What follows belongs to an exercise in optimizing a design on an open flow for small area; a production flow would make more cautious choices. Where RTL was checked, it was by simulation tests only, not by an equivalence proof against the original. The series may have gaps, and a smaller design here may also do less where the tests do not look. Function not checked in runs 2 to 4: the RTL went through the layout flow alone.

[design/flow/design.v]
module idct_dot_col(sel, x0, x1, x2, x3, x4, x5, x6, x7, out);
input [2:0] sel;
input [27:0] x0, x1, x2, x3, x4, x5, x6, x7;
output [42:0] out;
wire s4 = (sel == 3'd1) | (sel == 3'd2) | (sel == 3'd5) | (sel == 3'd6);
wire [28:0] x4n = {29{s4}} ^ {x4[27], x4};
wire [28:0] sv = {x0[27], x0} + x4n + {28'd0, s4};
wire [28:0] sv_u = {~sv[28], sv[27:0]};
reg [27:0] m7568;
always @(*) begin
    case (sel)
        3'd0: m7568 = x2;
        3'd1: m7568 = ~x6;
        3'd2: m7568 = x6;
        3'd3: m7568 = ~x2;
        3'd4: m7568 = ~x2;
        3'd5: m7568 = x6;
        3'd6: m7568 = ~x6;
        3'd7: m7568 = x2;
        default: m7568 = 28'd0;
    endcase
end
wire [27:0] m7568_u = {~m7568[27], m7568[26:0]};
reg [27:0] m3135;
always @(*) begin
    case (sel)
        3'd0: m3135 = x6;
        3'd1: m3135 = x2;
        3'd2: m3135 = ~x2;
        3'd3: m3135 = ~x6;
        3'd4: m3135 = ~x6;
        3'd5: m3135 = ~x2;
        3'd6: m3135 = x2;
        3'd7: m3135 = x6;
        default: m3135 = 28'd0;
    endcase
end
wire [27:0] m3135_u = {~m3135[27], m3135[26:0]};
reg [27:0] m8035;
always @(*) begin
    case (sel)
        3'd0: m8035 = x1;
        3'd1: m8035 = ~x5;
        3'd2: m8035 = ~x3;
        3'd3: m8035 = ~x7;
        3'd4: m8035 = x7;
        3'd5: m8035 = x3;
        3'd6: m8035 = x5;
        3'd7: m8035 = ~x1;
        default: m8035 = 28'd0;
    endcase
end
wire [27:0] m8035_u = {~m8035[27], m8035[26:0]};
reg [27:0] m6811;
always @(*) begin
    case (sel)
        3'd0: m6811 = x3;
        3'd1: m6811 = x1;
        3'd2: m6811 = x7;
        3'd3: m6811 = x5;
        3'd4: m6811 = ~x5;
        3'd5: m6811 = ~x7;
        3'd6: m6811 = ~x1;
        3'd7: m6811 = ~x3;
        default: m6811 = 28'd0;
    endcase
end
wire [27:0] m6811_u = {~m6811[27], m6811[26:0]};
reg [27:0] m4551;
always @(*) begin
    case (sel)
        3'd0: m4551 = x5;
        3'd1: m4551 = ~x7;
        3'd2: m4551 = x1;
        3'd3: m4551 = ~x3;
        3'd4: m4551 = x3;
        3'd5: m4551 = ~x1;
        3'd6: m4551 = x7;
        3'd7: m4551 = ~x5;
        default: m4551 = 28'd0;
    endcase
end
wire [27:0] m4551_u = {~m4551[27], m4551[26:0]};
reg [27:0] m1598;
always @(*) begin
    case (sel)
        3'd0: m1598 = x7;
        3'd1: m1598 = ~x3;
        3'd2: m1598 = x5;
        3'd3: m1598 = x1;
        3'd4: m1598 = ~x1;
        3'd5: m1598 = ~x5;
        3'd6: m1598 = x3;
        3'd7: m1598 = ~x7;
        default: m1598 = 28'd0;
    endcase
end
wire [27:0] m1598_u = {~m1598[27], m1598[26:0]};
reg [42:0] kc;
always @(*) begin
    case (sel)
        3'd0: kc = 43'd415538092906;
        3'd1: kc = 43'd415538114658;
        3'd2: kc = 43'd415538104076;
        3'd3: kc = 43'd415538116195;
        3'd4: kc = 43'd415538112018;
        3'd5: kc = 43'd415538109001;
        3'd6: kc = 43'd415538107285;
        3'd7: kc = 43'd415538113901;
        default: kc = 43'd0;
    endcase
end
wire [42:0] pp0 = {14'd0, sv_u} << 0;
wire [42:0] pp1 = {14'd0, sv_u} << 5;
wire [42:0] pp2 = {14'd0, sv_u} << 7;
wire [42:0] pp3 = {14'd0, ~sv_u} << 9;
wire [42:0] pp4 = {14'd0, ~sv_u} << 11;
wire [42:0] pp5 = {14'd0, sv_u} << 13;
wire [42:0] pp6 = {15'd0, m7568_u} << 4;
wire [42:0] pp7 = {15'd0, ~m7568_u} << 7;
wire [42:0] pp8 = {15'd0, ~m7568_u} << 9;
wire [42:0] pp9 = {15'd0, m7568_u} << 13;
wire [42:0] pp10 = {15'd0, ~m3135_u} << 0;
wire [42:0] pp11 = {15'd0, m3135_u} << 6;
wire [42:0] pp12 = {15'd0, ~m3135_u} << 10;
wire [42:0] pp13 = {15'd0, m3135_u} << 12;
wire [42:0] pp14 = {15'd0, ~m8035_u} << 0;
wire [42:0] pp15 = {15'd0, m8035_u} << 2;
wire [42:0] pp16 = {15'd0, ~m8035_u} << 5;
wire [42:0] pp17 = {15'd0, ~m8035_u} << 7;
wire [42:0] pp18 = {15'd0, m8035_u} << 13;
wire [42:0] pp19 = {15'd0, ~m6811_u} << 0;
wire [42:0] pp20 = {15'd0, ~m6811_u} << 2;
wire [42:0] pp21 = {15'd0, m6811_u} << 5;
wire [42:0] pp22 = {15'd0, m6811_u} << 7;
wire [42:0] pp23 = {15'd0, m6811_u} << 9;
wire [42:0] pp24 = {15'd0, ~m6811_u} << 11;
wire [42:0] pp25 = {15'd0, m6811_u} << 13;
wire [42:0] pp26 = {15'd0, ~m4551_u} << 0;
wire [42:0] pp27 = {15'd0, m4551_u} << 3;
wire [42:0] pp28 = {15'd0, ~m4551_u} << 6;
wire [42:0] pp29 = {15'd0, m4551_u} << 9;
wire [42:0] pp30 = {15'd0, m4551_u} << 12;
wire [42:0] pp31 = {15'd0, ~m1598_u} << 1;
wire [42:0] pp32 = {15'd0, m1598_u} << 6;
wire [42:0] pp33 = {15'd0, ~m1598_u} << 9;
wire [42:0] pp34 = {15'd0, m1598_u} << 11;
assign out = pp0 + pp1 + pp2 + pp3 + pp4 + pp5 + pp6 + pp7 + pp8 + pp9 + pp10 + pp11 + pp12 + pp13 + pp14 + pp15 + pp16 + pp17 + pp18 + pp19 + pp20 + pp21 + pp22 + pp23 + pp24 + pp25 + pp26 + pp27 + pp28 + pp29 + pp30 + pp31 + pp32 + pp33 + pp34 + kc;
endmodule
module idct_dot_row(sel, x0, x1, x2, x3, x4, x5, x6, x7, out);
input [2:0] sel;
input [11:0] x0, x1, x2, x3, x4, x5, x6, x7;
output [27:0] out;
wire s4 = (sel == 3'd1) | (sel == 3'd2) | (sel == 3'd5) | (sel == 3'd6);
wire [12:0] x4n = {13{s4}} ^ {x4[11], x4};
wire [12:0] sv = {x0[11], x0} + x4n + {12'd0, s4};
wire [12:0] sv_u = {~sv[12], sv[11:0]};
reg [11:0] m7568;
always @(*) begin
    case (sel)
        3'd0: m7568 = x2;
        3'd1: m7568 = ~x6;
        3'd2: m7568 = x6;
        3'd3: m7568 = ~x2;
        3'd4: m7568 = ~x2;
        3'd5: m7568 = x6;
        3'd6: m7568 = ~x6;
        3'd7: m7568 = x2;
        default: m7568 = 12'd0;
    endcase
end
wire [11:0] m7568_u = {~m7568[11], m7568[10:0]};
reg [11:0] m3135;
always @(*) begin
    case (sel)
        3'd0: m3135 = x6;
        3'd1: m3135 = x2;
        3'd2: m3135 = ~x2;
        3'd3: m3135 = ~x6;
        3'd4: m3135 = ~x6;
        3'd5: m3135 = ~x2;
        3'd6: m3135 = x2;
        3'd7: m3135 = x6;
        default: m3135 = 12'd0;
    endcase
end
wire [11:0] m3135_u = {~m3135[11], m3135[10:0]};
reg [11:0] m8035;
always @(*) begin
    case (sel)
        3'd0: m8035 = x1;
        3'd1: m8035 = ~x5;
        3'd2: m8035 = ~x3;
        3'd3: m8035 = ~x7;
        3'd4: m8035 = x7;
        3'd5: m8035 = x3;
        3'd6: m8035 = x5;
        3'd7: m8035 = ~x1;
        default: m8035 = 12'd0;
    endcase
end
wire [11:0] m8035_u = {~m8035[11], m8035[10:0]};
reg [11:0] m6811;
always @(*) begin
    case (sel)
        3'd0: m6811 = x3;
        3'd1: m6811 = x1;
        3'd2: m6811 = x7;
        3'd3: m6811 = x5;
        3'd4: m6811 = ~x5;
        3'd5: m6811 = ~x7;
        3'd6: m6811 = ~x1;
        3'd7: m6811 = ~x3;
        default: m6811 = 12'd0;
    endcase
end
wire [11:0] m6811_u = {~m6811[11], m6811[10:0]};
reg [11:0] m4551;
always @(*) begin
    case (sel)
        3'd0: m4551 = x5;
        3'd1: m4551 = ~x7;
        3'd2: m4551 = x1;
        3'd3: m4551 = ~x3;
        3'd4: m4551 = x3;
        3'd5: m4551 = ~x1;
        3'd6: m4551 = x7;
        3'd7: m4551 = ~x5;
        default: m4551 = 12'd0;
    endcase
end
wire [11:0] m4551_u = {~m4551[11], m4551[10:0]};
reg [11:0] m1598;
always @(*) begin
    case (sel)
        3'd0: m1598 = x7;
        3'd1: m1598 = ~x3;
        3'd2: m1598 = x5;
        3'd3: m1598 = x1;
        3'd4: m1598 = ~x1;
        3'd5: m1598 = ~x5;
        3'd6: m1598 = x3;
        3'd7: m1598 = ~x7;
        default: m1598 = 12'd0;
    endcase
end
wire [11:0] m1598_u = {~m1598[11], m1598[10:0]};
reg [27:0] kc;
always @(*) begin
    case (sel)
        3'd0: kc = 28'd140565354;
        3'd1: kc = 28'd140587106;
        3'd2: kc = 28'd140576524;
        3'd3: kc = 28'd140588643;
        3'd4: kc = 28'd140584466;
        3'd5: kc = 28'd140581449;
        3'd6: kc = 28'd140579733;
        3'd7: kc = 28'd140586349;
        default: kc = 28'd0;
    endcase
end
wire [27:0] pp0 = {15'd0, sv_u} << 0;
wire [27:0] pp1 = {15'd0, sv_u} << 5;
wire [27:0] pp2 = {15'd0, sv_u} << 7;
wire [27:0] pp3 = {15'd0, ~sv_u} << 9;
wire [27:0] pp4 = {15'd0, ~sv_u} << 11;
wire [27:0] pp5 = {15'd0, sv_u} << 13;
wire [27:0] pp6 = {16'd0, m7568_u} << 4;
wire [27:0] pp7 = {16'd0, ~m7568_u} << 7;
wire [27:0] pp8 = {16'd0, ~m7568_u} << 9;
wire [27:0] pp9 = {16'd0, m7568_u} << 13;
wire [27:0] pp10 = {16'd0, ~m3135_u} << 0;
wire [27:0] pp11 = {16'd0, m3135_u} << 6;
wire [27:0] pp12 = {16'd0, ~m3135_u} << 10;
wire [27:0] pp13 = {16'd0, m3135_u} << 12;
wire [27:0] pp14 = {16'd0, ~m8035_u} << 0;
wire [27:0] pp15 = {16'd0, m8035_u} << 2;
wire [27:0] pp16 = {16'd0, ~m8035_u} << 5;
wire [27:0] pp17 = {16'd0, ~m8035_u} << 7;
wire [27:0] pp18 = {16'd0, m8035_u} << 13;
wire [27:0] pp19 = {16'd0, ~m6811_u} << 0;
wire [27:0] pp20 = {16'd0, ~m6811_u} << 2;
wire [27:0] pp21 = {16'd0, m6811_u} << 5;
wire [27:0] pp22 = {16'd0, m6811_u} << 7;
wire [27:0] pp23 = {16'd0, m6811_u} << 9;
wire [27:0] pp24 = {16'd0, ~m6811_u} << 11;
wire [27:0] pp25 = {16'd0, m6811_u} << 13;
wire [27:0] pp26 = {16'd0, ~m4551_u} << 0;
wire [27:0] pp27 = {16'd0, m4551_u} << 3;
wire [27:0] pp28 = {16'd0, ~m4551_u} << 6;
wire [27:0] pp29 = {16'd0, m4551_u} << 9;
wire [27:0] pp30 = {16'd0, m4551_u} << 12;
wire [27:0] pp31 = {16'd0, ~m1598_u} << 1;
wire [27:0] pp32 = {16'd0, m1598_u} << 6;
wire [27:0] pp33 = {16'd0, ~m1598_u} << 9;
wire [27:0] pp34 = {16'd0, m1598_u} << 11;
assign out = pp0 + pp1 + pp2 + pp3 + pp4 + pp5 + pp6 + pp7 + pp8 + pp9 + pp10 + pp11 + pp12 + pp13 + pp14 + pp15 + pp16 + pp17 + pp18 + pp19 + pp20 + pp21 + pp22 + pp23 + pp24 + pp25 + pp26 + pp27 + pp28 + pp29 + pp30 + pp31 + pp32 + pp33 + pp34 + kc;
endmodule
module myidct_less_lut(clk, rst, start, dct_2d, idct_2d, rdy);
output [7:0] idct_2d;
output rdy;
input clk, rst, start;
input [11:0] dct_2d;
integer n;
wire en = start & ~rst;
reg [5:0] pos;
reg wrapped;
reg rdy_q;
always @(posedge clk) begin
    if (rst) begin
        pos <= 6'd0;
        wrapped <= 1'b0;
        rdy_q <= 1'b0;
    end else if (start) begin
        pos <= pos + 6'd1;
        if (pos == 6'd63) wrapped <= 1'b1;
        if (wrapped && pos == 6'd11) rdy_q <= 1'b1;
    end
end
reg [11:0] xin [0:65];
always @(posedge clk) begin
    if (start) begin
        xin[0] <= dct_2d;
        for (n = 1; n < 66; n = n + 1) xin[n] <= xin[n-1];
    end
end
reg [11:0] xs [0:63];
always @(posedge clk) begin
    if (en && pos == 6'd2) begin
        for (n = 0; n < 64; n = n + 1) xs[n] <= xin[65-n];
    end
end
wire [5:0] t = pos - 6'd3;
wire [2:0] cj = t[5:3];
wire [2:0] cs = t[2:0];
wire [11:0] xr [0:7];
genvar g;
generate
    for (g = 0; g < 8; g = g + 1) begin : rowsel
        assign xr[g] = xs[{cs, g[2:0]}];
    end
endgenerate
wire [27:0] y;
idct_dot_row rowpass(.sel(cj), .x0(xr[0]), .x1(xr[1]), .x2(xr[2]), .x3(xr[3]),
                     .x4(xr[4]), .x5(xr[5]), .x6(xr[6]), .x7(xr[7]), .out(y));
reg signed [27:0] ysr [0:6];
reg signed [27:0] ycol [0:7];
always @(posedge clk) begin
    if (start) begin
        ysr[0] <= y;
        for (n = 1; n < 7; n = n + 1) ysr[n] <= ysr[n-1];
    end
    if (en && cs == 3'd7) begin
        ycol[7] <= y;
        for (n = 0; n < 7; n = n + 1) ycol[n] <= ysr[6-n];
    end
end
wire [42:0] z;
idct_dot_col colpass(.sel(cs), .x0(ycol[0]), .x1(ycol[1]), .x2(ycol[2]), .x3(ycol[3]),
                     .x4(ycol[4]), .x5(ycol[5]), .x6(ycol[6]), .x7(ycol[7]), .out(z));
wire zneg = z[42];
wire [14:0] zq = z[42:28];
wire zfrac = |z[27:0];
wire [14:0] zt = zq + {14'd0, zneg & zfrac};
wire [7:0] pix = (zt[14] ? (zt[14:7] != 8'hff) : (zt[14:7] != 8'h00)) ?
                 (zt[14] ? 8'h00 : 8'hff) : {~zt[7], zt[6:0]};
reg [7:0] pixel;
always @(posedge clk) begin
    if (start) pixel <= pix;
end
assign rdy = rdy_q & start;
assign idct_2d = (rdy & ~rst) ? pixel : 8'd0;
endmodule
[design/flow/run.sh]
#!/bin/bash
# synth_recipe.tcl (not shown) runs the flow's synth.tcl, then flattens the netlist and writes it again
# the make line also repeats each setting of config.mk as NAME=value (left out here)
make -C /OpenROAD-flow-scripts/flow DESIGN_CONFIG=/design/flow/config.mk WORK_HOME=/design/flow/orfs CLKGATE_MAP_FILE= SYNTH_SCRIPT=/design/flow/synth_recipe.tcl finish
[design/flow/config.mk]
export PLATFORM = sky130hd
export DESIGN_NAME = myidct_less_lut
export DESIGN_NICKNAME = myidct_less_lut
export VERILOG_FILES = /design/flow/design.v
export SDC_FILE = /design/flow/constraint.sdc
export NUM_CORES = 8
export LEC_CHECK = 0
export CAP_MARGIN = 20
export CORE_MARGIN = 2
export CORE_UTILIZATION = 28
export PLACE_DENSITY = 0.4
export SLEW_MARGIN = 20
[design/flow/constraint.sdc]
create_clock -name core_clock -period 15.0 [get_ports {clk}]
set_input_delay 3.0000 -clock core_clock [delete_from_list [all_inputs] [get_ports {clk}]]
set_output_delay 3.0000 -clock core_clock [all_outputs]
set_load 0.01 [all_outputs]
Figure 1. Floorplan with the power grid (run 1).
The bar under the picture is 200 um long. Pins as bars on the die edge. Tap cells in grey.
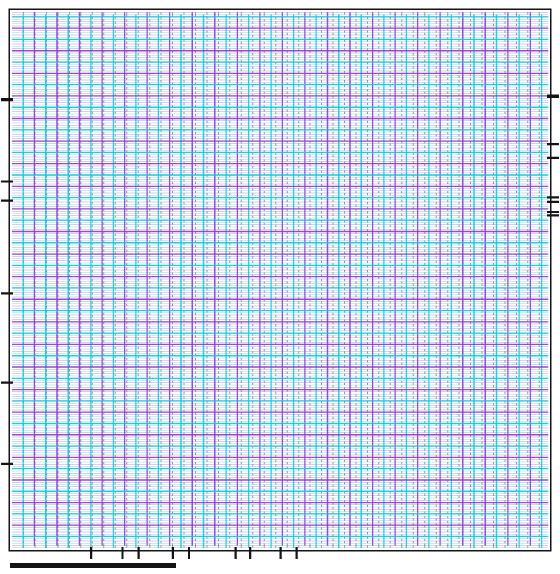
Key: purple = VDD; cyan = VSS
47 straps on met4. 238 met1 rails follow the rows. 47 straps on met5.
height of the die: 650 um
Core Footprint: 0.416 mm^2
Die Width: 650 um

Figure 2. Path with the least slack (run 1).
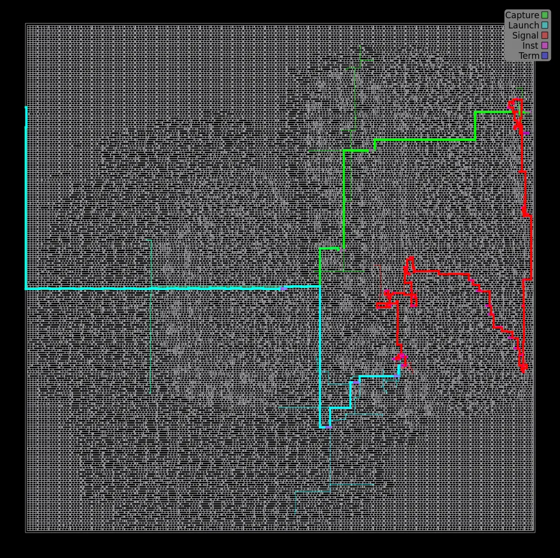
min cycle time layout: 14.30 ns
final std cells w/o fill: 14,511
final setup TNS: 0 ns
setup ws final: 0.696 ns

==> flow_metrics.env, run 1 <==
export IMPL_critPathMaxFanout=7
export IMPL_ff_latch_area_mm2=0.0599
export IMPL_antenna_found_initial=16
export IMPL_cpPeakStageDelay_ns=0.57
export IMPL_cp_end_kind="register"
export IMPL_drc=0
export IMPL_fin_skew_ns=0.156
export IMPL_slew_viol_final=0
export IMPL_syn_to_final_growth_pct=13.3
export IMPL_grt_max_degree=154
export IMPL_hold_violations=0
export IMPL_cp_num_buf_inv=8
export IMPL_firstDrtPassIters=6
export IMPL_maxCapViolCount=0
export IMPL_r2r_slack_ns=0.70
export IMPL_crit_path_top_delay_cell="fa_1"
export IMPL_n_fill_cell=41250
export IMPL_cp_required_ns=15.58
export IMPL_synth_net_count=10327
export IMPL_rows=237
export IMPL_htree_levels=4
export IMPL_synth_area_per_cell_um2=13.4
export IMPL_first_global_vias=74264
export IMPL_cts_buffers=221
export IMPL_drive_gt1_share_pct=7.77
export IMPL_grt_overflow_total=0
export IMPL_drtIter0Drc=7284
export IMPL_min_period_over_period_pct=95.4
export IMPL_worstSetupPathType="register to register"
export IMPL_max_freq_mhz=69.9
export IMPL_clkTransAtPathRegs_ns=0.06
export IMPL_clk_latency_ns=0.95
export IMPL_synth_area_mm2=0.117
export IMPL_pre_cts_slack_ns=-0.414
export IMPL_ys_ff_latch=1996
export IMPL_crit_top_cell="fa_1"
export IMPL_ios=24
export IMPL_final_nets=10440
export IMPL_hp_start="xin[26][7]$_DFFE_PP_"
export IMPL_root_buffer="clkbuf_16"
export IMPL_synth_ff_type="edfxtp_1"
export IMPL_synth_edff_count=1988
export IMPL_synthArstFlopShare_pct=0
export IMPL_status="timing/DRC/antenna clean"
export IMPL_grt_first_pass_wirelength_um=555000
export IMPL_r2r_end="pixel[3]$_DFFE_PP_"
export IMPL_tightestPinTransition_ns=1.17
export IMPL_ys_types=101
export IMPL_syn_inst=8709
export IMPL_start_kind="register"
export IMPL_yosysSeqAreaShare_pct=51.2
export IMPL_r2r_start="pos[1]$_SDFFE_PP0P_"
export IMPL_hold_path_class="register to register"
export IMPL_gp_congestion=0.925
export IMPL_grt_usage_pct=18.1
export IMPL_slew_headroom_pct=21.7
export IMPL_ys_warn_count=11
export IMPL_vias_per_cell=4.88
export IMPL_rsz0062_at_grt="false"
export IMPL_routedWlPerCell_um=26.8
export IMPL_path_delay_family="adder cells"
export IMPL_die_area_mm2=0.423
export IMPL_cts_tree="yes"
export IMPL_cp_arrival_ns=14.89
export IMPL_multi_input_area_mm2=0.0509
export IMPL_port_buffers=23
export IMPL_clock_sinks=1996
export IMPL_antenna_left=0
export IMPL_whs_path_depth=0
export IMPL_rr_worst_depth=52
export IMPL_hpwl_um=296000
export IMPL_clockBufferDepth=4
export IMPL_setup_violations=0
export IMPL_hold_path_end="xin[27][7]$_DFFE_PP_"
export IMPL_start_util_pct=28.1
Figure 3. M2 wires (run 1).
The bar under the picture is 200 um long.
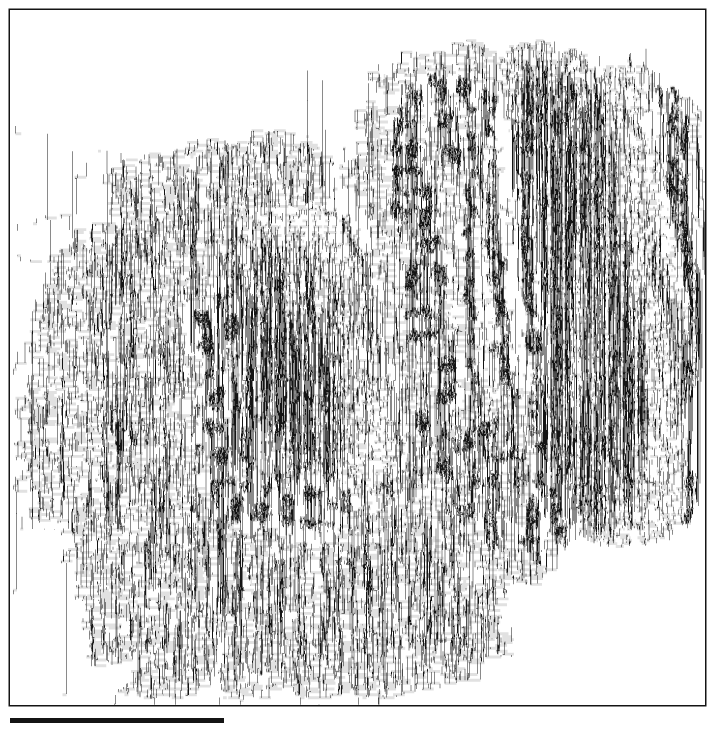
The layer holds 47% of the routed length. The layer carries 184 mm of wire. The wires run mostly vertical. 8,861 nets have wire on it.
via count: 70,846
final wirelength: 390,000 um
grt met2 use: 30.0%

[run 1: synthesized netlist by cell type (all sizes together), types with 72 or more instances]
cell | number | area [um^2]
o22ai | 86 | 544
clkbuf | 297 | 1120
buf | 84 | 343
o21a | 72 | 541
mux2i | 120 | 1200
a21oi | 357 | 1800
a22oi | 168 | 1260
inv | 1375 | 5160
o21ai | 370 | 1860
edfxtp | 1988 | 59700
a222oi | 123 | 1230
nor2 | 506 | 1900
xnor2 | 162 | 1450
ha | 326 | 4080
nand3 | 97 | 485
fa | 1277 | 25600
nand2 | 432 | 1620
[run 1: how the worst max path moves through the flow]
stage	startpoint	endpoint	slack [ns]	depth (start not counted)
floorplan	rst	xs[0][0]$_DFFE_PP_	-13.20	2
global placement	pos[1]$_SDFFE_PP0P_	pixel[6]$_DFFE_PP_	-0.30	53
detailed placement	pos[1]$_SDFFE_PP0P_	pixel[3]$_DFFE_PP_	-0.41	53
CTS	pos[1]$_SDFFE_PP0P_	pixel[3]$_DFFE_PP_	0.02	56
global route	pos[1]$_SDFFE_PP0P_	pixel[6]$_DFFE_PP_	0.05	56
finish	pos[1]$_SDFFE_PP0P_	pixel[3]$_DFFE_PP_	0.70	52
[run 1: metal layers]
metal	global-route usage, %	wire, um	up-vias
met1	25.2	177000	37387
met5	0	0	-
met2	30.0	184000	2225
met3	1.85	17000	505
met4	5.13	11700	0
li1	-	-	30729
[run 1: per-stage QoR]
step                setup TNS (ns)  utilization, %  std cells  hold WS, ns  area, um^2
CTS                              0            31.7      14496        0.351      132000
floorplan                        -               -       8709        0.400      117000
finish                           0            31.8      14511        0.374      132000
global placement             -2.01            30.0      14082        0.401      125000
global route                     0            31.8      14508        0.379      132000
detailed placement           -2.81            30.0      14083        0.405      125000
[run 1: layout by cell type, fill, tap and decap left out, types with 31 or more instances in the layout]
cell / netlist / routed
clkbuf_1: 295 / 41
xnor2_1: 159 / 153
xor2_1: 52 / 50
o21ai_0: 357 / 348
and2_1: 51 / 51
a221oi_1: 38 / 38
nand4_1: 31 / 31
a21oi_1: 353 / 348
o2111ai_1: 56 / 56
nand3_1: 97 / 96
clkinv_1: 3 / 47
nand2_1: 432 / 431
ha_1: 326 / 317
mux2i_1: 120 / 120
a21o_1: 57 / 57
nor3_1: 43 / 40
clkbuf_16: 0 / 221
o22ai_1: 85 / 85
fa_1: 1277 / 1277
inv_1: 1372 / 1366
buf_4: 3 / 222
a221o_1: 62 / 62
o21bai_1: 35 / 35
a31oi_1: 34 / 31
o21a_1: 72 / 72
a222oi_1: 123 / 123
a22oi_1: 168 / 168
clkinv_2: 0 / 47
nor2_1: 506 / 499
edfxtp_1: 1988 / 1988
[run 1: kinds of logic (layout without fill, tap and decap cells)]
family          count (synthesis)  count (layout)  synth area share [%]
simple gates                 1316            1316                  4.97
mux                           129             129                  1.11
compound gates               1683            1683                  9.95
buf+inv                      1759            2059                  5.67
other cells                     0               5                     0
flops                        1996            1996                  51.2
fa+ha+maj                    1607            1607                  25.4
xor+xnor                      219             219                  1.71
[run 1: layout make-up]
type	count	area share [%]
diodes	5	0.00945
clock buffers	264	4.31
clock inverters	146	1.15
inverters	1378	3.92
multi-input cells	4954	38.4
flip-flops and latches	1996	45.2
well taps	5497	5.19
repair buffers	271	1.82
[run 1: registers in the layout, summed over array words and instances (netlist names)]
name and cells:
pixel 8, pos 6, rdy_q 1, wrapped 1, xin 792, xs 768
ycol 224, ysr 196
[run 1: worst register-to-register path: cells and delay by family (launching register included)]
family                   cells  cell delay, ns
adder cells (fa/ha/maj)     14            5.63
AND/OR/NAND/NOR              8            1.70
buffers and inverters        8            1.11
XOR/XNOR                     4            0.58
AO/OA/AOI/OAI               18            4.59
flip-flops                   1            0.42
[run 1: timing repair]
item | in CTS | in global routing
setup buffers | 3 | 7
setup endpoints to repair | 7 | 8
pin swaps | 0 | 3
hold buffers | 0 | 0
gates resized for setup | 2 | 29
Figure 4. Wiring heat map (run 1).
The bar under the picture is 200 um long. 33 x 33 tiles, from dark purple (low) to yellow (high), scaled to the fullest tile. Values are wire area over tile area, all layers added.
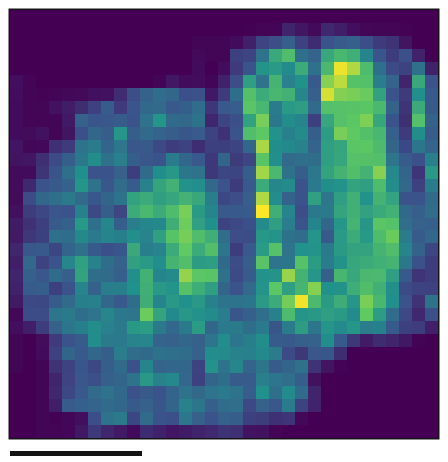

--- run 2 (changed files replaced; the others as in run 1) ---
==> design/flow/design.v <==
module mult_gen_0(A, B, P);
input signed [32:0] A;
input signed [13:0] B;
output signed [53:0] P;
assign P = A * B;
endmodule
module mult_gen_1(A, B, P);
input signed [11:0] A;
input signed [13:0] B;
output signed [32:0] P;
assign P = A * B;
endmodule
`timescale 1ns / 1ps
module myidct_less_lut(clk, rst, start, dct_2d, idct_2d, rdy);
output [7:0] idct_2d; 
output rdy;
input clk, rst, start; 
input[11:0] dct_2d; 
wire[7:0] idct_2d; 
wire rdy;
integer i;
function signed [13:0] coef;
    input [2:0] k;
    input [2:0] n;
    begin
        case ({k, n})
            6'd0: coef = 14'd5793;
            6'd1: coef = 14'd5793;
            6'd2: coef = 14'd5793;
            6'd3: coef = 14'd5793;
            6'd4: coef = 14'd5793;
            6'd5: coef = 14'd5793;
            6'd6: coef = 14'd5793;
            6'd7: coef = 14'd5793;
            6'd8: coef = 14'd8035;
            6'd9: coef = 14'd6811;
            6'd10: coef = 14'd4551;
            6'd11: coef = 14'd1598;
            6'd12: coef = -14'd1598;
            6'd13: coef = -14'd4551;
            6'd14: coef = -14'd6811;
            6'd15: coef = -14'd8035;
            6'd16: coef = 14'd7568;
            6'd17: coef = 14'd3135;
            6'd18: coef = -14'd3135;
            6'd19: coef = -14'd7568;
            6'd20: coef = -14'd7568;
            6'd21: coef = -14'd3135;
            6'd22: coef = 14'd3135;
            6'd23: coef = 14'd7568;
            6'd24: coef = 14'd6811;
            6'd25: coef = -14'd1598;
            6'd26: coef = -14'd8035;
            6'd27: coef = -14'd4551;
            6'd28: coef = 14'd4551;
            6'd29: coef = 14'd8035;
            6'd30: coef = 14'd1598;
            6'd31: coef = -14'd6811;
            6'd32: coef = 14'd5793;
            6'd33: coef = -14'd5793;
            6'd34: coef = -14'd5793;
            6'd35: coef = 14'd5793;
            6'd36: coef = 14'd5793;
            6'd37: coef = -14'd5793;
            6'd38: coef = -14'd5793;
            6'd39: coef = 14'd5793;
            6'd40: coef = 14'd4551;
            6'd41: coef = -14'd8035;
            6'd42: coef = 14'd1598;
            6'd43: coef = 14'd6811;
            6'd44: coef = -14'd6811;
            6'd45: coef = -14'd1598;
            6'd46: coef = 14'd8035;
            6'd47: coef = -14'd4551;
            6'd48: coef = 14'd3135;
            6'd49: coef = -14'd7568;
            6'd50: coef = 14'd7568;
            6'd51: coef = -14'd3135;
            6'd52: coef = -14'd3135;
            6'd53: coef = 14'd7568;
            6'd54: coef = -14'd7568;
            6'd55: coef = 14'd3135;
            6'd56: coef = 14'd1598;
            6'd57: coef = -14'd4551;
            6'd58: coef = 14'd6811;
            6'd59: coef = -14'd8035;
            6'd60: coef = 14'd8035;
            6'd61: coef = -14'd6811;
            6'd62: coef = 14'd4551;
            6'd63: coef = -14'd1598;
            default: coef = 14'd0;
        endcase
    end
endfunction
reg [32:0] mem [0:63];
reg [32:0] dup_mem [0:63];
reg [5:0] mem_index;
reg [5:0] mem_index_2;
reg [5:0] mem_index_2_initial;
wire mem_rdy;
assign mem_rdy = (stage_1_cnt == 3'd0 & stage_1_cnt_valid == 1'b1) & (mem_index == 6'd56);
reg [2:0] stage_1_cnt;
reg [2:0] stage_1_cnt_i;
reg stage_1_cnt_valid; 
reg stage_1_i_valid; 
reg signed [11:0] dct_2d_signed;
reg signed [32:0] stage_1 [0:7];
reg signed [32:0] stage_1_i [0:7];
reg stage_1_rdy;
reg signed [32:0] stage_2_in;
reg signed [53:0] stage_2_i [0:7];
reg signed [53:0] stage_2 [0:7];
reg [2:0] stage_2_cnt;
reg [2:0] stage_2_cnt_i;
reg stage2_cnt_valid;
reg stage_2_rdy_i;
reg stage_2_rdy;
reg [53:0] output_buffer [0:7];
reg [53:0] output_i_0;
reg [25:0] output_i_1;
reg [25:0] output_i_2;
reg [7:0] output_i_3;
reg [8:0] output_i_4;
reg [7:0] output_final;
always @(posedge clk) begin
    if (rst) begin
        stage_1_cnt <= 3'd0;
        stage_1_cnt_valid <= 1'b0;
        stage_1_i_valid <= 1'b0;
        stage_1_cnt_i <= 3'd0;
    end
    else begin
        if (start) begin
            stage_1_cnt_i <= stage_1_cnt_i + 1;
            stage_1_i_valid <= 1'b1;
            if (stage_1_i_valid) begin
                stage_1_cnt <= stage_1_cnt + 1;
                stage_1_cnt_valid <= 1'b1;
            end
        end
    end
end
always @(*) begin
    if (rst) begin
        dct_2d_signed <= 0;
    end
    else begin
        dct_2d_signed <= dct_2d;
    end
end
reg signed [13:0] cin_0 [0:7];
wire signed [32:0] mult_out_0 [0:7];
always @(*) begin
   for (i = 0; i < 8; i = i + 1) begin
       cin_0[i] = coef(stage_1_cnt_i, i[2:0]);   
  end
end
mult_gen_1 mult_8(.P(mult_out_0[0]), .A(dct_2d_signed), .B(cin_0[0]));
mult_gen_1 mult_9(.P(mult_out_0[1]), .A(dct_2d_signed), .B(cin_0[1]));
mult_gen_1 mult_10(.P(mult_out_0[2]), .A(dct_2d_signed), .B(cin_0[2]));
mult_gen_1 mult_11(.P(mult_out_0[3]), .A(dct_2d_signed), .B(cin_0[3]));
mult_gen_1 mult_12(.P(mult_out_0[4]), .A(dct_2d_signed), .B(cin_0[4]));
mult_gen_1 mult_13(.P(mult_out_0[5]), .A(dct_2d_signed), .B(cin_0[5]));
mult_gen_1 mult_14(.P(mult_out_0[6]), .A(dct_2d_signed), .B(cin_0[6]));
mult_gen_1 mult_15(.P(mult_out_0[7]), .A(dct_2d_signed), .B(cin_0[7]));
always @(posedge clk) begin
   for (i = 0; i < 8; i = i + 1) begin
       if (rst) begin
            stage_1_i[i] <= 0;
        end
        else if (start) begin
            stage_1_i[i] <= mult_out_0[i];
        end
    end
end
always @(posedge clk) begin
   for (i = 0; i < 8; i = i + 1) begin
       if (rst) begin
            stage_1[i] <= 0;
        end
        else if (start && stage_1_i_valid) begin
            case(stage_1_cnt)
                0: stage_1[i] <= stage_1_i[i];
                1: stage_1[i] <= stage_1_i[i] + stage_1[i];
                2: stage_1[i] <= stage_1_i[i] + stage_1[i];
                3: stage_1[i] <= stage_1_i[i] + stage_1[i];
                4: stage_1[i] <= stage_1_i[i] + stage_1[i];
                5: stage_1[i] <= stage_1_i[i] + stage_1[i];
                6: stage_1[i] <= stage_1_i[i] + stage_1[i];
                7: stage_1[i] <= stage_1_i[i] + stage_1[i];
              endcase
        end
    end
end
always @(posedge clk) begin
    if (rst) begin
        mem_index <= 6'd0;
        stage_1_rdy <= 0;
    end
    else begin
        if (start) begin
            if (stage_1_cnt == 3'd0 && stage_1_cnt_valid == 1'b1) begin
                for (i = 0; i < 8; i = i + 1) begin
                    mem[mem_index + i] <= stage_1[i];
                end
                mem_index <= mem_index + 8;
                if (mem_rdy) begin
                    mem_index <= 6'd0;
                    stage_1_rdy <= 1'b1;
                end
              end
         end
    end
end
reg mem_rdy_d;
always @(posedge clk) begin
    if (rst) begin
        mem_rdy_d <= 1'b0;
    end else begin
        if (start) begin
            mem_rdy_d <= mem_rdy;
        end
    end
end
always @(posedge clk) begin
    if (start && mem_rdy_d) begin
        for (i = 0; i < 64; i = i + 1) begin
            dup_mem[i] <= mem[i];
        end
    end
end
always @(posedge clk) begin
    if (rst) begin
        stage_2_in <= 0;
        mem_index_2 <= 0;
        mem_index_2_initial <= 1;
    end else begin
        if (start && mem_rdy) begin
            stage_2_in <= mem[0];    
            mem_index_2 <= 8;
            mem_index_2_initial <= 1;
        end else begin
            if (start && stage_1_rdy) begin
                if (mem_index_2 == 8) begin
                    stage_2_in <= mem[mem_index_2];
                end else begin
                    stage_2_in <= dup_mem[mem_index_2];
                end
                if (mem_index_2[5:3] == 3'b111) begin
                    mem_index_2 <= mem_index_2_initial;
                    mem_index_2_initial <= mem_index_2_initial + 1;
                end else begin
                    mem_index_2 <= mem_index_2 + 8;
                end
            end
        end
    end
end
always @(posedge clk) begin
    if (rst) begin
        stage_2_cnt <= 3'd0;
        stage_2_rdy <= 1'b0;
        stage2_cnt_valid <= 1'b0;
        stage_2_rdy_i <= 1'b0;
        stage_2_cnt_i <= 3'd0;
    end
    else begin
        if (start && stage_1_rdy) begin
            stage_2_rdy_i <= 1'b1;
            stage_2_cnt_i <= stage_2_cnt_i + 1;
        end
        if (start && stage_2_rdy_i) begin
            stage_2_cnt <= stage_2_cnt + 1;
            stage2_cnt_valid <= 1'b1;
            if (stage_2_cnt == 3'd0 && stage2_cnt_valid == 1'b1) begin
                stage_2_rdy <= 1'b1;
            end
        end
    end
end
reg signed [13:0] cin [0:7];
wire signed [53:0] mult_out [0:7];
always @(*) begin
   for (i = 0; i < 8; i = i + 1) begin
       cin[i] = coef(stage_2_cnt_i, i[2:0]);   
  end
end
mult_gen_0 mult_0(.P(mult_out[0]), .A(stage_2_in), .B(cin[0]));
mult_gen_0 mult_1(.P(mult_out[1]), .A(stage_2_in), .B(cin[1]));
mult_gen_0 mult_2(.P(mult_out[2]), .A(stage_2_in), .B(cin[2]));
mult_gen_0 mult_3(.P(mult_out[3]), .A(stage_2_in), .B(cin[3]));
mult_gen_0 mult_4(.P(mult_out[4]), .A(stage_2_in), .B(cin[4]));
mult_gen_0 mult_5(.P(mult_out[5]), .A(stage_2_in), .B(cin[5]));
mult_gen_0 mult_6(.P(mult_out[6]), .A(stage_2_in), .B(cin[6]));
mult_gen_0 mult_7(.P(mult_out[7]), .A(stage_2_in), .B(cin[7]));
always @(posedge clk) begin
   for (i = 0; i < 8; i = i + 1) begin
       if (rst) begin
            stage_2_i[i] <= 0;
        end
        else if (start && stage_1_rdy) begin
            stage_2_i[i] <= mult_out[i];
        end
    end
end
always @(posedge clk) begin
   for (i = 0; i < 8; i = i + 1) begin
       if (rst) begin
            stage_2[i] <= 0;
        end
        else if (start && stage_2_rdy_i) begin
            case(stage_2_cnt)
                0: stage_2[i] <= stage_2_i[i];
                1: stage_2[i] <= stage_2_i[i] + stage_2[i];
                2: stage_2[i] <= stage_2_i[i] + stage_2[i];
                3: stage_2[i] <= stage_2_i[i] + stage_2[i];
                4: stage_2[i] <= stage_2_i[i] + stage_2[i];
                5: stage_2[i] <= stage_2_i[i] + stage_2[i];
                6: stage_2[i] <= stage_2_i[i] + stage_2[i];
                7: stage_2[i] <= stage_2_i[i] + stage_2[i];
              endcase
        end
    end
end
always @(posedge clk) begin
    for (i = 0; i < 8; i = i + 1) begin
        if (rst) begin
            output_buffer[i] <= 0;
        end
        else begin
            if (start && stage_2_cnt == 3'd0 && stage2_cnt_valid == 1'b1)  begin
                output_buffer[i] <= stage_2[i];
            end
        end
    end
end
always @(*) begin
    if (rst) begin
        output_final <= 0;
        output_i_0 <= 0;
        output_i_1 <= 0;
        output_i_2 <= 0;
        output_i_3 <= 0;
        output_i_4 <= 0;
    end
    else begin
        begin
            output_i_0 = output_buffer[stage_2_cnt-3'b1];
            output_i_1 = (output_i_0[53] == 1) ? ~((~output_i_0+1)>>28)+1 : output_i_0>>28;
            output_i_2 = (output_i_1[25] == 1) ? ~output_i_1+1 : output_i_1;
            output_i_3 = (|(output_i_2[25:7]) ? (output_i_1[25] == 1 ? -8'd128 : 8'd127) : output_i_1[7:0]);
            output_i_4 = {output_i_3[7], output_i_3} + 9'd128;
            output_final = output_i_4[7:0];
        end
    end
end
assign rdy = stage_2_rdy & start;
assign idct_2d =  output_final &  {8{rdy}};
endmodule
Figure 5. Wiring heat map (run 2).
The bar under the picture is 200 um long. 31 x 31 tiles, from dark purple (low) to yellow (high), scaled to the fullest tile. Values are wire area over tile area, all layers added.
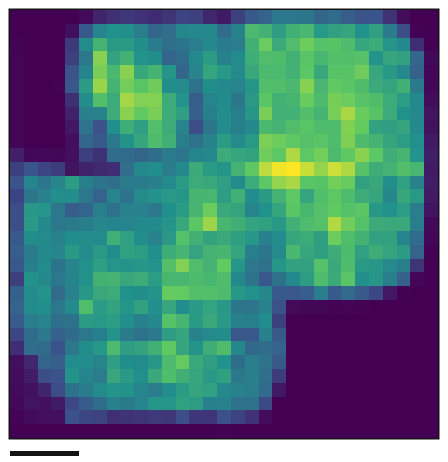
The mean over all tiles is 0.22. 20% of the tiles are nearly empty. The fullest tile reaches 0.56. The densest ninth of the die: middle.
gr usage total: 26.4%
via count: 325,966

Figure 6. Floorplan with the power grid (run 2).
The bar under the picture is 200 um long. Pins as bars on the die edge. Tap cells in grey.
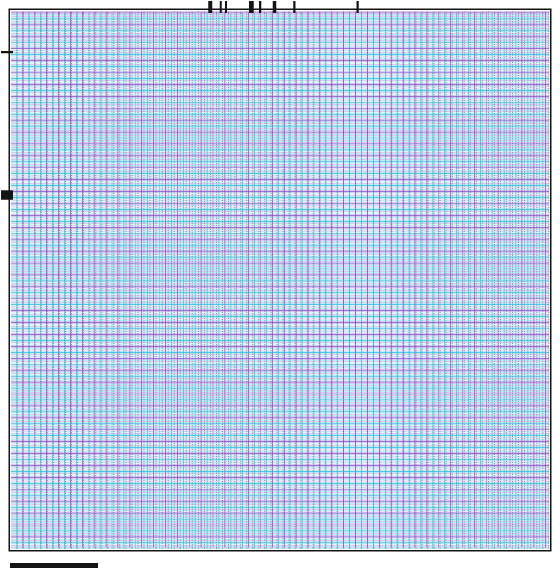
Key: cyan = VSS; purple = VDD
90 straps on met4. 20,158 tap cells. 24 signal pins sit on the boundary. The core has 451 rows. 90 straps on met5.
height of the die: 1230 um
Core Footprint: 1.51 mm^2
Die Width: 1230 um

Figure 7. Clock routing (run 2).
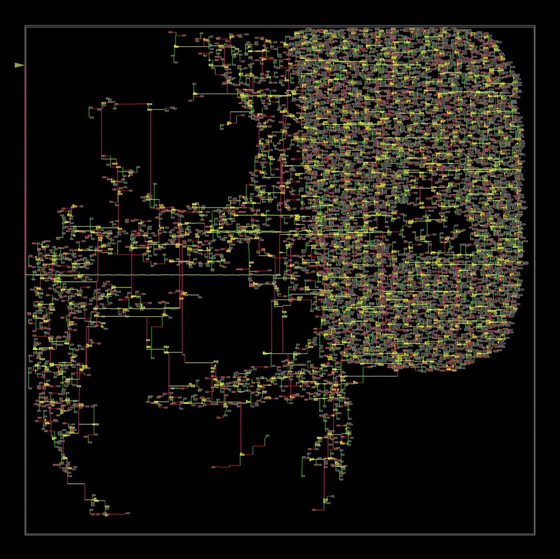
Setup Skew: 0.162 ns
sequential cells: 5,962
TritonCTS Buffers: 726

==> run 2 against run 1 <==
  * Sequential share of layout area fell by 11 points
  * Global-route usage rose by 8.3 points
  * Core utilization fell by 0.32 points
  * Non-clock buffer count rose by 855
  * Via count rose to 4.6 times the previous value
  * Worst hold slack got worse by 0.059 ns
  * Worst setup slack improved by 0.37 ns
  * Area after synthesis rose to 3.6 times the previous value
  * Synthesized cell count rose to 4.8 times the previous value
  * Die area rose to 3.6 times the previous value
  * Flip-flop and latch count rose by 3966
  * Critical path type is now register to output port
  * Highest routed layer is now met5
==> flow_metrics.env, run 2 <==
export IMPL_status="timing/DRC/antenna clean"
export IMPL_clock_sinks=5962
export IMPL_rows=451
export IMPL_layout_common_cells="nand2_1, inv_1, fa_1"
export IMPL_multi_input_area_mm2=0.234
export IMPL_start_kind="register"
export IMPL_cp_arrival_ns=10.93
export IMPL_cp_required_ns=12.00
export IMPL_grt_max_degree=171
export IMPL_fin_hold_ws_ns=0.315
export IMPL_hold_violations=0
export IMPL_cp_end_kind="output port"
export IMPL_vias_per_cell=5.23
export IMPL_cts_hold_buf=0
export IMPL_ys_ff_latch=5962
export IMPL_layout_commonest_cell="nand2_1"
export IMPL_synth_edff_count=4191
export IMPL_largest_registers="mem x2112, dup_mem x2079"
export IMPL_hpwl_um=1490000
export IMPL_hold_path_class="register to register"
export IMPL_syn_inst=42051
export IMPL_min_period_over_period_pct=92.9
export IMPL_worstSetupPathType="register to output port"
export IMPL_grt_overflow_total=0
export IMPL_htree_levels=6
export IMPL_first_global_vias=324963
export IMPL_finalNonFillerCells=62319
export IMPL_synth_area_per_cell_um2=10.1
export IMPL_rsz0062_at_grt="false"
export IMPL_gp_congestion=0.937
export IMPL_drtIter0Drc=39049
export IMPL_antenna_found_initial=217
export IMPL_die_area_mm2=1.52
export IMPL_yosysMostFrequentCell="nand2_1"
export IMPL_max_freq_mhz=71.8
export IMPL_synthTopCellsByArea="edfxtp_1, fa_1, dfxtp_1, nand2_1, ha_1"
export IMPL_clkTransAtPathRegs_ns=0.06
export IMPL_synth_net_count=48663
export IMPL_setup_violations=0
export IMPL_min_period_ns=13.93
export IMPL_drive_gt1_share_pct=6.48
export IMPL_maxCapViolCount=0
export IMPL_port_buffers=23
export IMPL_cts_setup_buffers=0
export IMPL_drc=0
export IMPL_ys_types=96
export IMPL_largest_register_ff_count=2112
export IMPL_cts_tree="yes"
export IMPL_ff_latch_area_mm2=0.161
export IMPL_dp_cells=60896
export IMPL_ys_warn_count=17
export IMPL_root_buffer="clkbuf_16"
export IMPL_synthArstFlopShare_pct=0
export IMPL_firstDrtPassIters=7
export IMPL_regMostFlops="mem"
export IMPL_clockBufferDepth=5
export IMPL_drt_total_wl_um=2050000
export IMPL_final_nets=48079
export IMPL_n_fill_cell=155594
export IMPL_synth_top_cell_area_share_pct=29.7
export IMPL_start_util_pct=28.1
export IMPL_synth_largest_area_cell="edfxtp_1"
export IMPL_slew_viol_final=0
export IMPL_cts_resized=0
export IMPL_ios=24
-- run 2: cell type report --
type | instances | share of cell area (%)
clock buffer | 938 | 4.12
sequential | 5962 | 34.0
inverter | 5500 | 4.36
tap | 20158 | 5.31
antenna | 100 | 0.0527
multi-input combinational | 28151 | 49.3
timing repair buffer | 1126 | 1.95
clock inverter | 384 | 0.945
-- run 2: cells by family after synthesis --
logic type,Yosys count,share of synthesized area (%)
adder cells (fa/ha/maj),6597,27.5
XOR/XNOR,1051,2.17
buffers and inverters,7938,7.06
multiplexers,151,0.363
AND/OR/NAND/NOR,13203,13.6
flip-flops,5962,38.1
AO/OA/AOI/OAI,7149,11.1
-- run 2: per-layer routing --
layer / wire [um] / part of all wire [%] / vias up / GRT usage, %
met2: 925000 / 45 / 14158 / 41.7
met5: 462 / 0.023 / - / 0
met1: 873000 / 43 / 171087 / 36.2
met4: 94500 / 4.6 / 64 / 10.5
li1: - / - / 137919 / -
met3: 155000 / 7.6 / 2738 / 4.14
-- run 2: final timing paths --
| check | slack (ns) | depth (start not counted) | endpoint | from |
|---|---|---|---|---|
| max reg2reg | 1.77 | 36 | stage_2_i[2][45]$_SDFFE_PP0P_ | stage_2_cnt_i[1]$_SDFFE_PP0P_ |
| min reg2reg | 0.32 | 0 | dup_mem[15][30]$_DFFE_PP_ | mem[15][30]$_DFFE_PP_ |
| min | 0.32 | 0 | dup_mem[15][30]$_DFFE_PP_ | mem[15][30]$_DFFE_PP_ |
| max | 1.07 | 26 | idct_2d[1] | stage_2_cnt[0]$_SDFFE_PP0P_ |
-- run 2: critical path, cell delays in order, from the launching register on --
cell	delay (ns)
dfxtp_1	0.55
inv_1	0.25
ha_1	0.31
ha_4	0.44
o41ai_1	0.76
nor2_2	0.33
a211oi_1	0.86
nand3_1	0.18
a221oi_2	0.69
buf_4	0.30
nand2_1	0.25
nor2_1	0.20
xor2_1	0.17
ha_1	0.26
inv_1	0.09
or4_4	0.57
a22oi_1	0.56
a211oi_1	0.19
nor3_1	0.29
nor4b_2	0.37
nand2_1	0.18
o31ai_1	0.33
mux2i_1	0.16
nor4_4	0.36
nand3_2	0.19
o31ai_2	0.27
clkdlybuf4s50_1	0.58
-- run 2: per-stage QoR --
step | setup TNS (ns) | instance area (um^2) | util (%) | setup WS (ns)
2_1_floorplan | -7093.92 | 423000 | - | -3.26
3_3_place_gp | 0 | 450000 | 29.9 | 1.16
3_5_place_dp | 0 | 450000 | 29.9 | 2.18
4_1_cts | 0 | 475000 | 31.5 | 1.05
5_1_grt | 0 | 475000 | 31.5 | 0.577
6_report | 0 | 475000 | 31.5 | 1.07
Figure 8. M2 wires (run 2).
The bar under the picture is 200 um long.
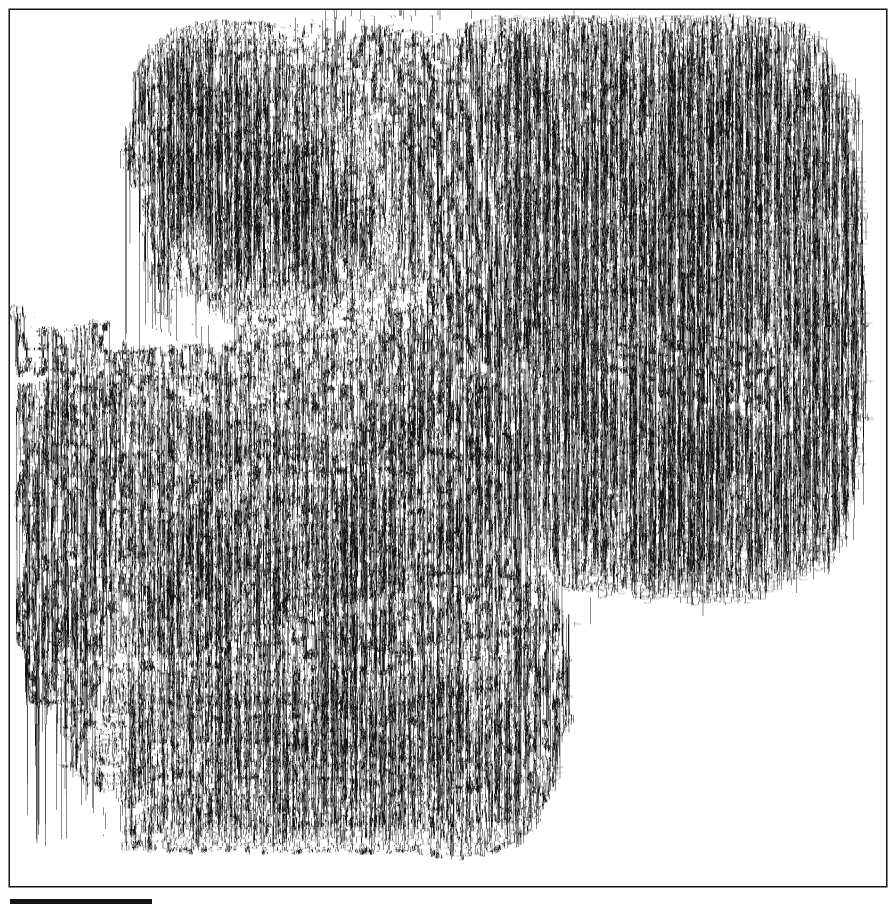

--- run 3: outline of the changes from run 2 ---
design/flow/design.v: 359 -> 3037 lines; modules unchanged: 0
  idct_dot_col: new, 2005 lines
  idct_fa: new, 6 lines
  idct_ha: new, 6 lines
  idct_dot_row: new, 945 lines
  myidct_less_lut: edited, 346 -> 75 lines
  removed: mult_gen_0, mult_gen_1
==> module myidct_less_lut as of run 3 <==
module myidct_less_lut(clk, rst, start, dct_2d, idct_2d, rdy);
output [7:0] idct_2d;
output rdy;
input clk, rst, start;
input [11:0] dct_2d;
integer n;
wire en = start & ~rst;
reg [5:0] pos;
reg wrapped;
reg rdy_q;
always @(posedge clk) begin
    if (rst) begin
        pos <= 6'd0;
        wrapped <= 1'b0;
        rdy_q <= 1'b0;
    end else if (start) begin
        pos <= pos + 6'd1;
        if (pos == 6'd63) wrapped <= 1'b1;
        if (wrapped && pos == 6'd11) rdy_q <= 1'b1;
    end
end
reg [11:0] xin [0:65];
always @(posedge clk) begin
    if (start) begin
        xin[0] <= dct_2d;
        for (n = 1; n < 66; n = n + 1) xin[n] <= xin[n-1];
    end
end
reg [11:0] xs [0:63];
always @(posedge clk) begin
    if (en && pos == 6'd2) begin
        for (n = 0; n < 64; n = n + 1) xs[n] <= xin[65-n];
    end
end
wire [5:0] t = pos - 6'd3;
wire [2:0] cj = t[5:3];
wire [2:0] cs = t[2:0];
wire [11:0] xr [0:7];
genvar g;
generate
    for (g = 0; g < 8; g = g + 1) begin : rowsel
        assign xr[g] = xs[{cs, g[2:0]}];
    end
endgenerate
wire [27:0] y;
idct_dot_row rowpass(.sel(cj), .x0(xr[0]), .x1(xr[1]), .x2(xr[2]), .x3(xr[3]),
                     .x4(xr[4]), .x5(xr[5]), .x6(xr[6]), .x7(xr[7]), .out(y));
reg signed [27:0] ysr [0:6];
reg signed [27:0] ycol [0:7];
always @(posedge clk) begin
    if (start) begin
        ysr[0] <= y;
        for (n = 1; n < 7; n = n + 1) ysr[n] <= ysr[n-1];
    end
    if (en && cs == 3'd7) begin
        ycol[7] <= y;
        for (n = 0; n < 7; n = n + 1) ycol[n] <= ysr[6-n];
    end
end
wire [42:0] z;
idct_dot_col colpass(.sel(cs), .x0(ycol[0]), .x1(ycol[1]), .x2(ycol[2]), .x3(ycol[3]),
                     .x4(ycol[4]), .x5(ycol[5]), .x6(ycol[6]), .x7(ycol[7]), .out(z));
wire zneg = z[42];
wire [14:0] zq = z[42:28];
wire zfrac = |z[27:0];
wire [14:0] zt = zq + {14'd0, zneg & zfrac};
wire [7:0] pix = (zt[14] ? (zt[14:7] != 8'hff) : (zt[14:7] != 8'h00)) ?
                 (zt[14] ? 8'h00 : 8'hff) : {~zt[7], zt[6:0]};
reg [7:0] pixel;
always @(posedge clk) begin
    if (start) pixel <= pix;
end
assign rdy = rdy_q & start;
assign idct_2d = (rdy & ~rst) ? pixel : 8'd0;
endmodule
==> module idct_fa as of run 3 <==
module idct_fa(a, b, c, s, co);
input a, b, c;
output s, co;
assign s = a ^ b ^ c;
assign co = (a & b) | (a & c) | (b & c);
endmodule
==> module idct_ha as of run 3 <==
module idct_ha(a, b, s, co);
input a, b;
output s, co;
assign s = a ^ b;
assign co = a & b;
endmodule
--- a/design/flow/config.mk
+++ b/design/flow/config.mk
@@ -6,7 +6,10 @@
 export NUM_CORES = 8
 export LEC_CHECK = 0
+export ABC_AREA = 1
 export CAP_MARGIN = 20
 export CORE_MARGIN = 2
-export CORE_UTILIZATION = 28
-export PLACE_DENSITY = 0.4
+export CORE_UTILIZATION = 65
+export PLACE_DENSITY = 0.72
 export SLEW_MARGIN = 20
+export SYNTH_HIERARCHICAL = 1
+export SYNTH_MINIMUM_KEEP_SIZE = 0
Figure 9. M2 wires (run 3).
The bar under the picture is 100 um long.
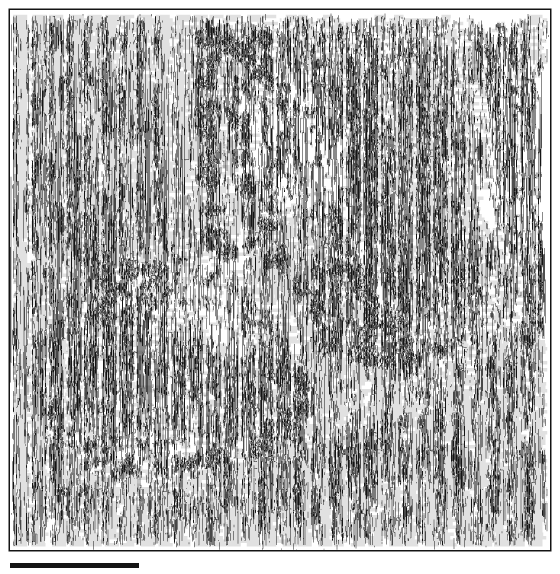
The longest straight run is 144 um. 8,787 nets have wire on it. The layer holds 45% of the routed length.
via count: 72,332
final wirelength: 338,000 um

Figure 10. Wiring heat map (run 3).
The bar under the picture is 100 um long. 21 x 21 tiles, from dark purple (low) to yellow (high), scaled to the fullest tile. Values are wire area over tile area, all layers added.
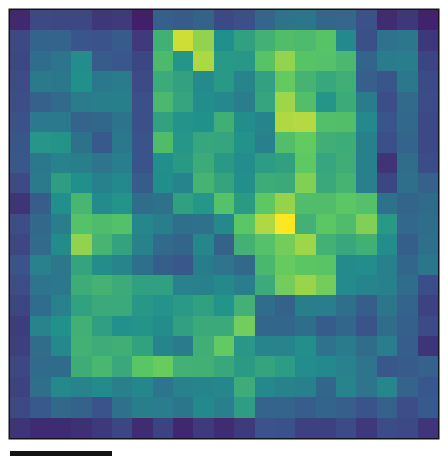
34% of the tiles are over half the peak. The fullest tile reaches 0.76. The mean over all tiles is 0.34.
WL per Instance: 30.8 um
gr usage total: 39.0%

==> run 3 against run 2 <==
  * Still clean
  * Area after synthesis decreased by 73%
  * Die area decreased by 88%
  * Via count decreased by 78%
  * Critical path type is now register to register
==> flow_metrics.env, run 3 <==
export IMPL_status="timing/DRC/antenna clean"
export IMPL_cts_buffers=185
export IMPL_min_period_over_period_pct=88.0
export IMPL_die_h_um=420
export IMPL_clockBufferDepth=3
export IMPL_worstSetupPathType="register to register"
export IMPL_crit_cells=47
export IMPL_synth_common_cells="edfxtp_1, fa_1, nand2_1"
export IMPL_crit_path_end="pixel[1]$_DFFE_PP_"
export IMPL_synth_area_mm2=0.112
export IMPL_rows=152
export IMPL_clock_sinks=1996
export IMPL_synth_edff_count=1988
export IMPL_syn_inst=8446
export IMPL_fin_hold_ws_ns=0.392
export IMPL_cpPeakStageDelay_ns=0.83
export IMPL_ys_warn_count=17
export IMPL_port_buffers=23
export IMPL_r2r_end="pixel[1]$_DFFE_PP_"
export IMPL_hpwl_um=253000
export IMPL_cp_end_kind="register"
export IMPL_fin_skew_ns=0.0762
export IMPL_clkTransAtPathRegs_ns=0.06
export IMPL_critPathMaxFanout=19
export IMPL_hold_violations=0
export IMPL_maxCapViolCount=0
export IMPL_largest_registers="xin x792, xs x768, ycol x224"
export IMPL_synth_largest_area_cell="edfxtp_1"
export IMPL_tightestPinTransition_ns=1.36
export IMPL_largest_register_ff_count=792
export IMPL_root_buffer="clkbuf_16"
export IMPL_grt_first_pass_wirelength_um=487000
export IMPL_synth_area_per_cell_um2=13.3
export IMPL_synth_net_count=9947
export IMPL_dp_cells=10613
export IMPL_start_kind="register"
export IMPL_rr_worst_depth=47
export IMPL_first_global_vias=73019
export IMPL_rsz0062_at_grt="false"
export IMPL_r2r_start="pos[0]$_SDFFE_PP0P_"
export IMPL_drc=0
export IMPL_die_x_um=420
export IMPL_synth_ff_type="edfxtp_1"
export IMPL_clk_latency_ns=0.86
export IMPL_final_nets=9993
export IMPL_yosysSeqAreaShare_pct=53.3
export IMPL_ios=24
export IMPL_path_delay_family="adder cells"
export IMPL_cp_arrival_ns=13.81
export IMPL_drive_gt1_share_pct=5.71
export IMPL_pre_cts_slack_ns=1.30
export IMPL_cts_resized=0
export IMPL_r2r_slack_ns=1.80
export IMPL_slew_headroom_pct=8.66
export IMPL_setup_violations=0
export IMPL_layout_commonest_cell="edfxtp_1"
export IMPL_drtIter0Drc=10456
export IMPL_die_area_mm2=0.176
export IMPL_vias_per_cell=6.60
export IMPL_cts_hold_buf=0
export IMPL_layout_common_cells="edfxtp_1, fa_1, nand2_1"
export IMPL_crit_path_top_delay_cell="xor2_1"
Figure 11. Path with the least slack (run 3).
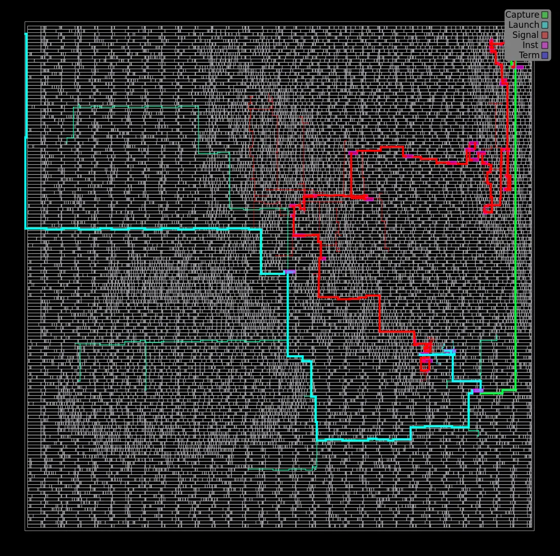
setup ws final: 1.80 ns
min cycle time layout: 13.20 ns
Util after Layout: 70.9%
final std cells w/o fill: 10,958

run 3: cell types whose count changed after synthesis, sizes merged, moves of 1763 or more:
cell	delta
edfxtp	-2203
nor2	-2335
fa	-3228
nand2	-5801
clkbuf	-2091
dfxtp	-1763
ha	-1883
inv	-4580
run 3: modules after synthesis (local to each module, per instance):
| module | times used | area [um^2] | cells | flip-flops and latches |
|---|---|---|---|---|
| idct_dot_col | 1 | 12900 | 2529 | 0 |
| idct_dot_row | 1 | 6310 | 1286 | 0 |
| myidct_less_lut | 1 | 66500 | 3285 | 1996 |
| idct_ha | 42 | 12.5 | 1 | 0 |
| idct_fa | 1304 | 20.0 | 1 | 0 |
run 3: how the worst min path moves through the flow:
stage / from / endpoint / slack (ns) / cells after the start
6_report: xin[54][11]$_DFFE_PP_ / xin[55][11]$_DFFE_PP_ / 0.39 / 0
3_5_place_dp: xin[0][11]$_DFFE_PP_ / xin[1][11]$_DFFE_PP_ / 0.40 / 0
4_1_cts: xin[54][11]$_DFFE_PP_ / xin[55][11]$_DFFE_PP_ / 0.39 / 0
5_1_grt: ysr[6][7]$_DFFE_PP_ / ycol[0][7]$_DFFE_PP_ / 0.42 / 0
2_1_floorplan: xin[0][0]$_DFFE_PP_ / xin[1][0]$_DFFE_PP_ / 0.40 / 0
3_3_place_gp: xin[0][0]$_DFFE_PP_ / xin[1][0]$_DFFE_PP_ / 0.40 / 0
run 3: cells by family after synthesis:
group	count (synthesis)	synth area share [%]
compound gates	1370	7.70
xor+xnor	110	0.857
fa+ha+maj	1486	25.3
buf+inv	1227	4.29
flops	1996	53.3
simple gates	2257	8.59
run 3: layout make-up:
class                           instances  area, um^2
Clock inverter                        127        1380
Timing Repair Buffer                  168        1510
Inverter                              918        3450
Multi-Input combinational cell       5223       47900
Sequential cell                      1996       59900
Fill cell                           11210       50000
Tap cell                             2310        2890
Clock buffer                          216        4780
run 3: per-stage QoR:
stage / instance area [um^2] / utilization (%) / TNS [ns]
after floorplan: 112000 / - / -5310.37
after global placement: 115000 / 67.2 / 0
after detailed placement: 115000 / 67.2 / 0
after CTS: 122000 / 70.8 / 0
after global routing: 122000 / 70.9 / 0
final: 122000 / 70.9 / 0
run 3: routing by layer:
layer  global-route usage [%]  vias up  part of all wire, %
li1                         -    29713                    -
met1                     53.2    36300                   37
met2                     58.6     5250                   45
met3                     12.0     1067                   13
met4                     17.5        2                  5.4
met5                        0        -               0.0027
run 3: worst register-to-register path: cells and delay by family (launching register included):
kind / cells / cell delay [ns]
adder cells (fa/ha/maj): 14 / 5.92
AND/OR/NAND/NOR: 22 / 3.65
XOR/XNOR: 3 / 1.10
buffers and inverters: 5 / 0.99
AO/OA/AOI/OAI: 3 / 0.76
flip-flops: 1 / 0.51
Figure 12. Clock routing (run 3).
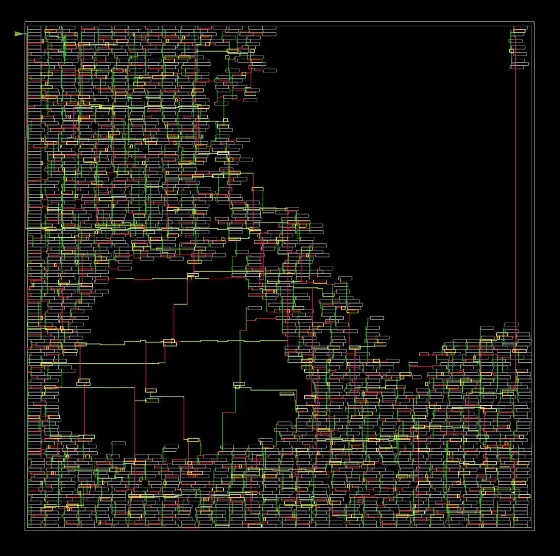

--- run 4: outline of the changes from run 3 ---
design/flow/design.v: 3037 -> 3389 lines; modules unchanged: 2
  idct_dot_col: edited, 2005 -> 2057 lines
  idct_dot_row: edited, 945 -> 1066 lines
  idct_addsub: new, 125 lines
  myidct_less_lut: edited, 75 -> 129 lines
==> module idct_addsub as of run 4 <==
module idct_addsub(a, b, sum, dif);
input [27:0] a, b;
output [28:0] sum, dif;
wire [28:0] ae = {a[27], a};
wire [28:0] be = {b[27], b};
wire [28:0] bn = ~be;
wire s1, c2;
idct_ha hs1 (.a(ae[0]), .b(be[0]), .s(s1), .co(c2));
wire s3, c4;
idct_fa fs3 (.a(ae[1]), .b(be[1]), .c(c2), .s(s3), .co(c4));
wire s5, c6;
idct_fa fs5 (.a(ae[2]), .b(be[2]), .c(c4), .s(s5), .co(c6));
wire s7, c8;
idct_fa fs7 (.a(ae[3]), .b(be[3]), .c(c6), .s(s7), .co(c8));
wire s9, c10;
idct_fa fs9 (.a(ae[4]), .b(be[4]), .c(c8), .s(s9), .co(c10));
wire s11, c12;
idct_fa fs11 (.a(ae[5]), .b(be[5]), .c(c10), .s(s11), .co(c12));
wire s13, c14;
idct_fa fs13 (.a(ae[6]), .b(be[6]), .c(c12), .s(s13), .co(c14));
wire s15, c16;
idct_fa fs15 (.a(ae[7]), .b(be[7]), .c(c14), .s(s15), .co(c16));
wire s17, c18;
idct_fa fs17 (.a(ae[8]), .b(be[8]), .c(c16), .s(s17), .co(c18));
wire s19, c20;
idct_fa fs19 (.a(ae[9]), .b(be[9]), .c(c18), .s(s19), .co(c20));
wire s21, c22;
idct_fa fs21 (.a(ae[10]), .b(be[10]), .c(c20), .s(s21), .co(c22));
wire s23, c24;
idct_fa fs23 (.a(ae[11]), .b(be[11]), .c(c22), .s(s23), .co(c24));
wire s25, c26;
idct_fa fs25 (.a(ae[12]), .b(be[12]), .c(c24), .s(s25), .co(c26));
wire s27, c28;
idct_fa fs27 (.a(ae[13]), .b(be[13]), .c(c26), .s(s27), .co(c28));
wire s29, c30;
idct_fa fs29 (.a(ae[14]), .b(be[14]), .c(c28), .s(s29), .co(c30));
wire s31, c32;
idct_fa fs31 (.a(ae[15]), .b(be[15]), .c(c30), .s(s31), .co(c32));
wire s33, c34;
idct_fa fs33 (.a(ae[16]), .b(be[16]), .c(c32), .s(s33), .co(c34));
wire s35, c36;
idct_fa fs35 (.a(ae[17]), .b(be[17]), .c(c34), .s(s35), .co(c36));
wire s37, c38;
idct_fa fs37 (.a(ae[18]), .b(be[18]), .c(c36), .s(s37), .co(c38));
wire s39, c40;
idct_fa fs39 (.a(ae[19]), .b(be[19]), .c(c38), .s(s39), .co(c40));
wire s41, c42;
idct_fa fs41 (.a(ae[20]), .b(be[20]), .c(c40), .s(s41), .co(c42));
wire s43, c44;
idct_fa fs43 (.a(ae[21]), .b(be[21]), .c(c42), .s(s43), .co(c44));
wire s45, c46;
idct_fa fs45 (.a(ae[22]), .b(be[22]), .c(c44), .s(s45), .co(c46));
wire s47, c48;
idct_fa fs47 (.a(ae[23]), .b(be[23]), .c(c46), .s(s47), .co(c48));
wire s49, c50;
idct_fa fs49 (.a(ae[24]), .b(be[24]), .c(c48), .s(s49), .co(c50));
wire s51, c52;
idct_fa fs51 (.a(ae[25]), .b(be[25]), .c(c50), .s(s51), .co(c52));
wire s53, c54;
idct_fa fs53 (.a(ae[26]), .b(be[26]), .c(c52), .s(s53), .co(c54));
wire s55, c56;
idct_fa fs55 (.a(ae[27]), .b(be[27]), .c(c54), .s(s55), .co(c56));
wire s57, c58;
idct_fa fs57 (.a(ae[28]), .b(be[28]), .c(c56), .s(s57), .co(c58));
wire s59 = ~(ae[0] ^ bn[0]);
wire c60 = ae[0] | bn[0];
wire s61, c62;
idct_fa fs61 (.a(ae[1]), .b(bn[1]), .c(c60), .s(s61), .co(c62));
wire s63, c64;
idct_fa fs63 (.a(ae[2]), .b(bn[2]), .c(c62), .s(s63), .co(c64));
wire s65, c66;
idct_fa fs65 (.a(ae[3]), .b(bn[3]), .c(c64), .s(s65), .co(c66));
wire s67, c68;
idct_fa fs67 (.a(ae[4]), .b(bn[4]), .c(c66), .s(s67), .co(c68));
wire s69, c70;
idct_fa fs69 (.a(ae[5]), .b(bn[5]), .c(c68), .s(s69), .co(c70));
wire s71, c72;
idct_fa fs71 (.a(ae[6]), .b(bn[6]), .c(c70), .s(s71), .co(c72));
wire s73, c74;
idct_fa fs73 (.a(ae[7]), .b(bn[7]), .c(c72), .s(s73), .co(c74));
wire s75, c76;
idct_fa fs75 (.a(ae[8]), .b(bn[8]), .c(c74), .s(s75), .co(c76));
wire s77, c78;
idct_fa fs77 (.a(ae[9]), .b(bn[9]), .c(c76), .s(s77), .co(c78));
wire s79, c80;
idct_fa fs79 (.a(ae[10]), .b(bn[10]), .c(c78), .s(s79), .co(c80));
wire s81, c82;
idct_fa fs81 (.a(ae[11]), .b(bn[11]), .c(c80), .s(s81), .co(c82));
wire s83, c84;
idct_fa fs83 (.a(ae[12]), .b(bn[12]), .c(c82), .s(s83), .co(c84));
wire s85, c86;
idct_fa fs85 (.a(ae[13]), .b(bn[13]), .c(c84), .s(s85), .co(c86));
wire s87, c88;
idct_fa fs87 (.a(ae[14]), .b(bn[14]), .c(c86), .s(s87), .co(c88));
wire s89, c90;
idct_fa fs89 (.a(ae[15]), .b(bn[15]), .c(c88), .s(s89), .co(c90));
wire s91, c92;
idct_fa fs91 (.a(ae[16]), .b(bn[16]), .c(c90), .s(s91), .co(c92));
wire s93, c94;
idct_fa fs93 (.a(ae[17]), .b(bn[17]), .c(c92), .s(s93), .co(c94));
wire s95, c96;
idct_fa fs95 (.a(ae[18]), .b(bn[18]), .c(c94), .s(s95), .co(c96));
wire s97, c98;
idct_fa fs97 (.a(ae[19]), .b(bn[19]), .c(c96), .s(s97), .co(c98));
wire s99, c100;
idct_fa fs99 (.a(ae[20]), .b(bn[20]), .c(c98), .s(s99), .co(c100));
wire s101, c102;
idct_fa fs101 (.a(ae[21]), .b(bn[21]), .c(c100), .s(s101), .co(c102));
wire s103, c104;
idct_fa fs103 (.a(ae[22]), .b(bn[22]), .c(c102), .s(s103), .co(c104));
wire s105, c106;
idct_fa fs105 (.a(ae[23]), .b(bn[23]), .c(c104), .s(s105), .co(c106));
wire s107, c108;
idct_fa fs107 (.a(ae[24]), .b(bn[24]), .c(c106), .s(s107), .co(c108));
wire s109, c110;
idct_fa fs109 (.a(ae[25]), .b(bn[25]), .c(c108), .s(s109), .co(c110));
wire s111, c112;
idct_fa fs111 (.a(ae[26]), .b(bn[26]), .c(c110), .s(s111), .co(c112));
wire s113, c114;
idct_fa fs113 (.a(ae[27]), .b(bn[27]), .c(c112), .s(s113), .co(c114));
wire s115, c116;
idct_fa fs115 (.a(ae[28]), .b(bn[28]), .c(c114), .s(s115), .co(c116));
assign sum = {s57, s55, s53, s51, s49, s47, s45, s43, s41, s39, s37, s35, s33, s31, s29, s27, s25, s23, s21, s19, s17, s15, s13, s11, s9, s7, s5, s3, s1};
assign dif = {s115, s113, s111, s109, s107, s105, s103, s101, s99, s97, s95, s93, s91, s89, s87, s85, s83, s81, s79, s77, s75, s73, s71, s69, s67, s65, s63, s61, s59};
endmodule
==> module myidct_less_lut as of run 4 <==
module myidct_less_lut(clk, rst, start, dct_2d, idct_2d, rdy);
output [7:0] idct_2d;
output rdy;
input clk, rst, start;
input [11:0] dct_2d;
integer n;
wire en = start & ~rst;
reg [5:0] pos;
reg wrapped;
reg rdy_q;
always @(posedge clk) begin
    if (rst) begin
        pos <= 6'd0;
        wrapped <= 1'b0;
        rdy_q <= 1'b0;
    end else if (start) begin
        pos <= pos + 6'd1;
        if (pos == 6'd63) wrapped <= 1'b1;
        if (wrapped && pos == 6'd11) rdy_q <= 1'b1;
    end
end
wire [2:0] ph = pos[2:0];
reg [11:0] xin [0:62];
always @(posedge clk) begin
    if (start) begin
        xin[0] <= dct_2d;
        for (n = 1; n < 63; n = n + 1) xin[n] <= xin[n-1];
    end
end
reg [11:0] xs [0:63];
always @(posedge clk) begin
    if (en && pos == 6'd63) begin
        for (n = 0; n < 63; n = n + 1) xs[n] <= xin[62-n];
        xs[63] <= dct_2d;
    end
end
wire [11:0] xr [0:7];
genvar g;
generate
    for (g = 0; g < 8; g = g + 1) begin : rowsel
        assign xr[g] = xs[{ph, g[2:0]}];
    end
endgenerate
wire [27:0] y;
idct_dot_row rowpass(.sel(pos[5:3]), .x0(xr[0]), .x1(xr[1]), .x2(xr[2]), .x3(xr[3]),
                     .x4(xr[4]), .x5(xr[5]), .x6(xr[6]), .x7(xr[7]), .y(y));
reg [27:0] ysr [0:6];
always @(posedge clk) begin
    if (start) begin
        ysr[0] <= y;
        for (n = 1; n < 7; n = n + 1) ysr[n] <= ysr[n-1];
    end
end
wire [28:0] splus, sminus;
idct_addsub sadd(.a(ysr[6]), .b(ysr[2]), .sum(splus), .dif(sminus));
reg [28:0] sa, sb;
reg [27:0] pa, pb;
reg [27:0] o [0:3];
always @(posedge clk) begin
    if (start) begin
        if (ph == 3'd7) begin
            sa <= splus;
            sb <= sminus;
            pa <= ysr[4];
            pb <= ysr[0];
            o[0] <= ysr[5];
            o[1] <= ysr[3];
            o[2] <= ysr[1];
            o[3] <= y;
        end else begin
            sa <= sb;
            sb <= sa;
            pa <= ~pb;
            pb <= pa;
            o[0] <= ~o[2];
            o[1] <= o[0];
            o[2] <= ~o[3];
            o[3] <= ~o[1];
        end
    end
end
wire [7:0] pix;
idct_dot_col colpass(.ph(ph), .sa(sa), .pa(pa), .pb(pb), .o0(o[0]), .o1(o[1]),
                     .o2(o[2]), .o3(o[3]), .pix(pix));
reg [7:0] pbuf [0:3];
reg [1:0] ra;
always @(*) begin
    case (pos[4:0])
        5'd0: ra = 2'd0;
        5'd1: ra = 2'd1;
        5'd2: ra = 2'd2;
        5'd3: ra = 2'd3;
        5'd4: ra = 2'd0;
        5'd5: ra = 2'd1;
        5'd6: ra = 2'd3;
        5'd7: ra = 2'd3;
        5'd8: ra = 2'd2;
        5'd9: ra = 2'd3;
        5'd10: ra = 2'd1;
        5'd11: ra = 2'd0;
        5'd12: ra = 2'd2;
        5'd13: ra = 2'd3;
        5'd14: ra = 2'd0;
        5'd15: ra = 2'd0;
        5'd16: ra = 2'd1;
        5'd17: ra = 2'd0;
        5'd18: ra = 2'd3;
        5'd19: ra = 2'd2;
        5'd20: ra = 2'd1;
        5'd21: ra = 2'd0;
        5'd22: ra = 2'd2;
        5'd23: ra = 2'd2;
        5'd24: ra = 2'd3;
        5'd25: ra = 2'd2;
        5'd26: ra = 2'd0;
        5'd27: ra = 2'd1;
        5'd28: ra = 2'd3;
        5'd29: ra = 2'd2;
        5'd30: ra = 2'd1;
        5'd31: ra = 2'd1;
        default: ra = 0;
    endcase
end
always @(posedge clk) begin
    if (start) pbuf[ra] <= pix;
end
assign rdy = rdy_q & start;
assign idct_2d = (rdy & ~rst) ? pbuf[ra] : 8'd0;
endmodule
--- a/design/flow/config.mk
+++ b/design/flow/config.mk
@@ -6,8 +6,8 @@
 export NUM_CORES = 8
 export LEC_CHECK = 0
-export ABC_AREA = 1
 export CAP_MARGIN = 20
 export CORE_MARGIN = 2
 export CORE_UTILIZATION = 65
+export CTS_BUF_LIST = sky130_fd_sc_hd__clkbuf_4 sky130_fd_sc_hd__clkbuf_8
 export PLACE_DENSITY = 0.72
 export SLEW_MARGIN = 20
Figure 13. Clock routing (run 4).
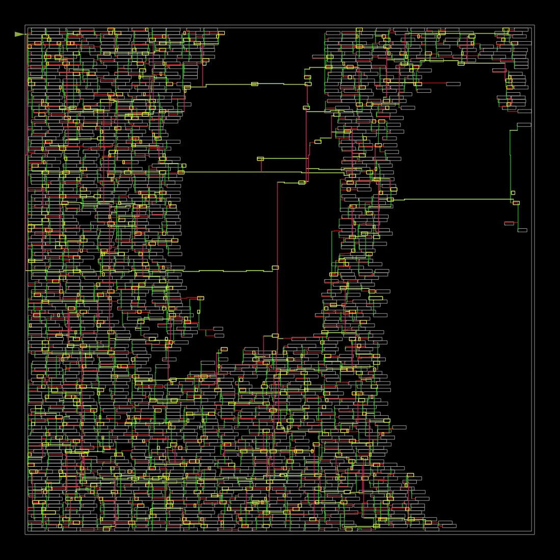
Clock Latency Late Sink: 1.06 ns
# clk buffers: 404

Figure 14. Wiring heat map (run 4).
The bar under the picture is 100 um long. 20 x 20 tiles, from dark purple (low) to yellow (high), scaled to the fullest tile. Values are wire area over tile area, all layers added.
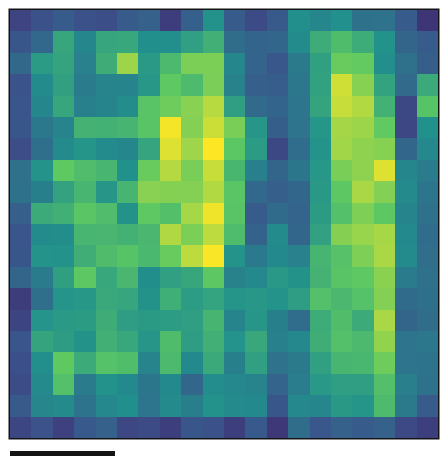
The mean over all tiles is 0.28. The fullest tile reaches 0.53. 53% of the tiles are over half the peak.
final wirelength: 280,000 um
gr usage total: 34.3%
WL per Instance: 32.4 um
via count: 56,002

==> run 4 against run 3 <==
  * The layout now fails its checks (negative setup slack)
  * Sequential share of layout area rose by 3.1 points
  * Core utilization fell by 0.53 points
  * Largest cell class unchanged
  * Area after synthesis fell by 5.8%
  * Global-route usage fell by 4.7 points
  * Critical path depth rose by 1
  * Die area fell by 5.7%
  * Synthesized cell count fell by 27%
  * Via count fell by 23%
  * Clock skew rose by 0.026 ns
==> flow_metrics.env, run 4 <==
export IMPL_violations="negative setup slack"
export IMPL_first_global_vias=58590
export IMPL_synthArstFlopShare_pct=0
export IMPL_coreArea_mm2=0.162
export IMPL_dp_cells=8114
export IMPL_min_period_over_period_pct=104
export IMPL_ios=24
export IMPL_antenna_left=0
export IMPL_n_fill_cell=10178
export IMPL_vias_per_cell=6.47
export IMPL_synthMuxAreaShare_pct=2.26
export IMPL_maxCapViolCount=0
export IMPL_critPathMaxFanout=4
export IMPL_synth_net_count=7726
export IMPL_regMostFlops="xs"
export IMPL_synth_top_cell_area_share_pct=56.1
export IMPL_synth_common_cells="edfxtp_1, fa_1, inv_1"
export IMPL_rsz0062_at_grt="true"
export IMPL_cts_buffers=318
export IMPL_start_util_pct=65.3
export IMPL_worst_slack_ns=-0.538
export IMPL_layout_common_cells="edfxtp_1, fa_1, inv_1"
export IMPL_crit_top_cell="fa_2"
export IMPL_grt_max_degree=205
export IMPL_fin_hold_ws_ns=0.382
export IMPL_tightestPinTransition_ns=1.22
export IMPL_hpwl_um=214000
export IMPL_synth_edff_count=1978
export IMPL_drtIter0Drc=7892
export IMPL_finalNonFillerCells=8650
export IMPL_largest_registers="xs x768, xin x756, ysr x196"
export IMPL_htree_levels=5
export IMPL_synth_area_per_cell_um2=17.2
export IMPL_synthTopCellsByArea="edfxtp_1, fa_1, ha_1, mux2_2, inv_1"
export IMPL_status="complete, but fails checks"
export IMPL_multi_input_area_mm2=0.0434
export IMPL_gp_congestion=1.05
export IMPL_setup_violations=6
export IMPL_min_period_ns=15.54
export IMPL_ys_warn_count=17
export IMPL_cp_arrival_ns=16.21
export IMPL_ff_latch_area_mm2=0.0596
export IMPL_r2r_slack_ns=-0.54
export IMPL_fin_setup_tns_ns=-1.70
export IMPL_worstSetupPathType="register to register"
export IMPL_largest_register_ff_count=768
export IMPL_synthSimpleGateAreaFrac_pct=2.87
export IMPL_grt_overflow_total=0
Figure 15. Floorplan with the power grid (run 4).
The bar under the picture is 100 um long. Pins as bars on the die edge. Tap cells in grey.
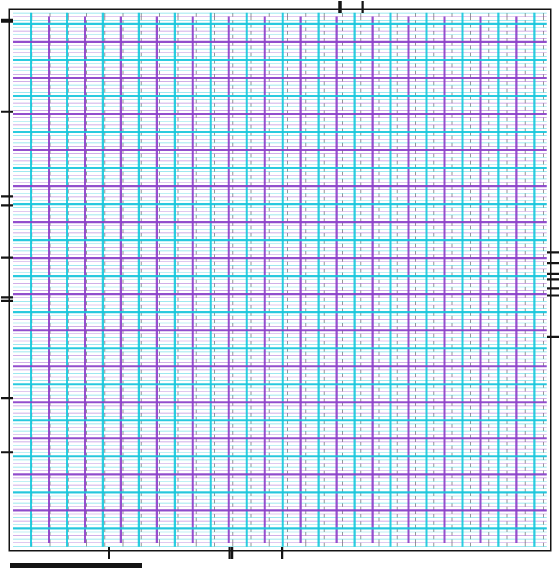
Key: purple = VDD; cyan = VSS
2,175 tap cells. The core has 148 rows.
height of the die: 408 um
Die Width: 408 um

## run 4: changes by cell type after synthesis, sizes merged, moves of 62 or more
cell | before | now
nand2 | 1180 | 234
inv | 914 | 351
nand3 | 586 | 26
o22ai | 375 | 0
a21oi | 458 | 163
mux2 | 0 | 149
fa | 1308 | 1438
nor2 | 346 | 227
a221oi | 18 | 133
a31oi | 15 | 117
a222oi | 0 | 96
o2111a | 88 | 0
buf | 141 | 222
nand2b | 0 | 62
## run 4: layout make-up
cell class	instances	area share, %
inverter	352	1.16
timing repair buffer	158	1.18
clock inverter	123	0.601
tap	2175	2.38
antenna	4	0.00877
sequential	1988	52.2
clock buffer	404	4.43
multi-input combinational	3446	38.0
## run 4: per-layer routing
metal / track usage, % / share of wire [%] / up-vias
met4: 17.3 / 5.6 / 4
met1: 46.3 / 38 / 29585
met2: 55.2 / 49 / 3137
met5: 0 / 0.010 / -
met3: 5.43 / 7.9 / 637
li1: - / - / 22639
## run 4: repair_timing
item / CTS / global route
pin swaps: 5 / 0
resized for setup: 11 / 2
hold endpoints to repair: 0 / 0
buffers inserted: 4 / 0
endpoints found under the setup margin: 6 / 8
## run 4: worst max-delay path, delay by kind of cell, from the launching register on
kind / cells / cell delay (ns)
adders and majority gates: 36 / 13.31
AOI/OAI and AO/OA: 4 / 0.53
DFF: 1 / 0.37
buffers and inverters: 4 / 0.36
muxes: 1 / 0.27
xor gates and xnor gates: 1 / 0.18
and+or+nand+nor: 2 / 0.17
## run 4: worst paths after layout
| check | startpoint | end | depth (start not counted) |
|---|---|---|---|
| worst max-delay path | pos[1]$_SDFFE_PP0P_ | o[3][26]$_DFFE_PP_ | 48 |
| worst min-delay path | ysr[0][23]$_DFFE_PP_ | ysr[1][23]$_DFFE_PP_ | 0 |
| worst max register to register | pos[1]$_SDFFE_PP0P_ | o[3][26]$_DFFE_PP_ | 48 |
| worst min register to register | ysr[0][23]$_DFFE_PP_ | ysr[1][23]$_DFFE_PP_ | 0 |
## run 4: per-stage QoR
step | utilization, % | instance area (um^2)
after floorplan | - | 106000
after global placement | 66.7 | 108000
after detailed placement | 66.7 | 108000
after CTS | 70.3 | 114000
after global routing | 70.3 | 114000
final | 70.3 | 114000
## run 4: cell families (layout without fill, tap and decap cells)
logic type                 count (synthesis)  count (layout)
buffers and inverters                    706            1037
adders and majority gates               1571            1571
DFF                                     1988            1988
and+or+nand+nor                          671             671
xor gates and xnor gates                  55              55
muxes                                    208             208
AOI/OAI and AO/OA                        941             941
other                                      0               4
## run 4: Yosys stat by module (local to each module, per instance)
module           times used  cells  area (um^2)
idct_ha                  46      1         12.5
myidct_less_lut           1   3201        67600
idct_dot_row              1    849         5370
idct_fa                1438      1         20.0
idct_dot_col              1    517         3050
idct_addsub               1     89          561
Figure 16. Cell sizes after repair (run 4).
The bar under the picture is 100 um long.
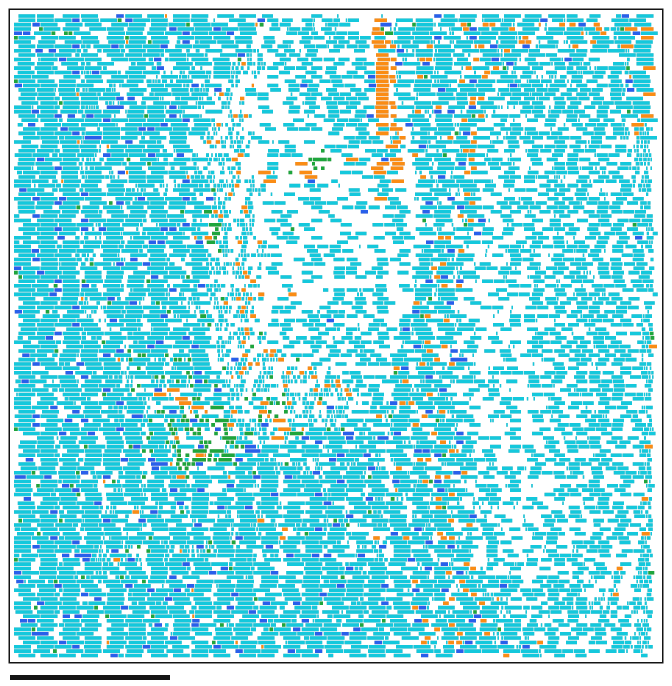

==> run 5, diff against run 4 <==
--- a/design/flow/design.v
+++ b/design/flow/design.v
@@ -22,11 +22,11 @@
     case (ph)
         3'd0: kc = 43'd415538092906;
         3'd1: kc = 43'd415538114658;
-        3'd2: kc = 43'd415538112018;
+        3'd2: kc = 43'd415538116195;
         3'd3: kc = 43'd415538104076;
         3'd4: kc = 43'd415538113901;
         3'd5: kc = 43'd415538107285;
-        3'd6: kc = 43'd415538116195;
+        3'd6: kc = 43'd415538112018;
         3'd7: kc = 43'd415538109001;
         default: kc = 43'd0;
     endcase
@@ -3121,131 +3121,6 @@
 wire m944 = c876 ? s930 : s903;
 assign y = {m944, m943, m942, m941, m940, m939, m938, m937, m936, m935, m934, m933, m932, m931, s875, s873, s871, s869, s867, s865, s863, s861, s859, s857, s855, s853, s851, s849};
 endmodule
-module idct_addsub(a, b, sum, dif);
-input [27:0] a, b;
-output [28:0] sum, dif;
-wire [28:0] ae = {a[27], a};
-wire [28:0] be = {b[27], b};
-wire [28:0] bn = ~be;
-wire s1, c2;
-idct_ha hs1 (.a(ae[0]), .b(be[0]), .s(s1), .co(c2));
-wire s3, c4;
-idct_fa fs3 (.a(ae[1]), .b(be[1]), .c(c2), .s(s3), .co(c4));
-wire s5, c6;
-idct_fa fs5 (.a(ae[2]), .b(be[2]), .c(c4), .s(s5), .co(c6));
-wire s7, c8;
-idct_fa fs7 (.a(ae[3]), .b(be[3]), .c(c6), .s(s7), .co(c8));
-wire s9, c10;
-idct_fa fs9 (.a(ae[4]), .b(be[4]), .c(c8), .s(s9), .co(c10));
-wire s11, c12;
-idct_fa fs11 (.a(ae[5]), .b(be[5]), .c(c10), .s(s11), .co(c12));
-wire s13, c14;
-idct_fa fs13 (.a(ae[6]), .b(be[6]), .c(c12), .s(s13), .co(c14));
-wire s15, c16;
-idct_fa fs15 (.a(ae[7]), .b(be[7]), .c(c14), .s(s15), .co(c16));
-wire s17, c18;
-idct_fa fs17 (.a(ae[8]), .b(be[8]), .c(c16), .s(s17), .co(c18));
-wire s19, c20;
-idct_fa fs19 (.a(ae[9]), .b(be[9]), .c(c18), .s(s19), .co(c20));
-wire s21, c22;
-idct_fa fs21 (.a(ae[10]), .b(be[10]), .c(c20), .s(s21), .co(c22));
-wire s23, c24;
-idct_fa fs23 (.a(ae[11]), .b(be[11]), .c(c22), .s(s23), .co(c24));
-wire s25, c26;
-idct_fa fs25 (.a(ae[12]), .b(be[12]), .c(c24), .s(s25), .co(c26));
-wire s27, c28;
-idct_fa fs27 (.a(ae[13]), .b(be[13]), .c(c26), .s(s27), .co(c28));
-wire s29, c30;
-idct_fa fs29 (.a(ae[14]), .b(be[14]), .c(c28), .s(s29), .co(c30));
-wire s31, c32;
-idct_fa fs31 (.a(ae[15]), .b(be[15]), .c(c30), .s(s31), .co(c32));
-wire s33, c34;
-idct_fa fs33 (.a(ae[16]), .b(be[16]), .c(c32), .s(s33), .co(c34));
-wire s35, c36;
-idct_fa fs35 (.a(ae[17]), .b(be[17]), .c(c34), .s(s35), .co(c36));
-wire s37, c38;
-idct_fa fs37 (.a(ae[18]), .b(be[18]), .c(c36), .s(s37), .co(c38));
-wire s39, c40;
-idct_fa fs39 (.a(ae[19]), .b(be[19]), .c(c38), .s(s39), .co(c40));
-wire s41, c42;
-idct_fa fs41 (.a(ae[20]), .b(be[20]), .c(c40), .s(s41), .co(c42));
-wire s43, c44;
-idct_fa fs43 (.a(ae[21]), .b(be[21]), .c(c42), .s(s43), .co(c44));
-wire s45, c46;
-idct_fa fs45 (.a(ae[22]), .b(be[22]), .c(c44), .s(s45), .co(c46));
-wire s47, c48;
-idct_fa fs47 (.a(ae[23]), .b(be[23]), .c(c46), .s(s47), .co(c48));
-wire s49, c50;
-idct_fa fs49 (.a(ae[24]), .b(be[24]), .c(c48), .s(s49), .co(c50));
-wire s51, c52;
-idct_fa fs51 (.a(ae[25]), .b(be[25]), .c(c50), .s(s51), .co(c52));
-wire s53, c54;
-idct_fa fs53 (.a(ae[26]), .b(be[26]), .c(c52), .s(s53), .co(c54));
-wire s55, c56;
-idct_fa fs55 (.a(ae[27]), .b(be[27]), .c(c54), .s(s55), .co(c56));
-wire s57, c58;
-idct_fa fs57 (.a(ae[28]), .b(be[28]), .c(c56), .s(s57), .co(c58));
-wire s59 = ~(ae[0] ^ bn[0]);
-wire c60 = ae[0] | bn[0];
-wire s61, c62;
-idct_fa fs61 (.a(ae[1]), .b(bn[1]), .c(c60), .s(s61), .co(c62));
-wire s63, c64;
-idct_fa fs63 (.a(ae[2]), .b(bn[2]), .c(c62), .s(s63), .co(c64));
-wire s65, c66;
-idct_fa fs65 (.a(ae[3]), .b(bn[3]), .c(c64), .s(s65), .co(c66));
-wire s67, c68;
-idct_fa fs67 (.a(ae[4]), .b(bn[4]), .c(c66), .s(s67), .co(c68));
-wire s69, c70;
-idct_fa fs69 (.a(ae[5]), .b(bn[5]), .c(c68), .s(s69), .co(c70));
-wire s71, c72;
-idct_fa fs71 (.a(ae[6]), .b(bn[6]), .c(c70), .s(s71), .co(c72));
-wire s73, c74;
-idct_fa fs73 (.a(ae[7]), .b(bn[7]), .c(c72), .s(s73), .co(c74));
-wire s75, c76;
-idct_fa fs75 (.a(ae[8]), .b(bn[8]), .c(c74), .s(s75), .co(c76));
-wire s77, c78;
-idct_fa fs77 (.a(ae[9]), .b(bn[9]), .c(c76), .s(s77), .co(c78));
-wire s79, c80;
-idct_fa fs79 (.a(ae[10]), .b(bn[10]), .c(c78), .s(s79), .co(c80));
-wire s81, c82;
-idct_fa fs81 (.a(ae[11]), .b(bn[11]), .c(c80), .s(s81), .co(c82));
-wire s83, c84;
-idct_fa fs83 (.a(ae[12]), .b(bn[12]), .c(c82), .s(s83), .co(c84));
-wire s85, c86;
-idct_fa fs85 (.a(ae[13]), .b(bn[13]), .c(c84), .s(s85), .co(c86));
-wire s87, c88;
-idct_fa fs87 (.a(ae[14]), .b(bn[14]), .c(c86), .s(s87), .co(c88));
-wire s89, c90;
-idct_fa fs89 (.a(ae[15]), .b(bn[15]), .c(c88), .s(s89), .co(c90));
-wire s91, c92;
-idct_fa fs91 (.a(ae[16]), .b(bn[16]), .c(c90), .s(s91), .co(c92));
-wire s93, c94;
-idct_fa fs93 (.a(ae[17]), .b(bn[17]), .c(c92), .s(s93), .co(c94));
-wire s95, c96;
-idct_fa fs95 (.a(ae[18]), .b(bn[18]), .c(c94), .s(s95), .co(c96));
-wire s97, c98;
-idct_fa fs97 (.a(ae[19]), .b(bn[19]), .c(c96), .s(s97), .co(c98));
-wire s99, c100;
-idct_fa fs99 (.a(ae[20]), .b(bn[20]), .c(c98), .s(s99), .co(c100));
-wire s101, c102;
-idct_fa fs101 (.a(ae[21]), .b(bn[21]), .c(c100), .s(s101), .co(c102));
-wire s103, c104;
-idct_fa fs103 (.a(ae[22]), .b(bn[22]), .c(c102), .s(s103), .co(c104));
-wire s105, c106;
-idct_fa fs105 (.a(ae[23]), .b(bn[23]), .c(c104), .s(s105), .co(c106));
-wire s107, c108;
-idct_fa fs107 (.a(ae[24]), .b(bn[24]), .c(c106), .s(s107), .co(c108));
-wire s109, c110;
-idct_fa fs109 (.a(ae[25]), .b(bn[25]), .c(c108), .s(s109), .co(c110));
-wire s111, c112;
-idct_fa fs111 (.a(ae[26]), .b(bn[26]), .c(c110), .s(s111), .co(c112));
-wire s113, c114;
-idct_fa fs113 (.a(ae[27]), .b(bn[27]), .c(c112), .s(s113), .co(c114));
-wire s115, c116;
-idct_fa fs115 (.a(ae[28]), .b(bn[28]), .c(c114), .s(s115), .co(c116));
-assign sum = {s57, s55, s53, s51, s49, s47, s45, s43, s41, s39, s37, s35, s33, s31, s29, s27, s25, s23, s21, s19, s17, s15, s13, s11, s9, s7, s5, s3, s1};
-assign dif = {s115, s113, s111, s109, s107, s105, s103, s101, s99, s97, s95, s93, s91, s89, s87, s85, s83, s81, s79, s77, s75, s73, s71, s69, s67, s65, s63, s61, s59};
-endmodule
 module idct_fa(a, b, c, s, co);
 input a, b, c;
 output s, co;
@@ -3311,11 +3186,26 @@
         for (n = 1; n < 7; n = n + 1) ysr[n] <= ysr[n-1];
     end
 end
-wire [28:0] splus, sminus;
-idct_addsub sadd(.a(ysr[6]), .b(ysr[2]), .sum(splus), .dif(sminus));
+wire [28:0] y0e = {ysr[6][27], ysr[6]};
+wire [28:0] y4e = {ysr[2][27], ysr[2]};
+wire [28:0] splus = y0e + y4e;
+wire [28:0] sminus = y0e - y4e;
 reg [28:0] sa, sb;
 reg [27:0] pa, pb;
 reg [27:0] o [0:3];
+reg [3:0] fl;
+always @(*) begin
+    case (ph)
+        3'd0: fl = 4'b1101;
+        3'd1: fl = 4'b0010;
+        3'd2: fl = 4'b0010;
+        3'd3: fl = 4'b1101;
+        3'd4: fl = 4'b1101;
+        3'd5: fl = 4'b0010;
+        3'd6: fl = 4'b0010;
+        default: fl = 4'b0000;
+    endcase
+end
 always @(posedge clk) begin
     if (start) begin
         if (ph == 3'd7) begin
@@ -3332,10 +3222,10 @@
             sb <= sa;
             pa <= ~pb;
             pb <= pa;
-            o[0] <= ~o[2];
-            o[1] <= o[0];
-            o[2] <= ~o[3];
-            o[3] <= ~o[1];
+            o[0] <= o[2] ^ {28{fl[0]}};
+            o[1] <= o[0] ^ {28{fl[1]}};
+            o[2] <= o[3] ^ {28{fl[2]}};
+            o[3] <= o[1] ^ {28{fl[3]}};
         end
     end
 end
@@ -3345,40 +3235,24 @@
 reg [7:0] pbuf [0:3];
 reg [1:0] ra;
 always @(*) begin
-    case (pos[4:0])
-        5'd0: ra = 2'd0;
-        5'd1: ra = 2'd1;
-        5'd2: ra = 2'd2;
-        5'd3: ra = 2'd3;
-        5'd4: ra = 2'd0;
-        5'd5: ra = 2'd1;
-        5'd6: ra = 2'd3;
-        5'd7: ra = 2'd3;
-        5'd8: ra = 2'd2;
-        5'd9: ra = 2'd3;
-        5'd10: ra = 2'd1;
-        5'd11: ra = 2'd0;
-        5'd12: ra = 2'd2;
-        5'd13: ra = 2'd3;
-        5'd14: ra = 2'd0;
-        5'd15: ra = 2'd0;
-        5'd16: ra = 2'd1;
-        5'd17: ra = 2'd0;
-        5'd18: ra = 2'd3;
-        5'd19: ra = 2'd2;
-        5'd20: ra = 2'd1;
-        5'd21: ra = 2'd0;
-        5'd22: ra = 2'd2;
-        5'd23: ra = 2'd2;
-        5'd24: ra = 2'd3;
-        5'd25: ra = 2'd2;
-        5'd26: ra = 2'd0;
-        5'd27: ra = 2'd1;
-        5'd28: ra = 2'd3;
-        5'd29: ra = 2'd2;
-        5'd30: ra = 2'd1;
-        5'd31: ra = 2'd1;
-        default: ra = 0;
+    case (pos[3:0])
+        4'd0: ra = 2'd0;
+        4'd1: ra = 2'd1;
+        4'd2: ra = 2'd2;
+        4'd3: ra = 2'd3;
+        4'd4: ra = 2'd0;
+        4'd5: ra = 2'd1;
+        4'd6: ra = 2'd3;
+        4'd7: ra = 2'd2;
+        4'd8: ra = 2'd3;
+        4'd9: ra = 2'd2;
+        4'd10: ra = 2'd1;
+        4'd11: ra = 2'd0;
+        4'd12: ra = 2'd3;
+        4'd13: ra = 2'd2;
+        4'd14: ra = 2'd0;
+        4'd15: ra = 2'd1;
+        default: ra = 2'd0;
     endcase
 end
 always @(posedge clk) begin
--- a/design/flow/config.mk
+++ b/design/flow/config.mk
@@ -8,7 +8,6 @@
 export CAP_MARGIN = 20
 export CORE_MARGIN = 2
 export CORE_UTILIZATION = 65
-export CTS_BUF_LIST = sky130_fd_sc_hd__clkbuf_4 sky130_fd_sc_hd__clkbuf_8
 export PLACE_DENSITY = 0.72
 export SLEW_MARGIN = 20
 export SYNTH_HIERARCHICAL = 1
Figure 17. Cell sizes after repair (run 5).
The bar under the picture is 100 um long.
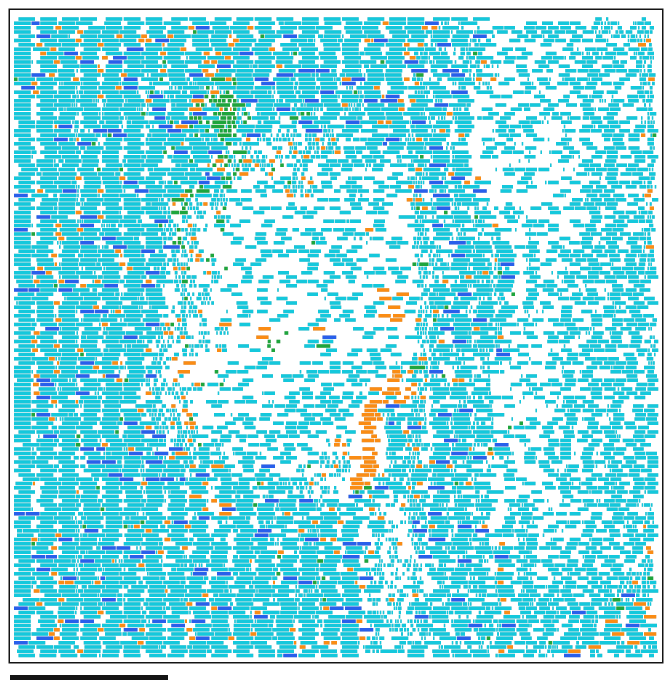
Key: orange = drive 2 [cells 400, share 5.9%, most used mux2_2]; blue = drive 6 and up [cells 225, share 3.3%, most used clkbuf_16]; green = drive 3 to 4 [cells 176, share 2.6%, most used buf_4]; cyan = drive 1 or less [cells 5,988, share 88%, most used edfxtp_1]
Layout area overhead: 8.32%
post-layout instance area: 0.117 mm^2
Plain + repair buffers: 162

Figure 18. Wiring heat map (run 5).
The bar under the picture is 100 um long. 21 x 21 tiles, from dark purple (low) to yellow (high), scaled to the fullest tile. Values are wire area over tile area, all layers added.
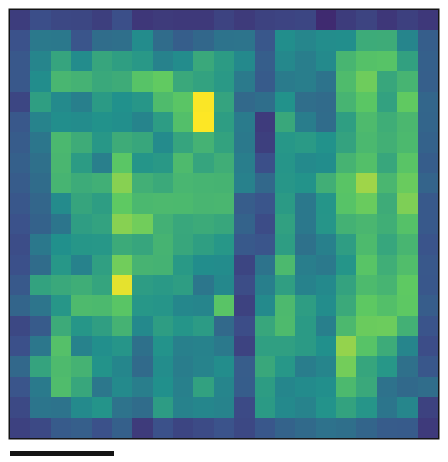
The fullest tile reaches 0.62. 49% of the tiles are over half the peak. The mean over all tiles is 0.30.
gr usage total: 36.5%
via count: 59,506
final wirelength: 305,000 um
WL per Instance: 33.9 um

Figure 19. Path with the least slack (run 5).
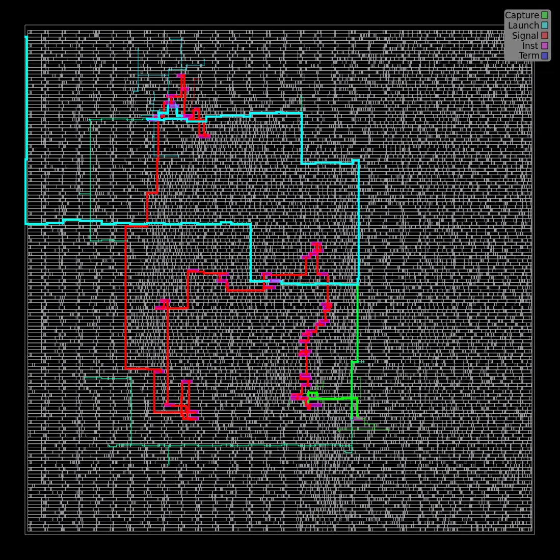
min cycle time layout: 15.59 ns
final std cells w/o fill: 8,982
setup ws final: -0.592 ns
final setup TNS: -2.13 ns
Util after Layout: 71.0%

==> run 5 against run 4 <==
  * Still fails the layout checks on negative setup slack
  * Non-clock buffer count grew 4
  * Wire length grew 8.9%
  * Sequential share of layout area decreased by 1.5 points
  * Register-to-register slack worse by 0.05 ns
  * Synthesized cell count increased by 7.7%
  * Final area rose by 2.9%
==> flow_metrics.env, run 5 <==
export IMPL_status="complete, but fails checks"
export IMPL_violations="negative setup slack"
export IMPL_clock_sinks=1988
export IMPL_maxCapViolCount=0
export IMPL_hold_path_class="register to register"
export IMPL_synthArstFlopShare_pct=0
export IMPL_cp_arrival_ns=16.09
export IMPL_r2r_end="o[3][26]$_DFFE_PP_"
export IMPL_clockBufferDepth=3
export IMPL_synth_net_count=8193
export IMPL_min_period_over_period_pct=104
export IMPL_synth_top_cell_area_share_pct=54.8
export IMPL_rr_worst_depth=46
export IMPL_htree_levels=4
export IMPL_synth_common_cells="edfxtp_1, fa_1, nand2_1"
export IMPL_layout_commonest_cell="edfxtp_1"
export IMPL_crit_top_cell="fa_2"
export IMPL_worstSetupPathType="register to register"
export IMPL_syn_inst=6610
export IMPL_hpwl_um=226000
export IMPL_coreArea_mm2=0.165
export IMPL_hold_path_end="xin[57][8]$_DFFE_PP_"
export IMPL_synth_ff_type="edfxtp_1"
export IMPL_port_buffers=23
export IMPL_cts_buffers=183
export IMPL_synthTopCellsByArea="edfxtp_1, fa_1, mux2_2, ha_1, nand2_1"
export IMPL_clk_latency_ns=0.87
export IMPL_start_util_pct=65.6
export IMPL_hold_violations=0
export IMPL_drive_gt1_share_pct=11.8
export IMPL_setup_violations=6
export IMPL_first_global_vias=61937
export IMPL_rsz0062_at_grt="true"
export IMPL_largest_register_ff_count=768
export IMPL_ys_types=90
export IMPL_vias_per_cell=6.63
export IMPL_cts_tree="yes"
export IMPL_fin_skew_ns=0.111
export IMPL_yosysSeqAreaShare_pct=55.0
export IMPL_rows=149
export IMPL_tightestPinTransition_ns=1.27
export IMPL_start_kind="register"
export IMPL_synth_area_mm2=0.108
export IMPL_cpPeakStageDelay_ns=0.58
export IMPL_whs_path_depth=0
export IMPL_worst_slack_ns=-0.592
export IMPL_place_area_mm2=0.111
export IMPL_slew_viol_final=0
export IMPL_r2r_start="pos[0]$_SDFFE_PP0P_"
export IMPL_critPathMaxFanout=4
==> run 5: repair_timing <==
item	4_1_cts	5_1_grt
pin swaps	0	1
hold buffers	0	0
resized for setup	9	2
setup endpoints to repair	6	8
setup buffers	4	2
==> run 5: layer usage <==
metal | GRT usage (%) | wire length (um) | vias to the layer above
li1 | - | - | 23895
met1 | 48.8 | 114000 | 31420
met2 | 60.6 | 151000 | 3525
met3 | 5.71 | 24500 | 660
met4 | 15.5 | 15400 | 6
met5 | 0 | 29 | -
==> run 5: area by class of cell <==
| type | instances | area [um^2] |
|---|---|---|
| fill | 9925 | 47900 |
| clock inverter | 114 | 1210 |
| multi-input combinational | 3923 | 46300 |
| tap | 2189 | 2740 |
| clock buffer | 219 | 4720 |
| antenna | 4 | 10.0 |
| timing repair buffer | 162 | 1380 |
| sequential | 1988 | 59600 |
| inverter | 383 | 1440 |
==> run 5: stage by stage <==
| stage | utilization [%] | hold slack [ns] | worst slack [ns] |
|---|---|---|---|
| 4_1_cts | 71.0 | 0.396 | -0.516 |
| 3_3_place_gp | 67.4 | 0.401 | -0.396 |
| 6_report | 71.0 | 0.405 | -0.592 |
| 5_1_grt | 71.0 | 0.411 | -0.866 |
| 2_1_floorplan | - | 0.400 | -7.03 |
| 3_5_place_dp | 67.4 | 0.406 | -0.491 |
==> run 5: worst max path at each step <==
| stage | cells past startpoint | start | endpoint | slack, ns |
|---|---|---|---|---|
| after floorplan | 4 | start | xs[0][0]$_DFFE_PP_ | -7.03 |
| after global placement | 46 | pos[0]$_SDFFE_PP0P_ | o[3][26]$_DFFE_PP_ | -0.40 |
| after detailed placement | 44 | pos[0]$_SDFFE_PP0P_ | o[3][26]$_DFFE_PP_ | -0.49 |
| after CTS | 45 | pos[0]$_SDFFE_PP0P_ | o[3][26]$_DFFE_PP_ | -0.52 |
| after global routing | 46 | pos[0]$_SDFFE_PP0P_ | o[3][26]$_DFFE_PP_ | -0.87 |
| final | 46 | pos[0]$_SDFFE_PP0P_ | o[3][26]$_DFFE_PP_ | -0.59 |
==> run 5: worst max-delay path: cells and delay by family (launching register included) <==
family          cells  cell delay [ns]
mux                 1             0.27
fa+ha+maj          35            13.31
compound gates      3             0.67
flops               1             0.38
simple gates        2             0.23
xor+xnor            1             0.19
buf+inv             4             0.22
==> run 5: modules after synthesis, one instance, submodules excluded <==
module | times used | cells inside
idct_fa | 1382 | 1
idct_dot_row | 1 | 827
idct_dot_col | 1 | 507
idct_ha | 45 | 1
myidct_less_lut | 1 | 3849
==> run 5: kinds of logic after synthesis <==
| kind of cell | Yosys count | share of synthesized area (%) |
|---|---|---|
| compound gates | 939 | 6.13 |
| xor+xnor | 208 | 1.68 |
| fa+ha+maj | 1568 | 27.7 |
| buf+inv | 699 | 2.64 |
| flops | 1988 | 55.0 |
| mux | 298 | 3.15 |
| simple gates | 910 | 3.74 |

[what the ideal ports hide]
How much do the figures lean on ideal ports? The routed layouts below were timed once more, with nothing changed but the port constraints.
Step 1 (the two cells are an assumption about what drives the block):
set clk [get_ports {clk}]
set_driving_cell -lib_cell sky130_fd_sc_hd__clkbuf_16 $clk
set_driving_cell -lib_cell sky130_fd_sc_hd__buf_2 [delete_from_list [all_inputs] $clk]
Step 2 also shifts input and output timing later by t, the mid clock arrival at the registers, as if the neighbouring blocks saw the same clock.
a / b / c = no drivers / after step 1 / after step 2; a / b = the first two.
| run | t, ns | setup slack, ns | worst setup path at the end | worst register clock-pin slew, ns |
|---|---|---|---|---|
| run 1 | 0.970 | 0.696 / 0.696 / 0.696 | register to register | 0.07 / 0.07 |
| run 2 | 1.336 | 1.068 / 0.901 / 1.775 | register to register | 0.08 / 0.08 |
| run 3 | 0.912 | 1.796 / 1.796 / 1.796 | register to register | 0.07 / 0.07 |
| run 4 | 1.085 | -0.538 / -0.538 / -0.538 | register to register | 0.07 / 0.07 |
| run 5 | 0.906 | -0.592 / -0.592 / -0.592 | register to register | 0.08 / 0.08 |
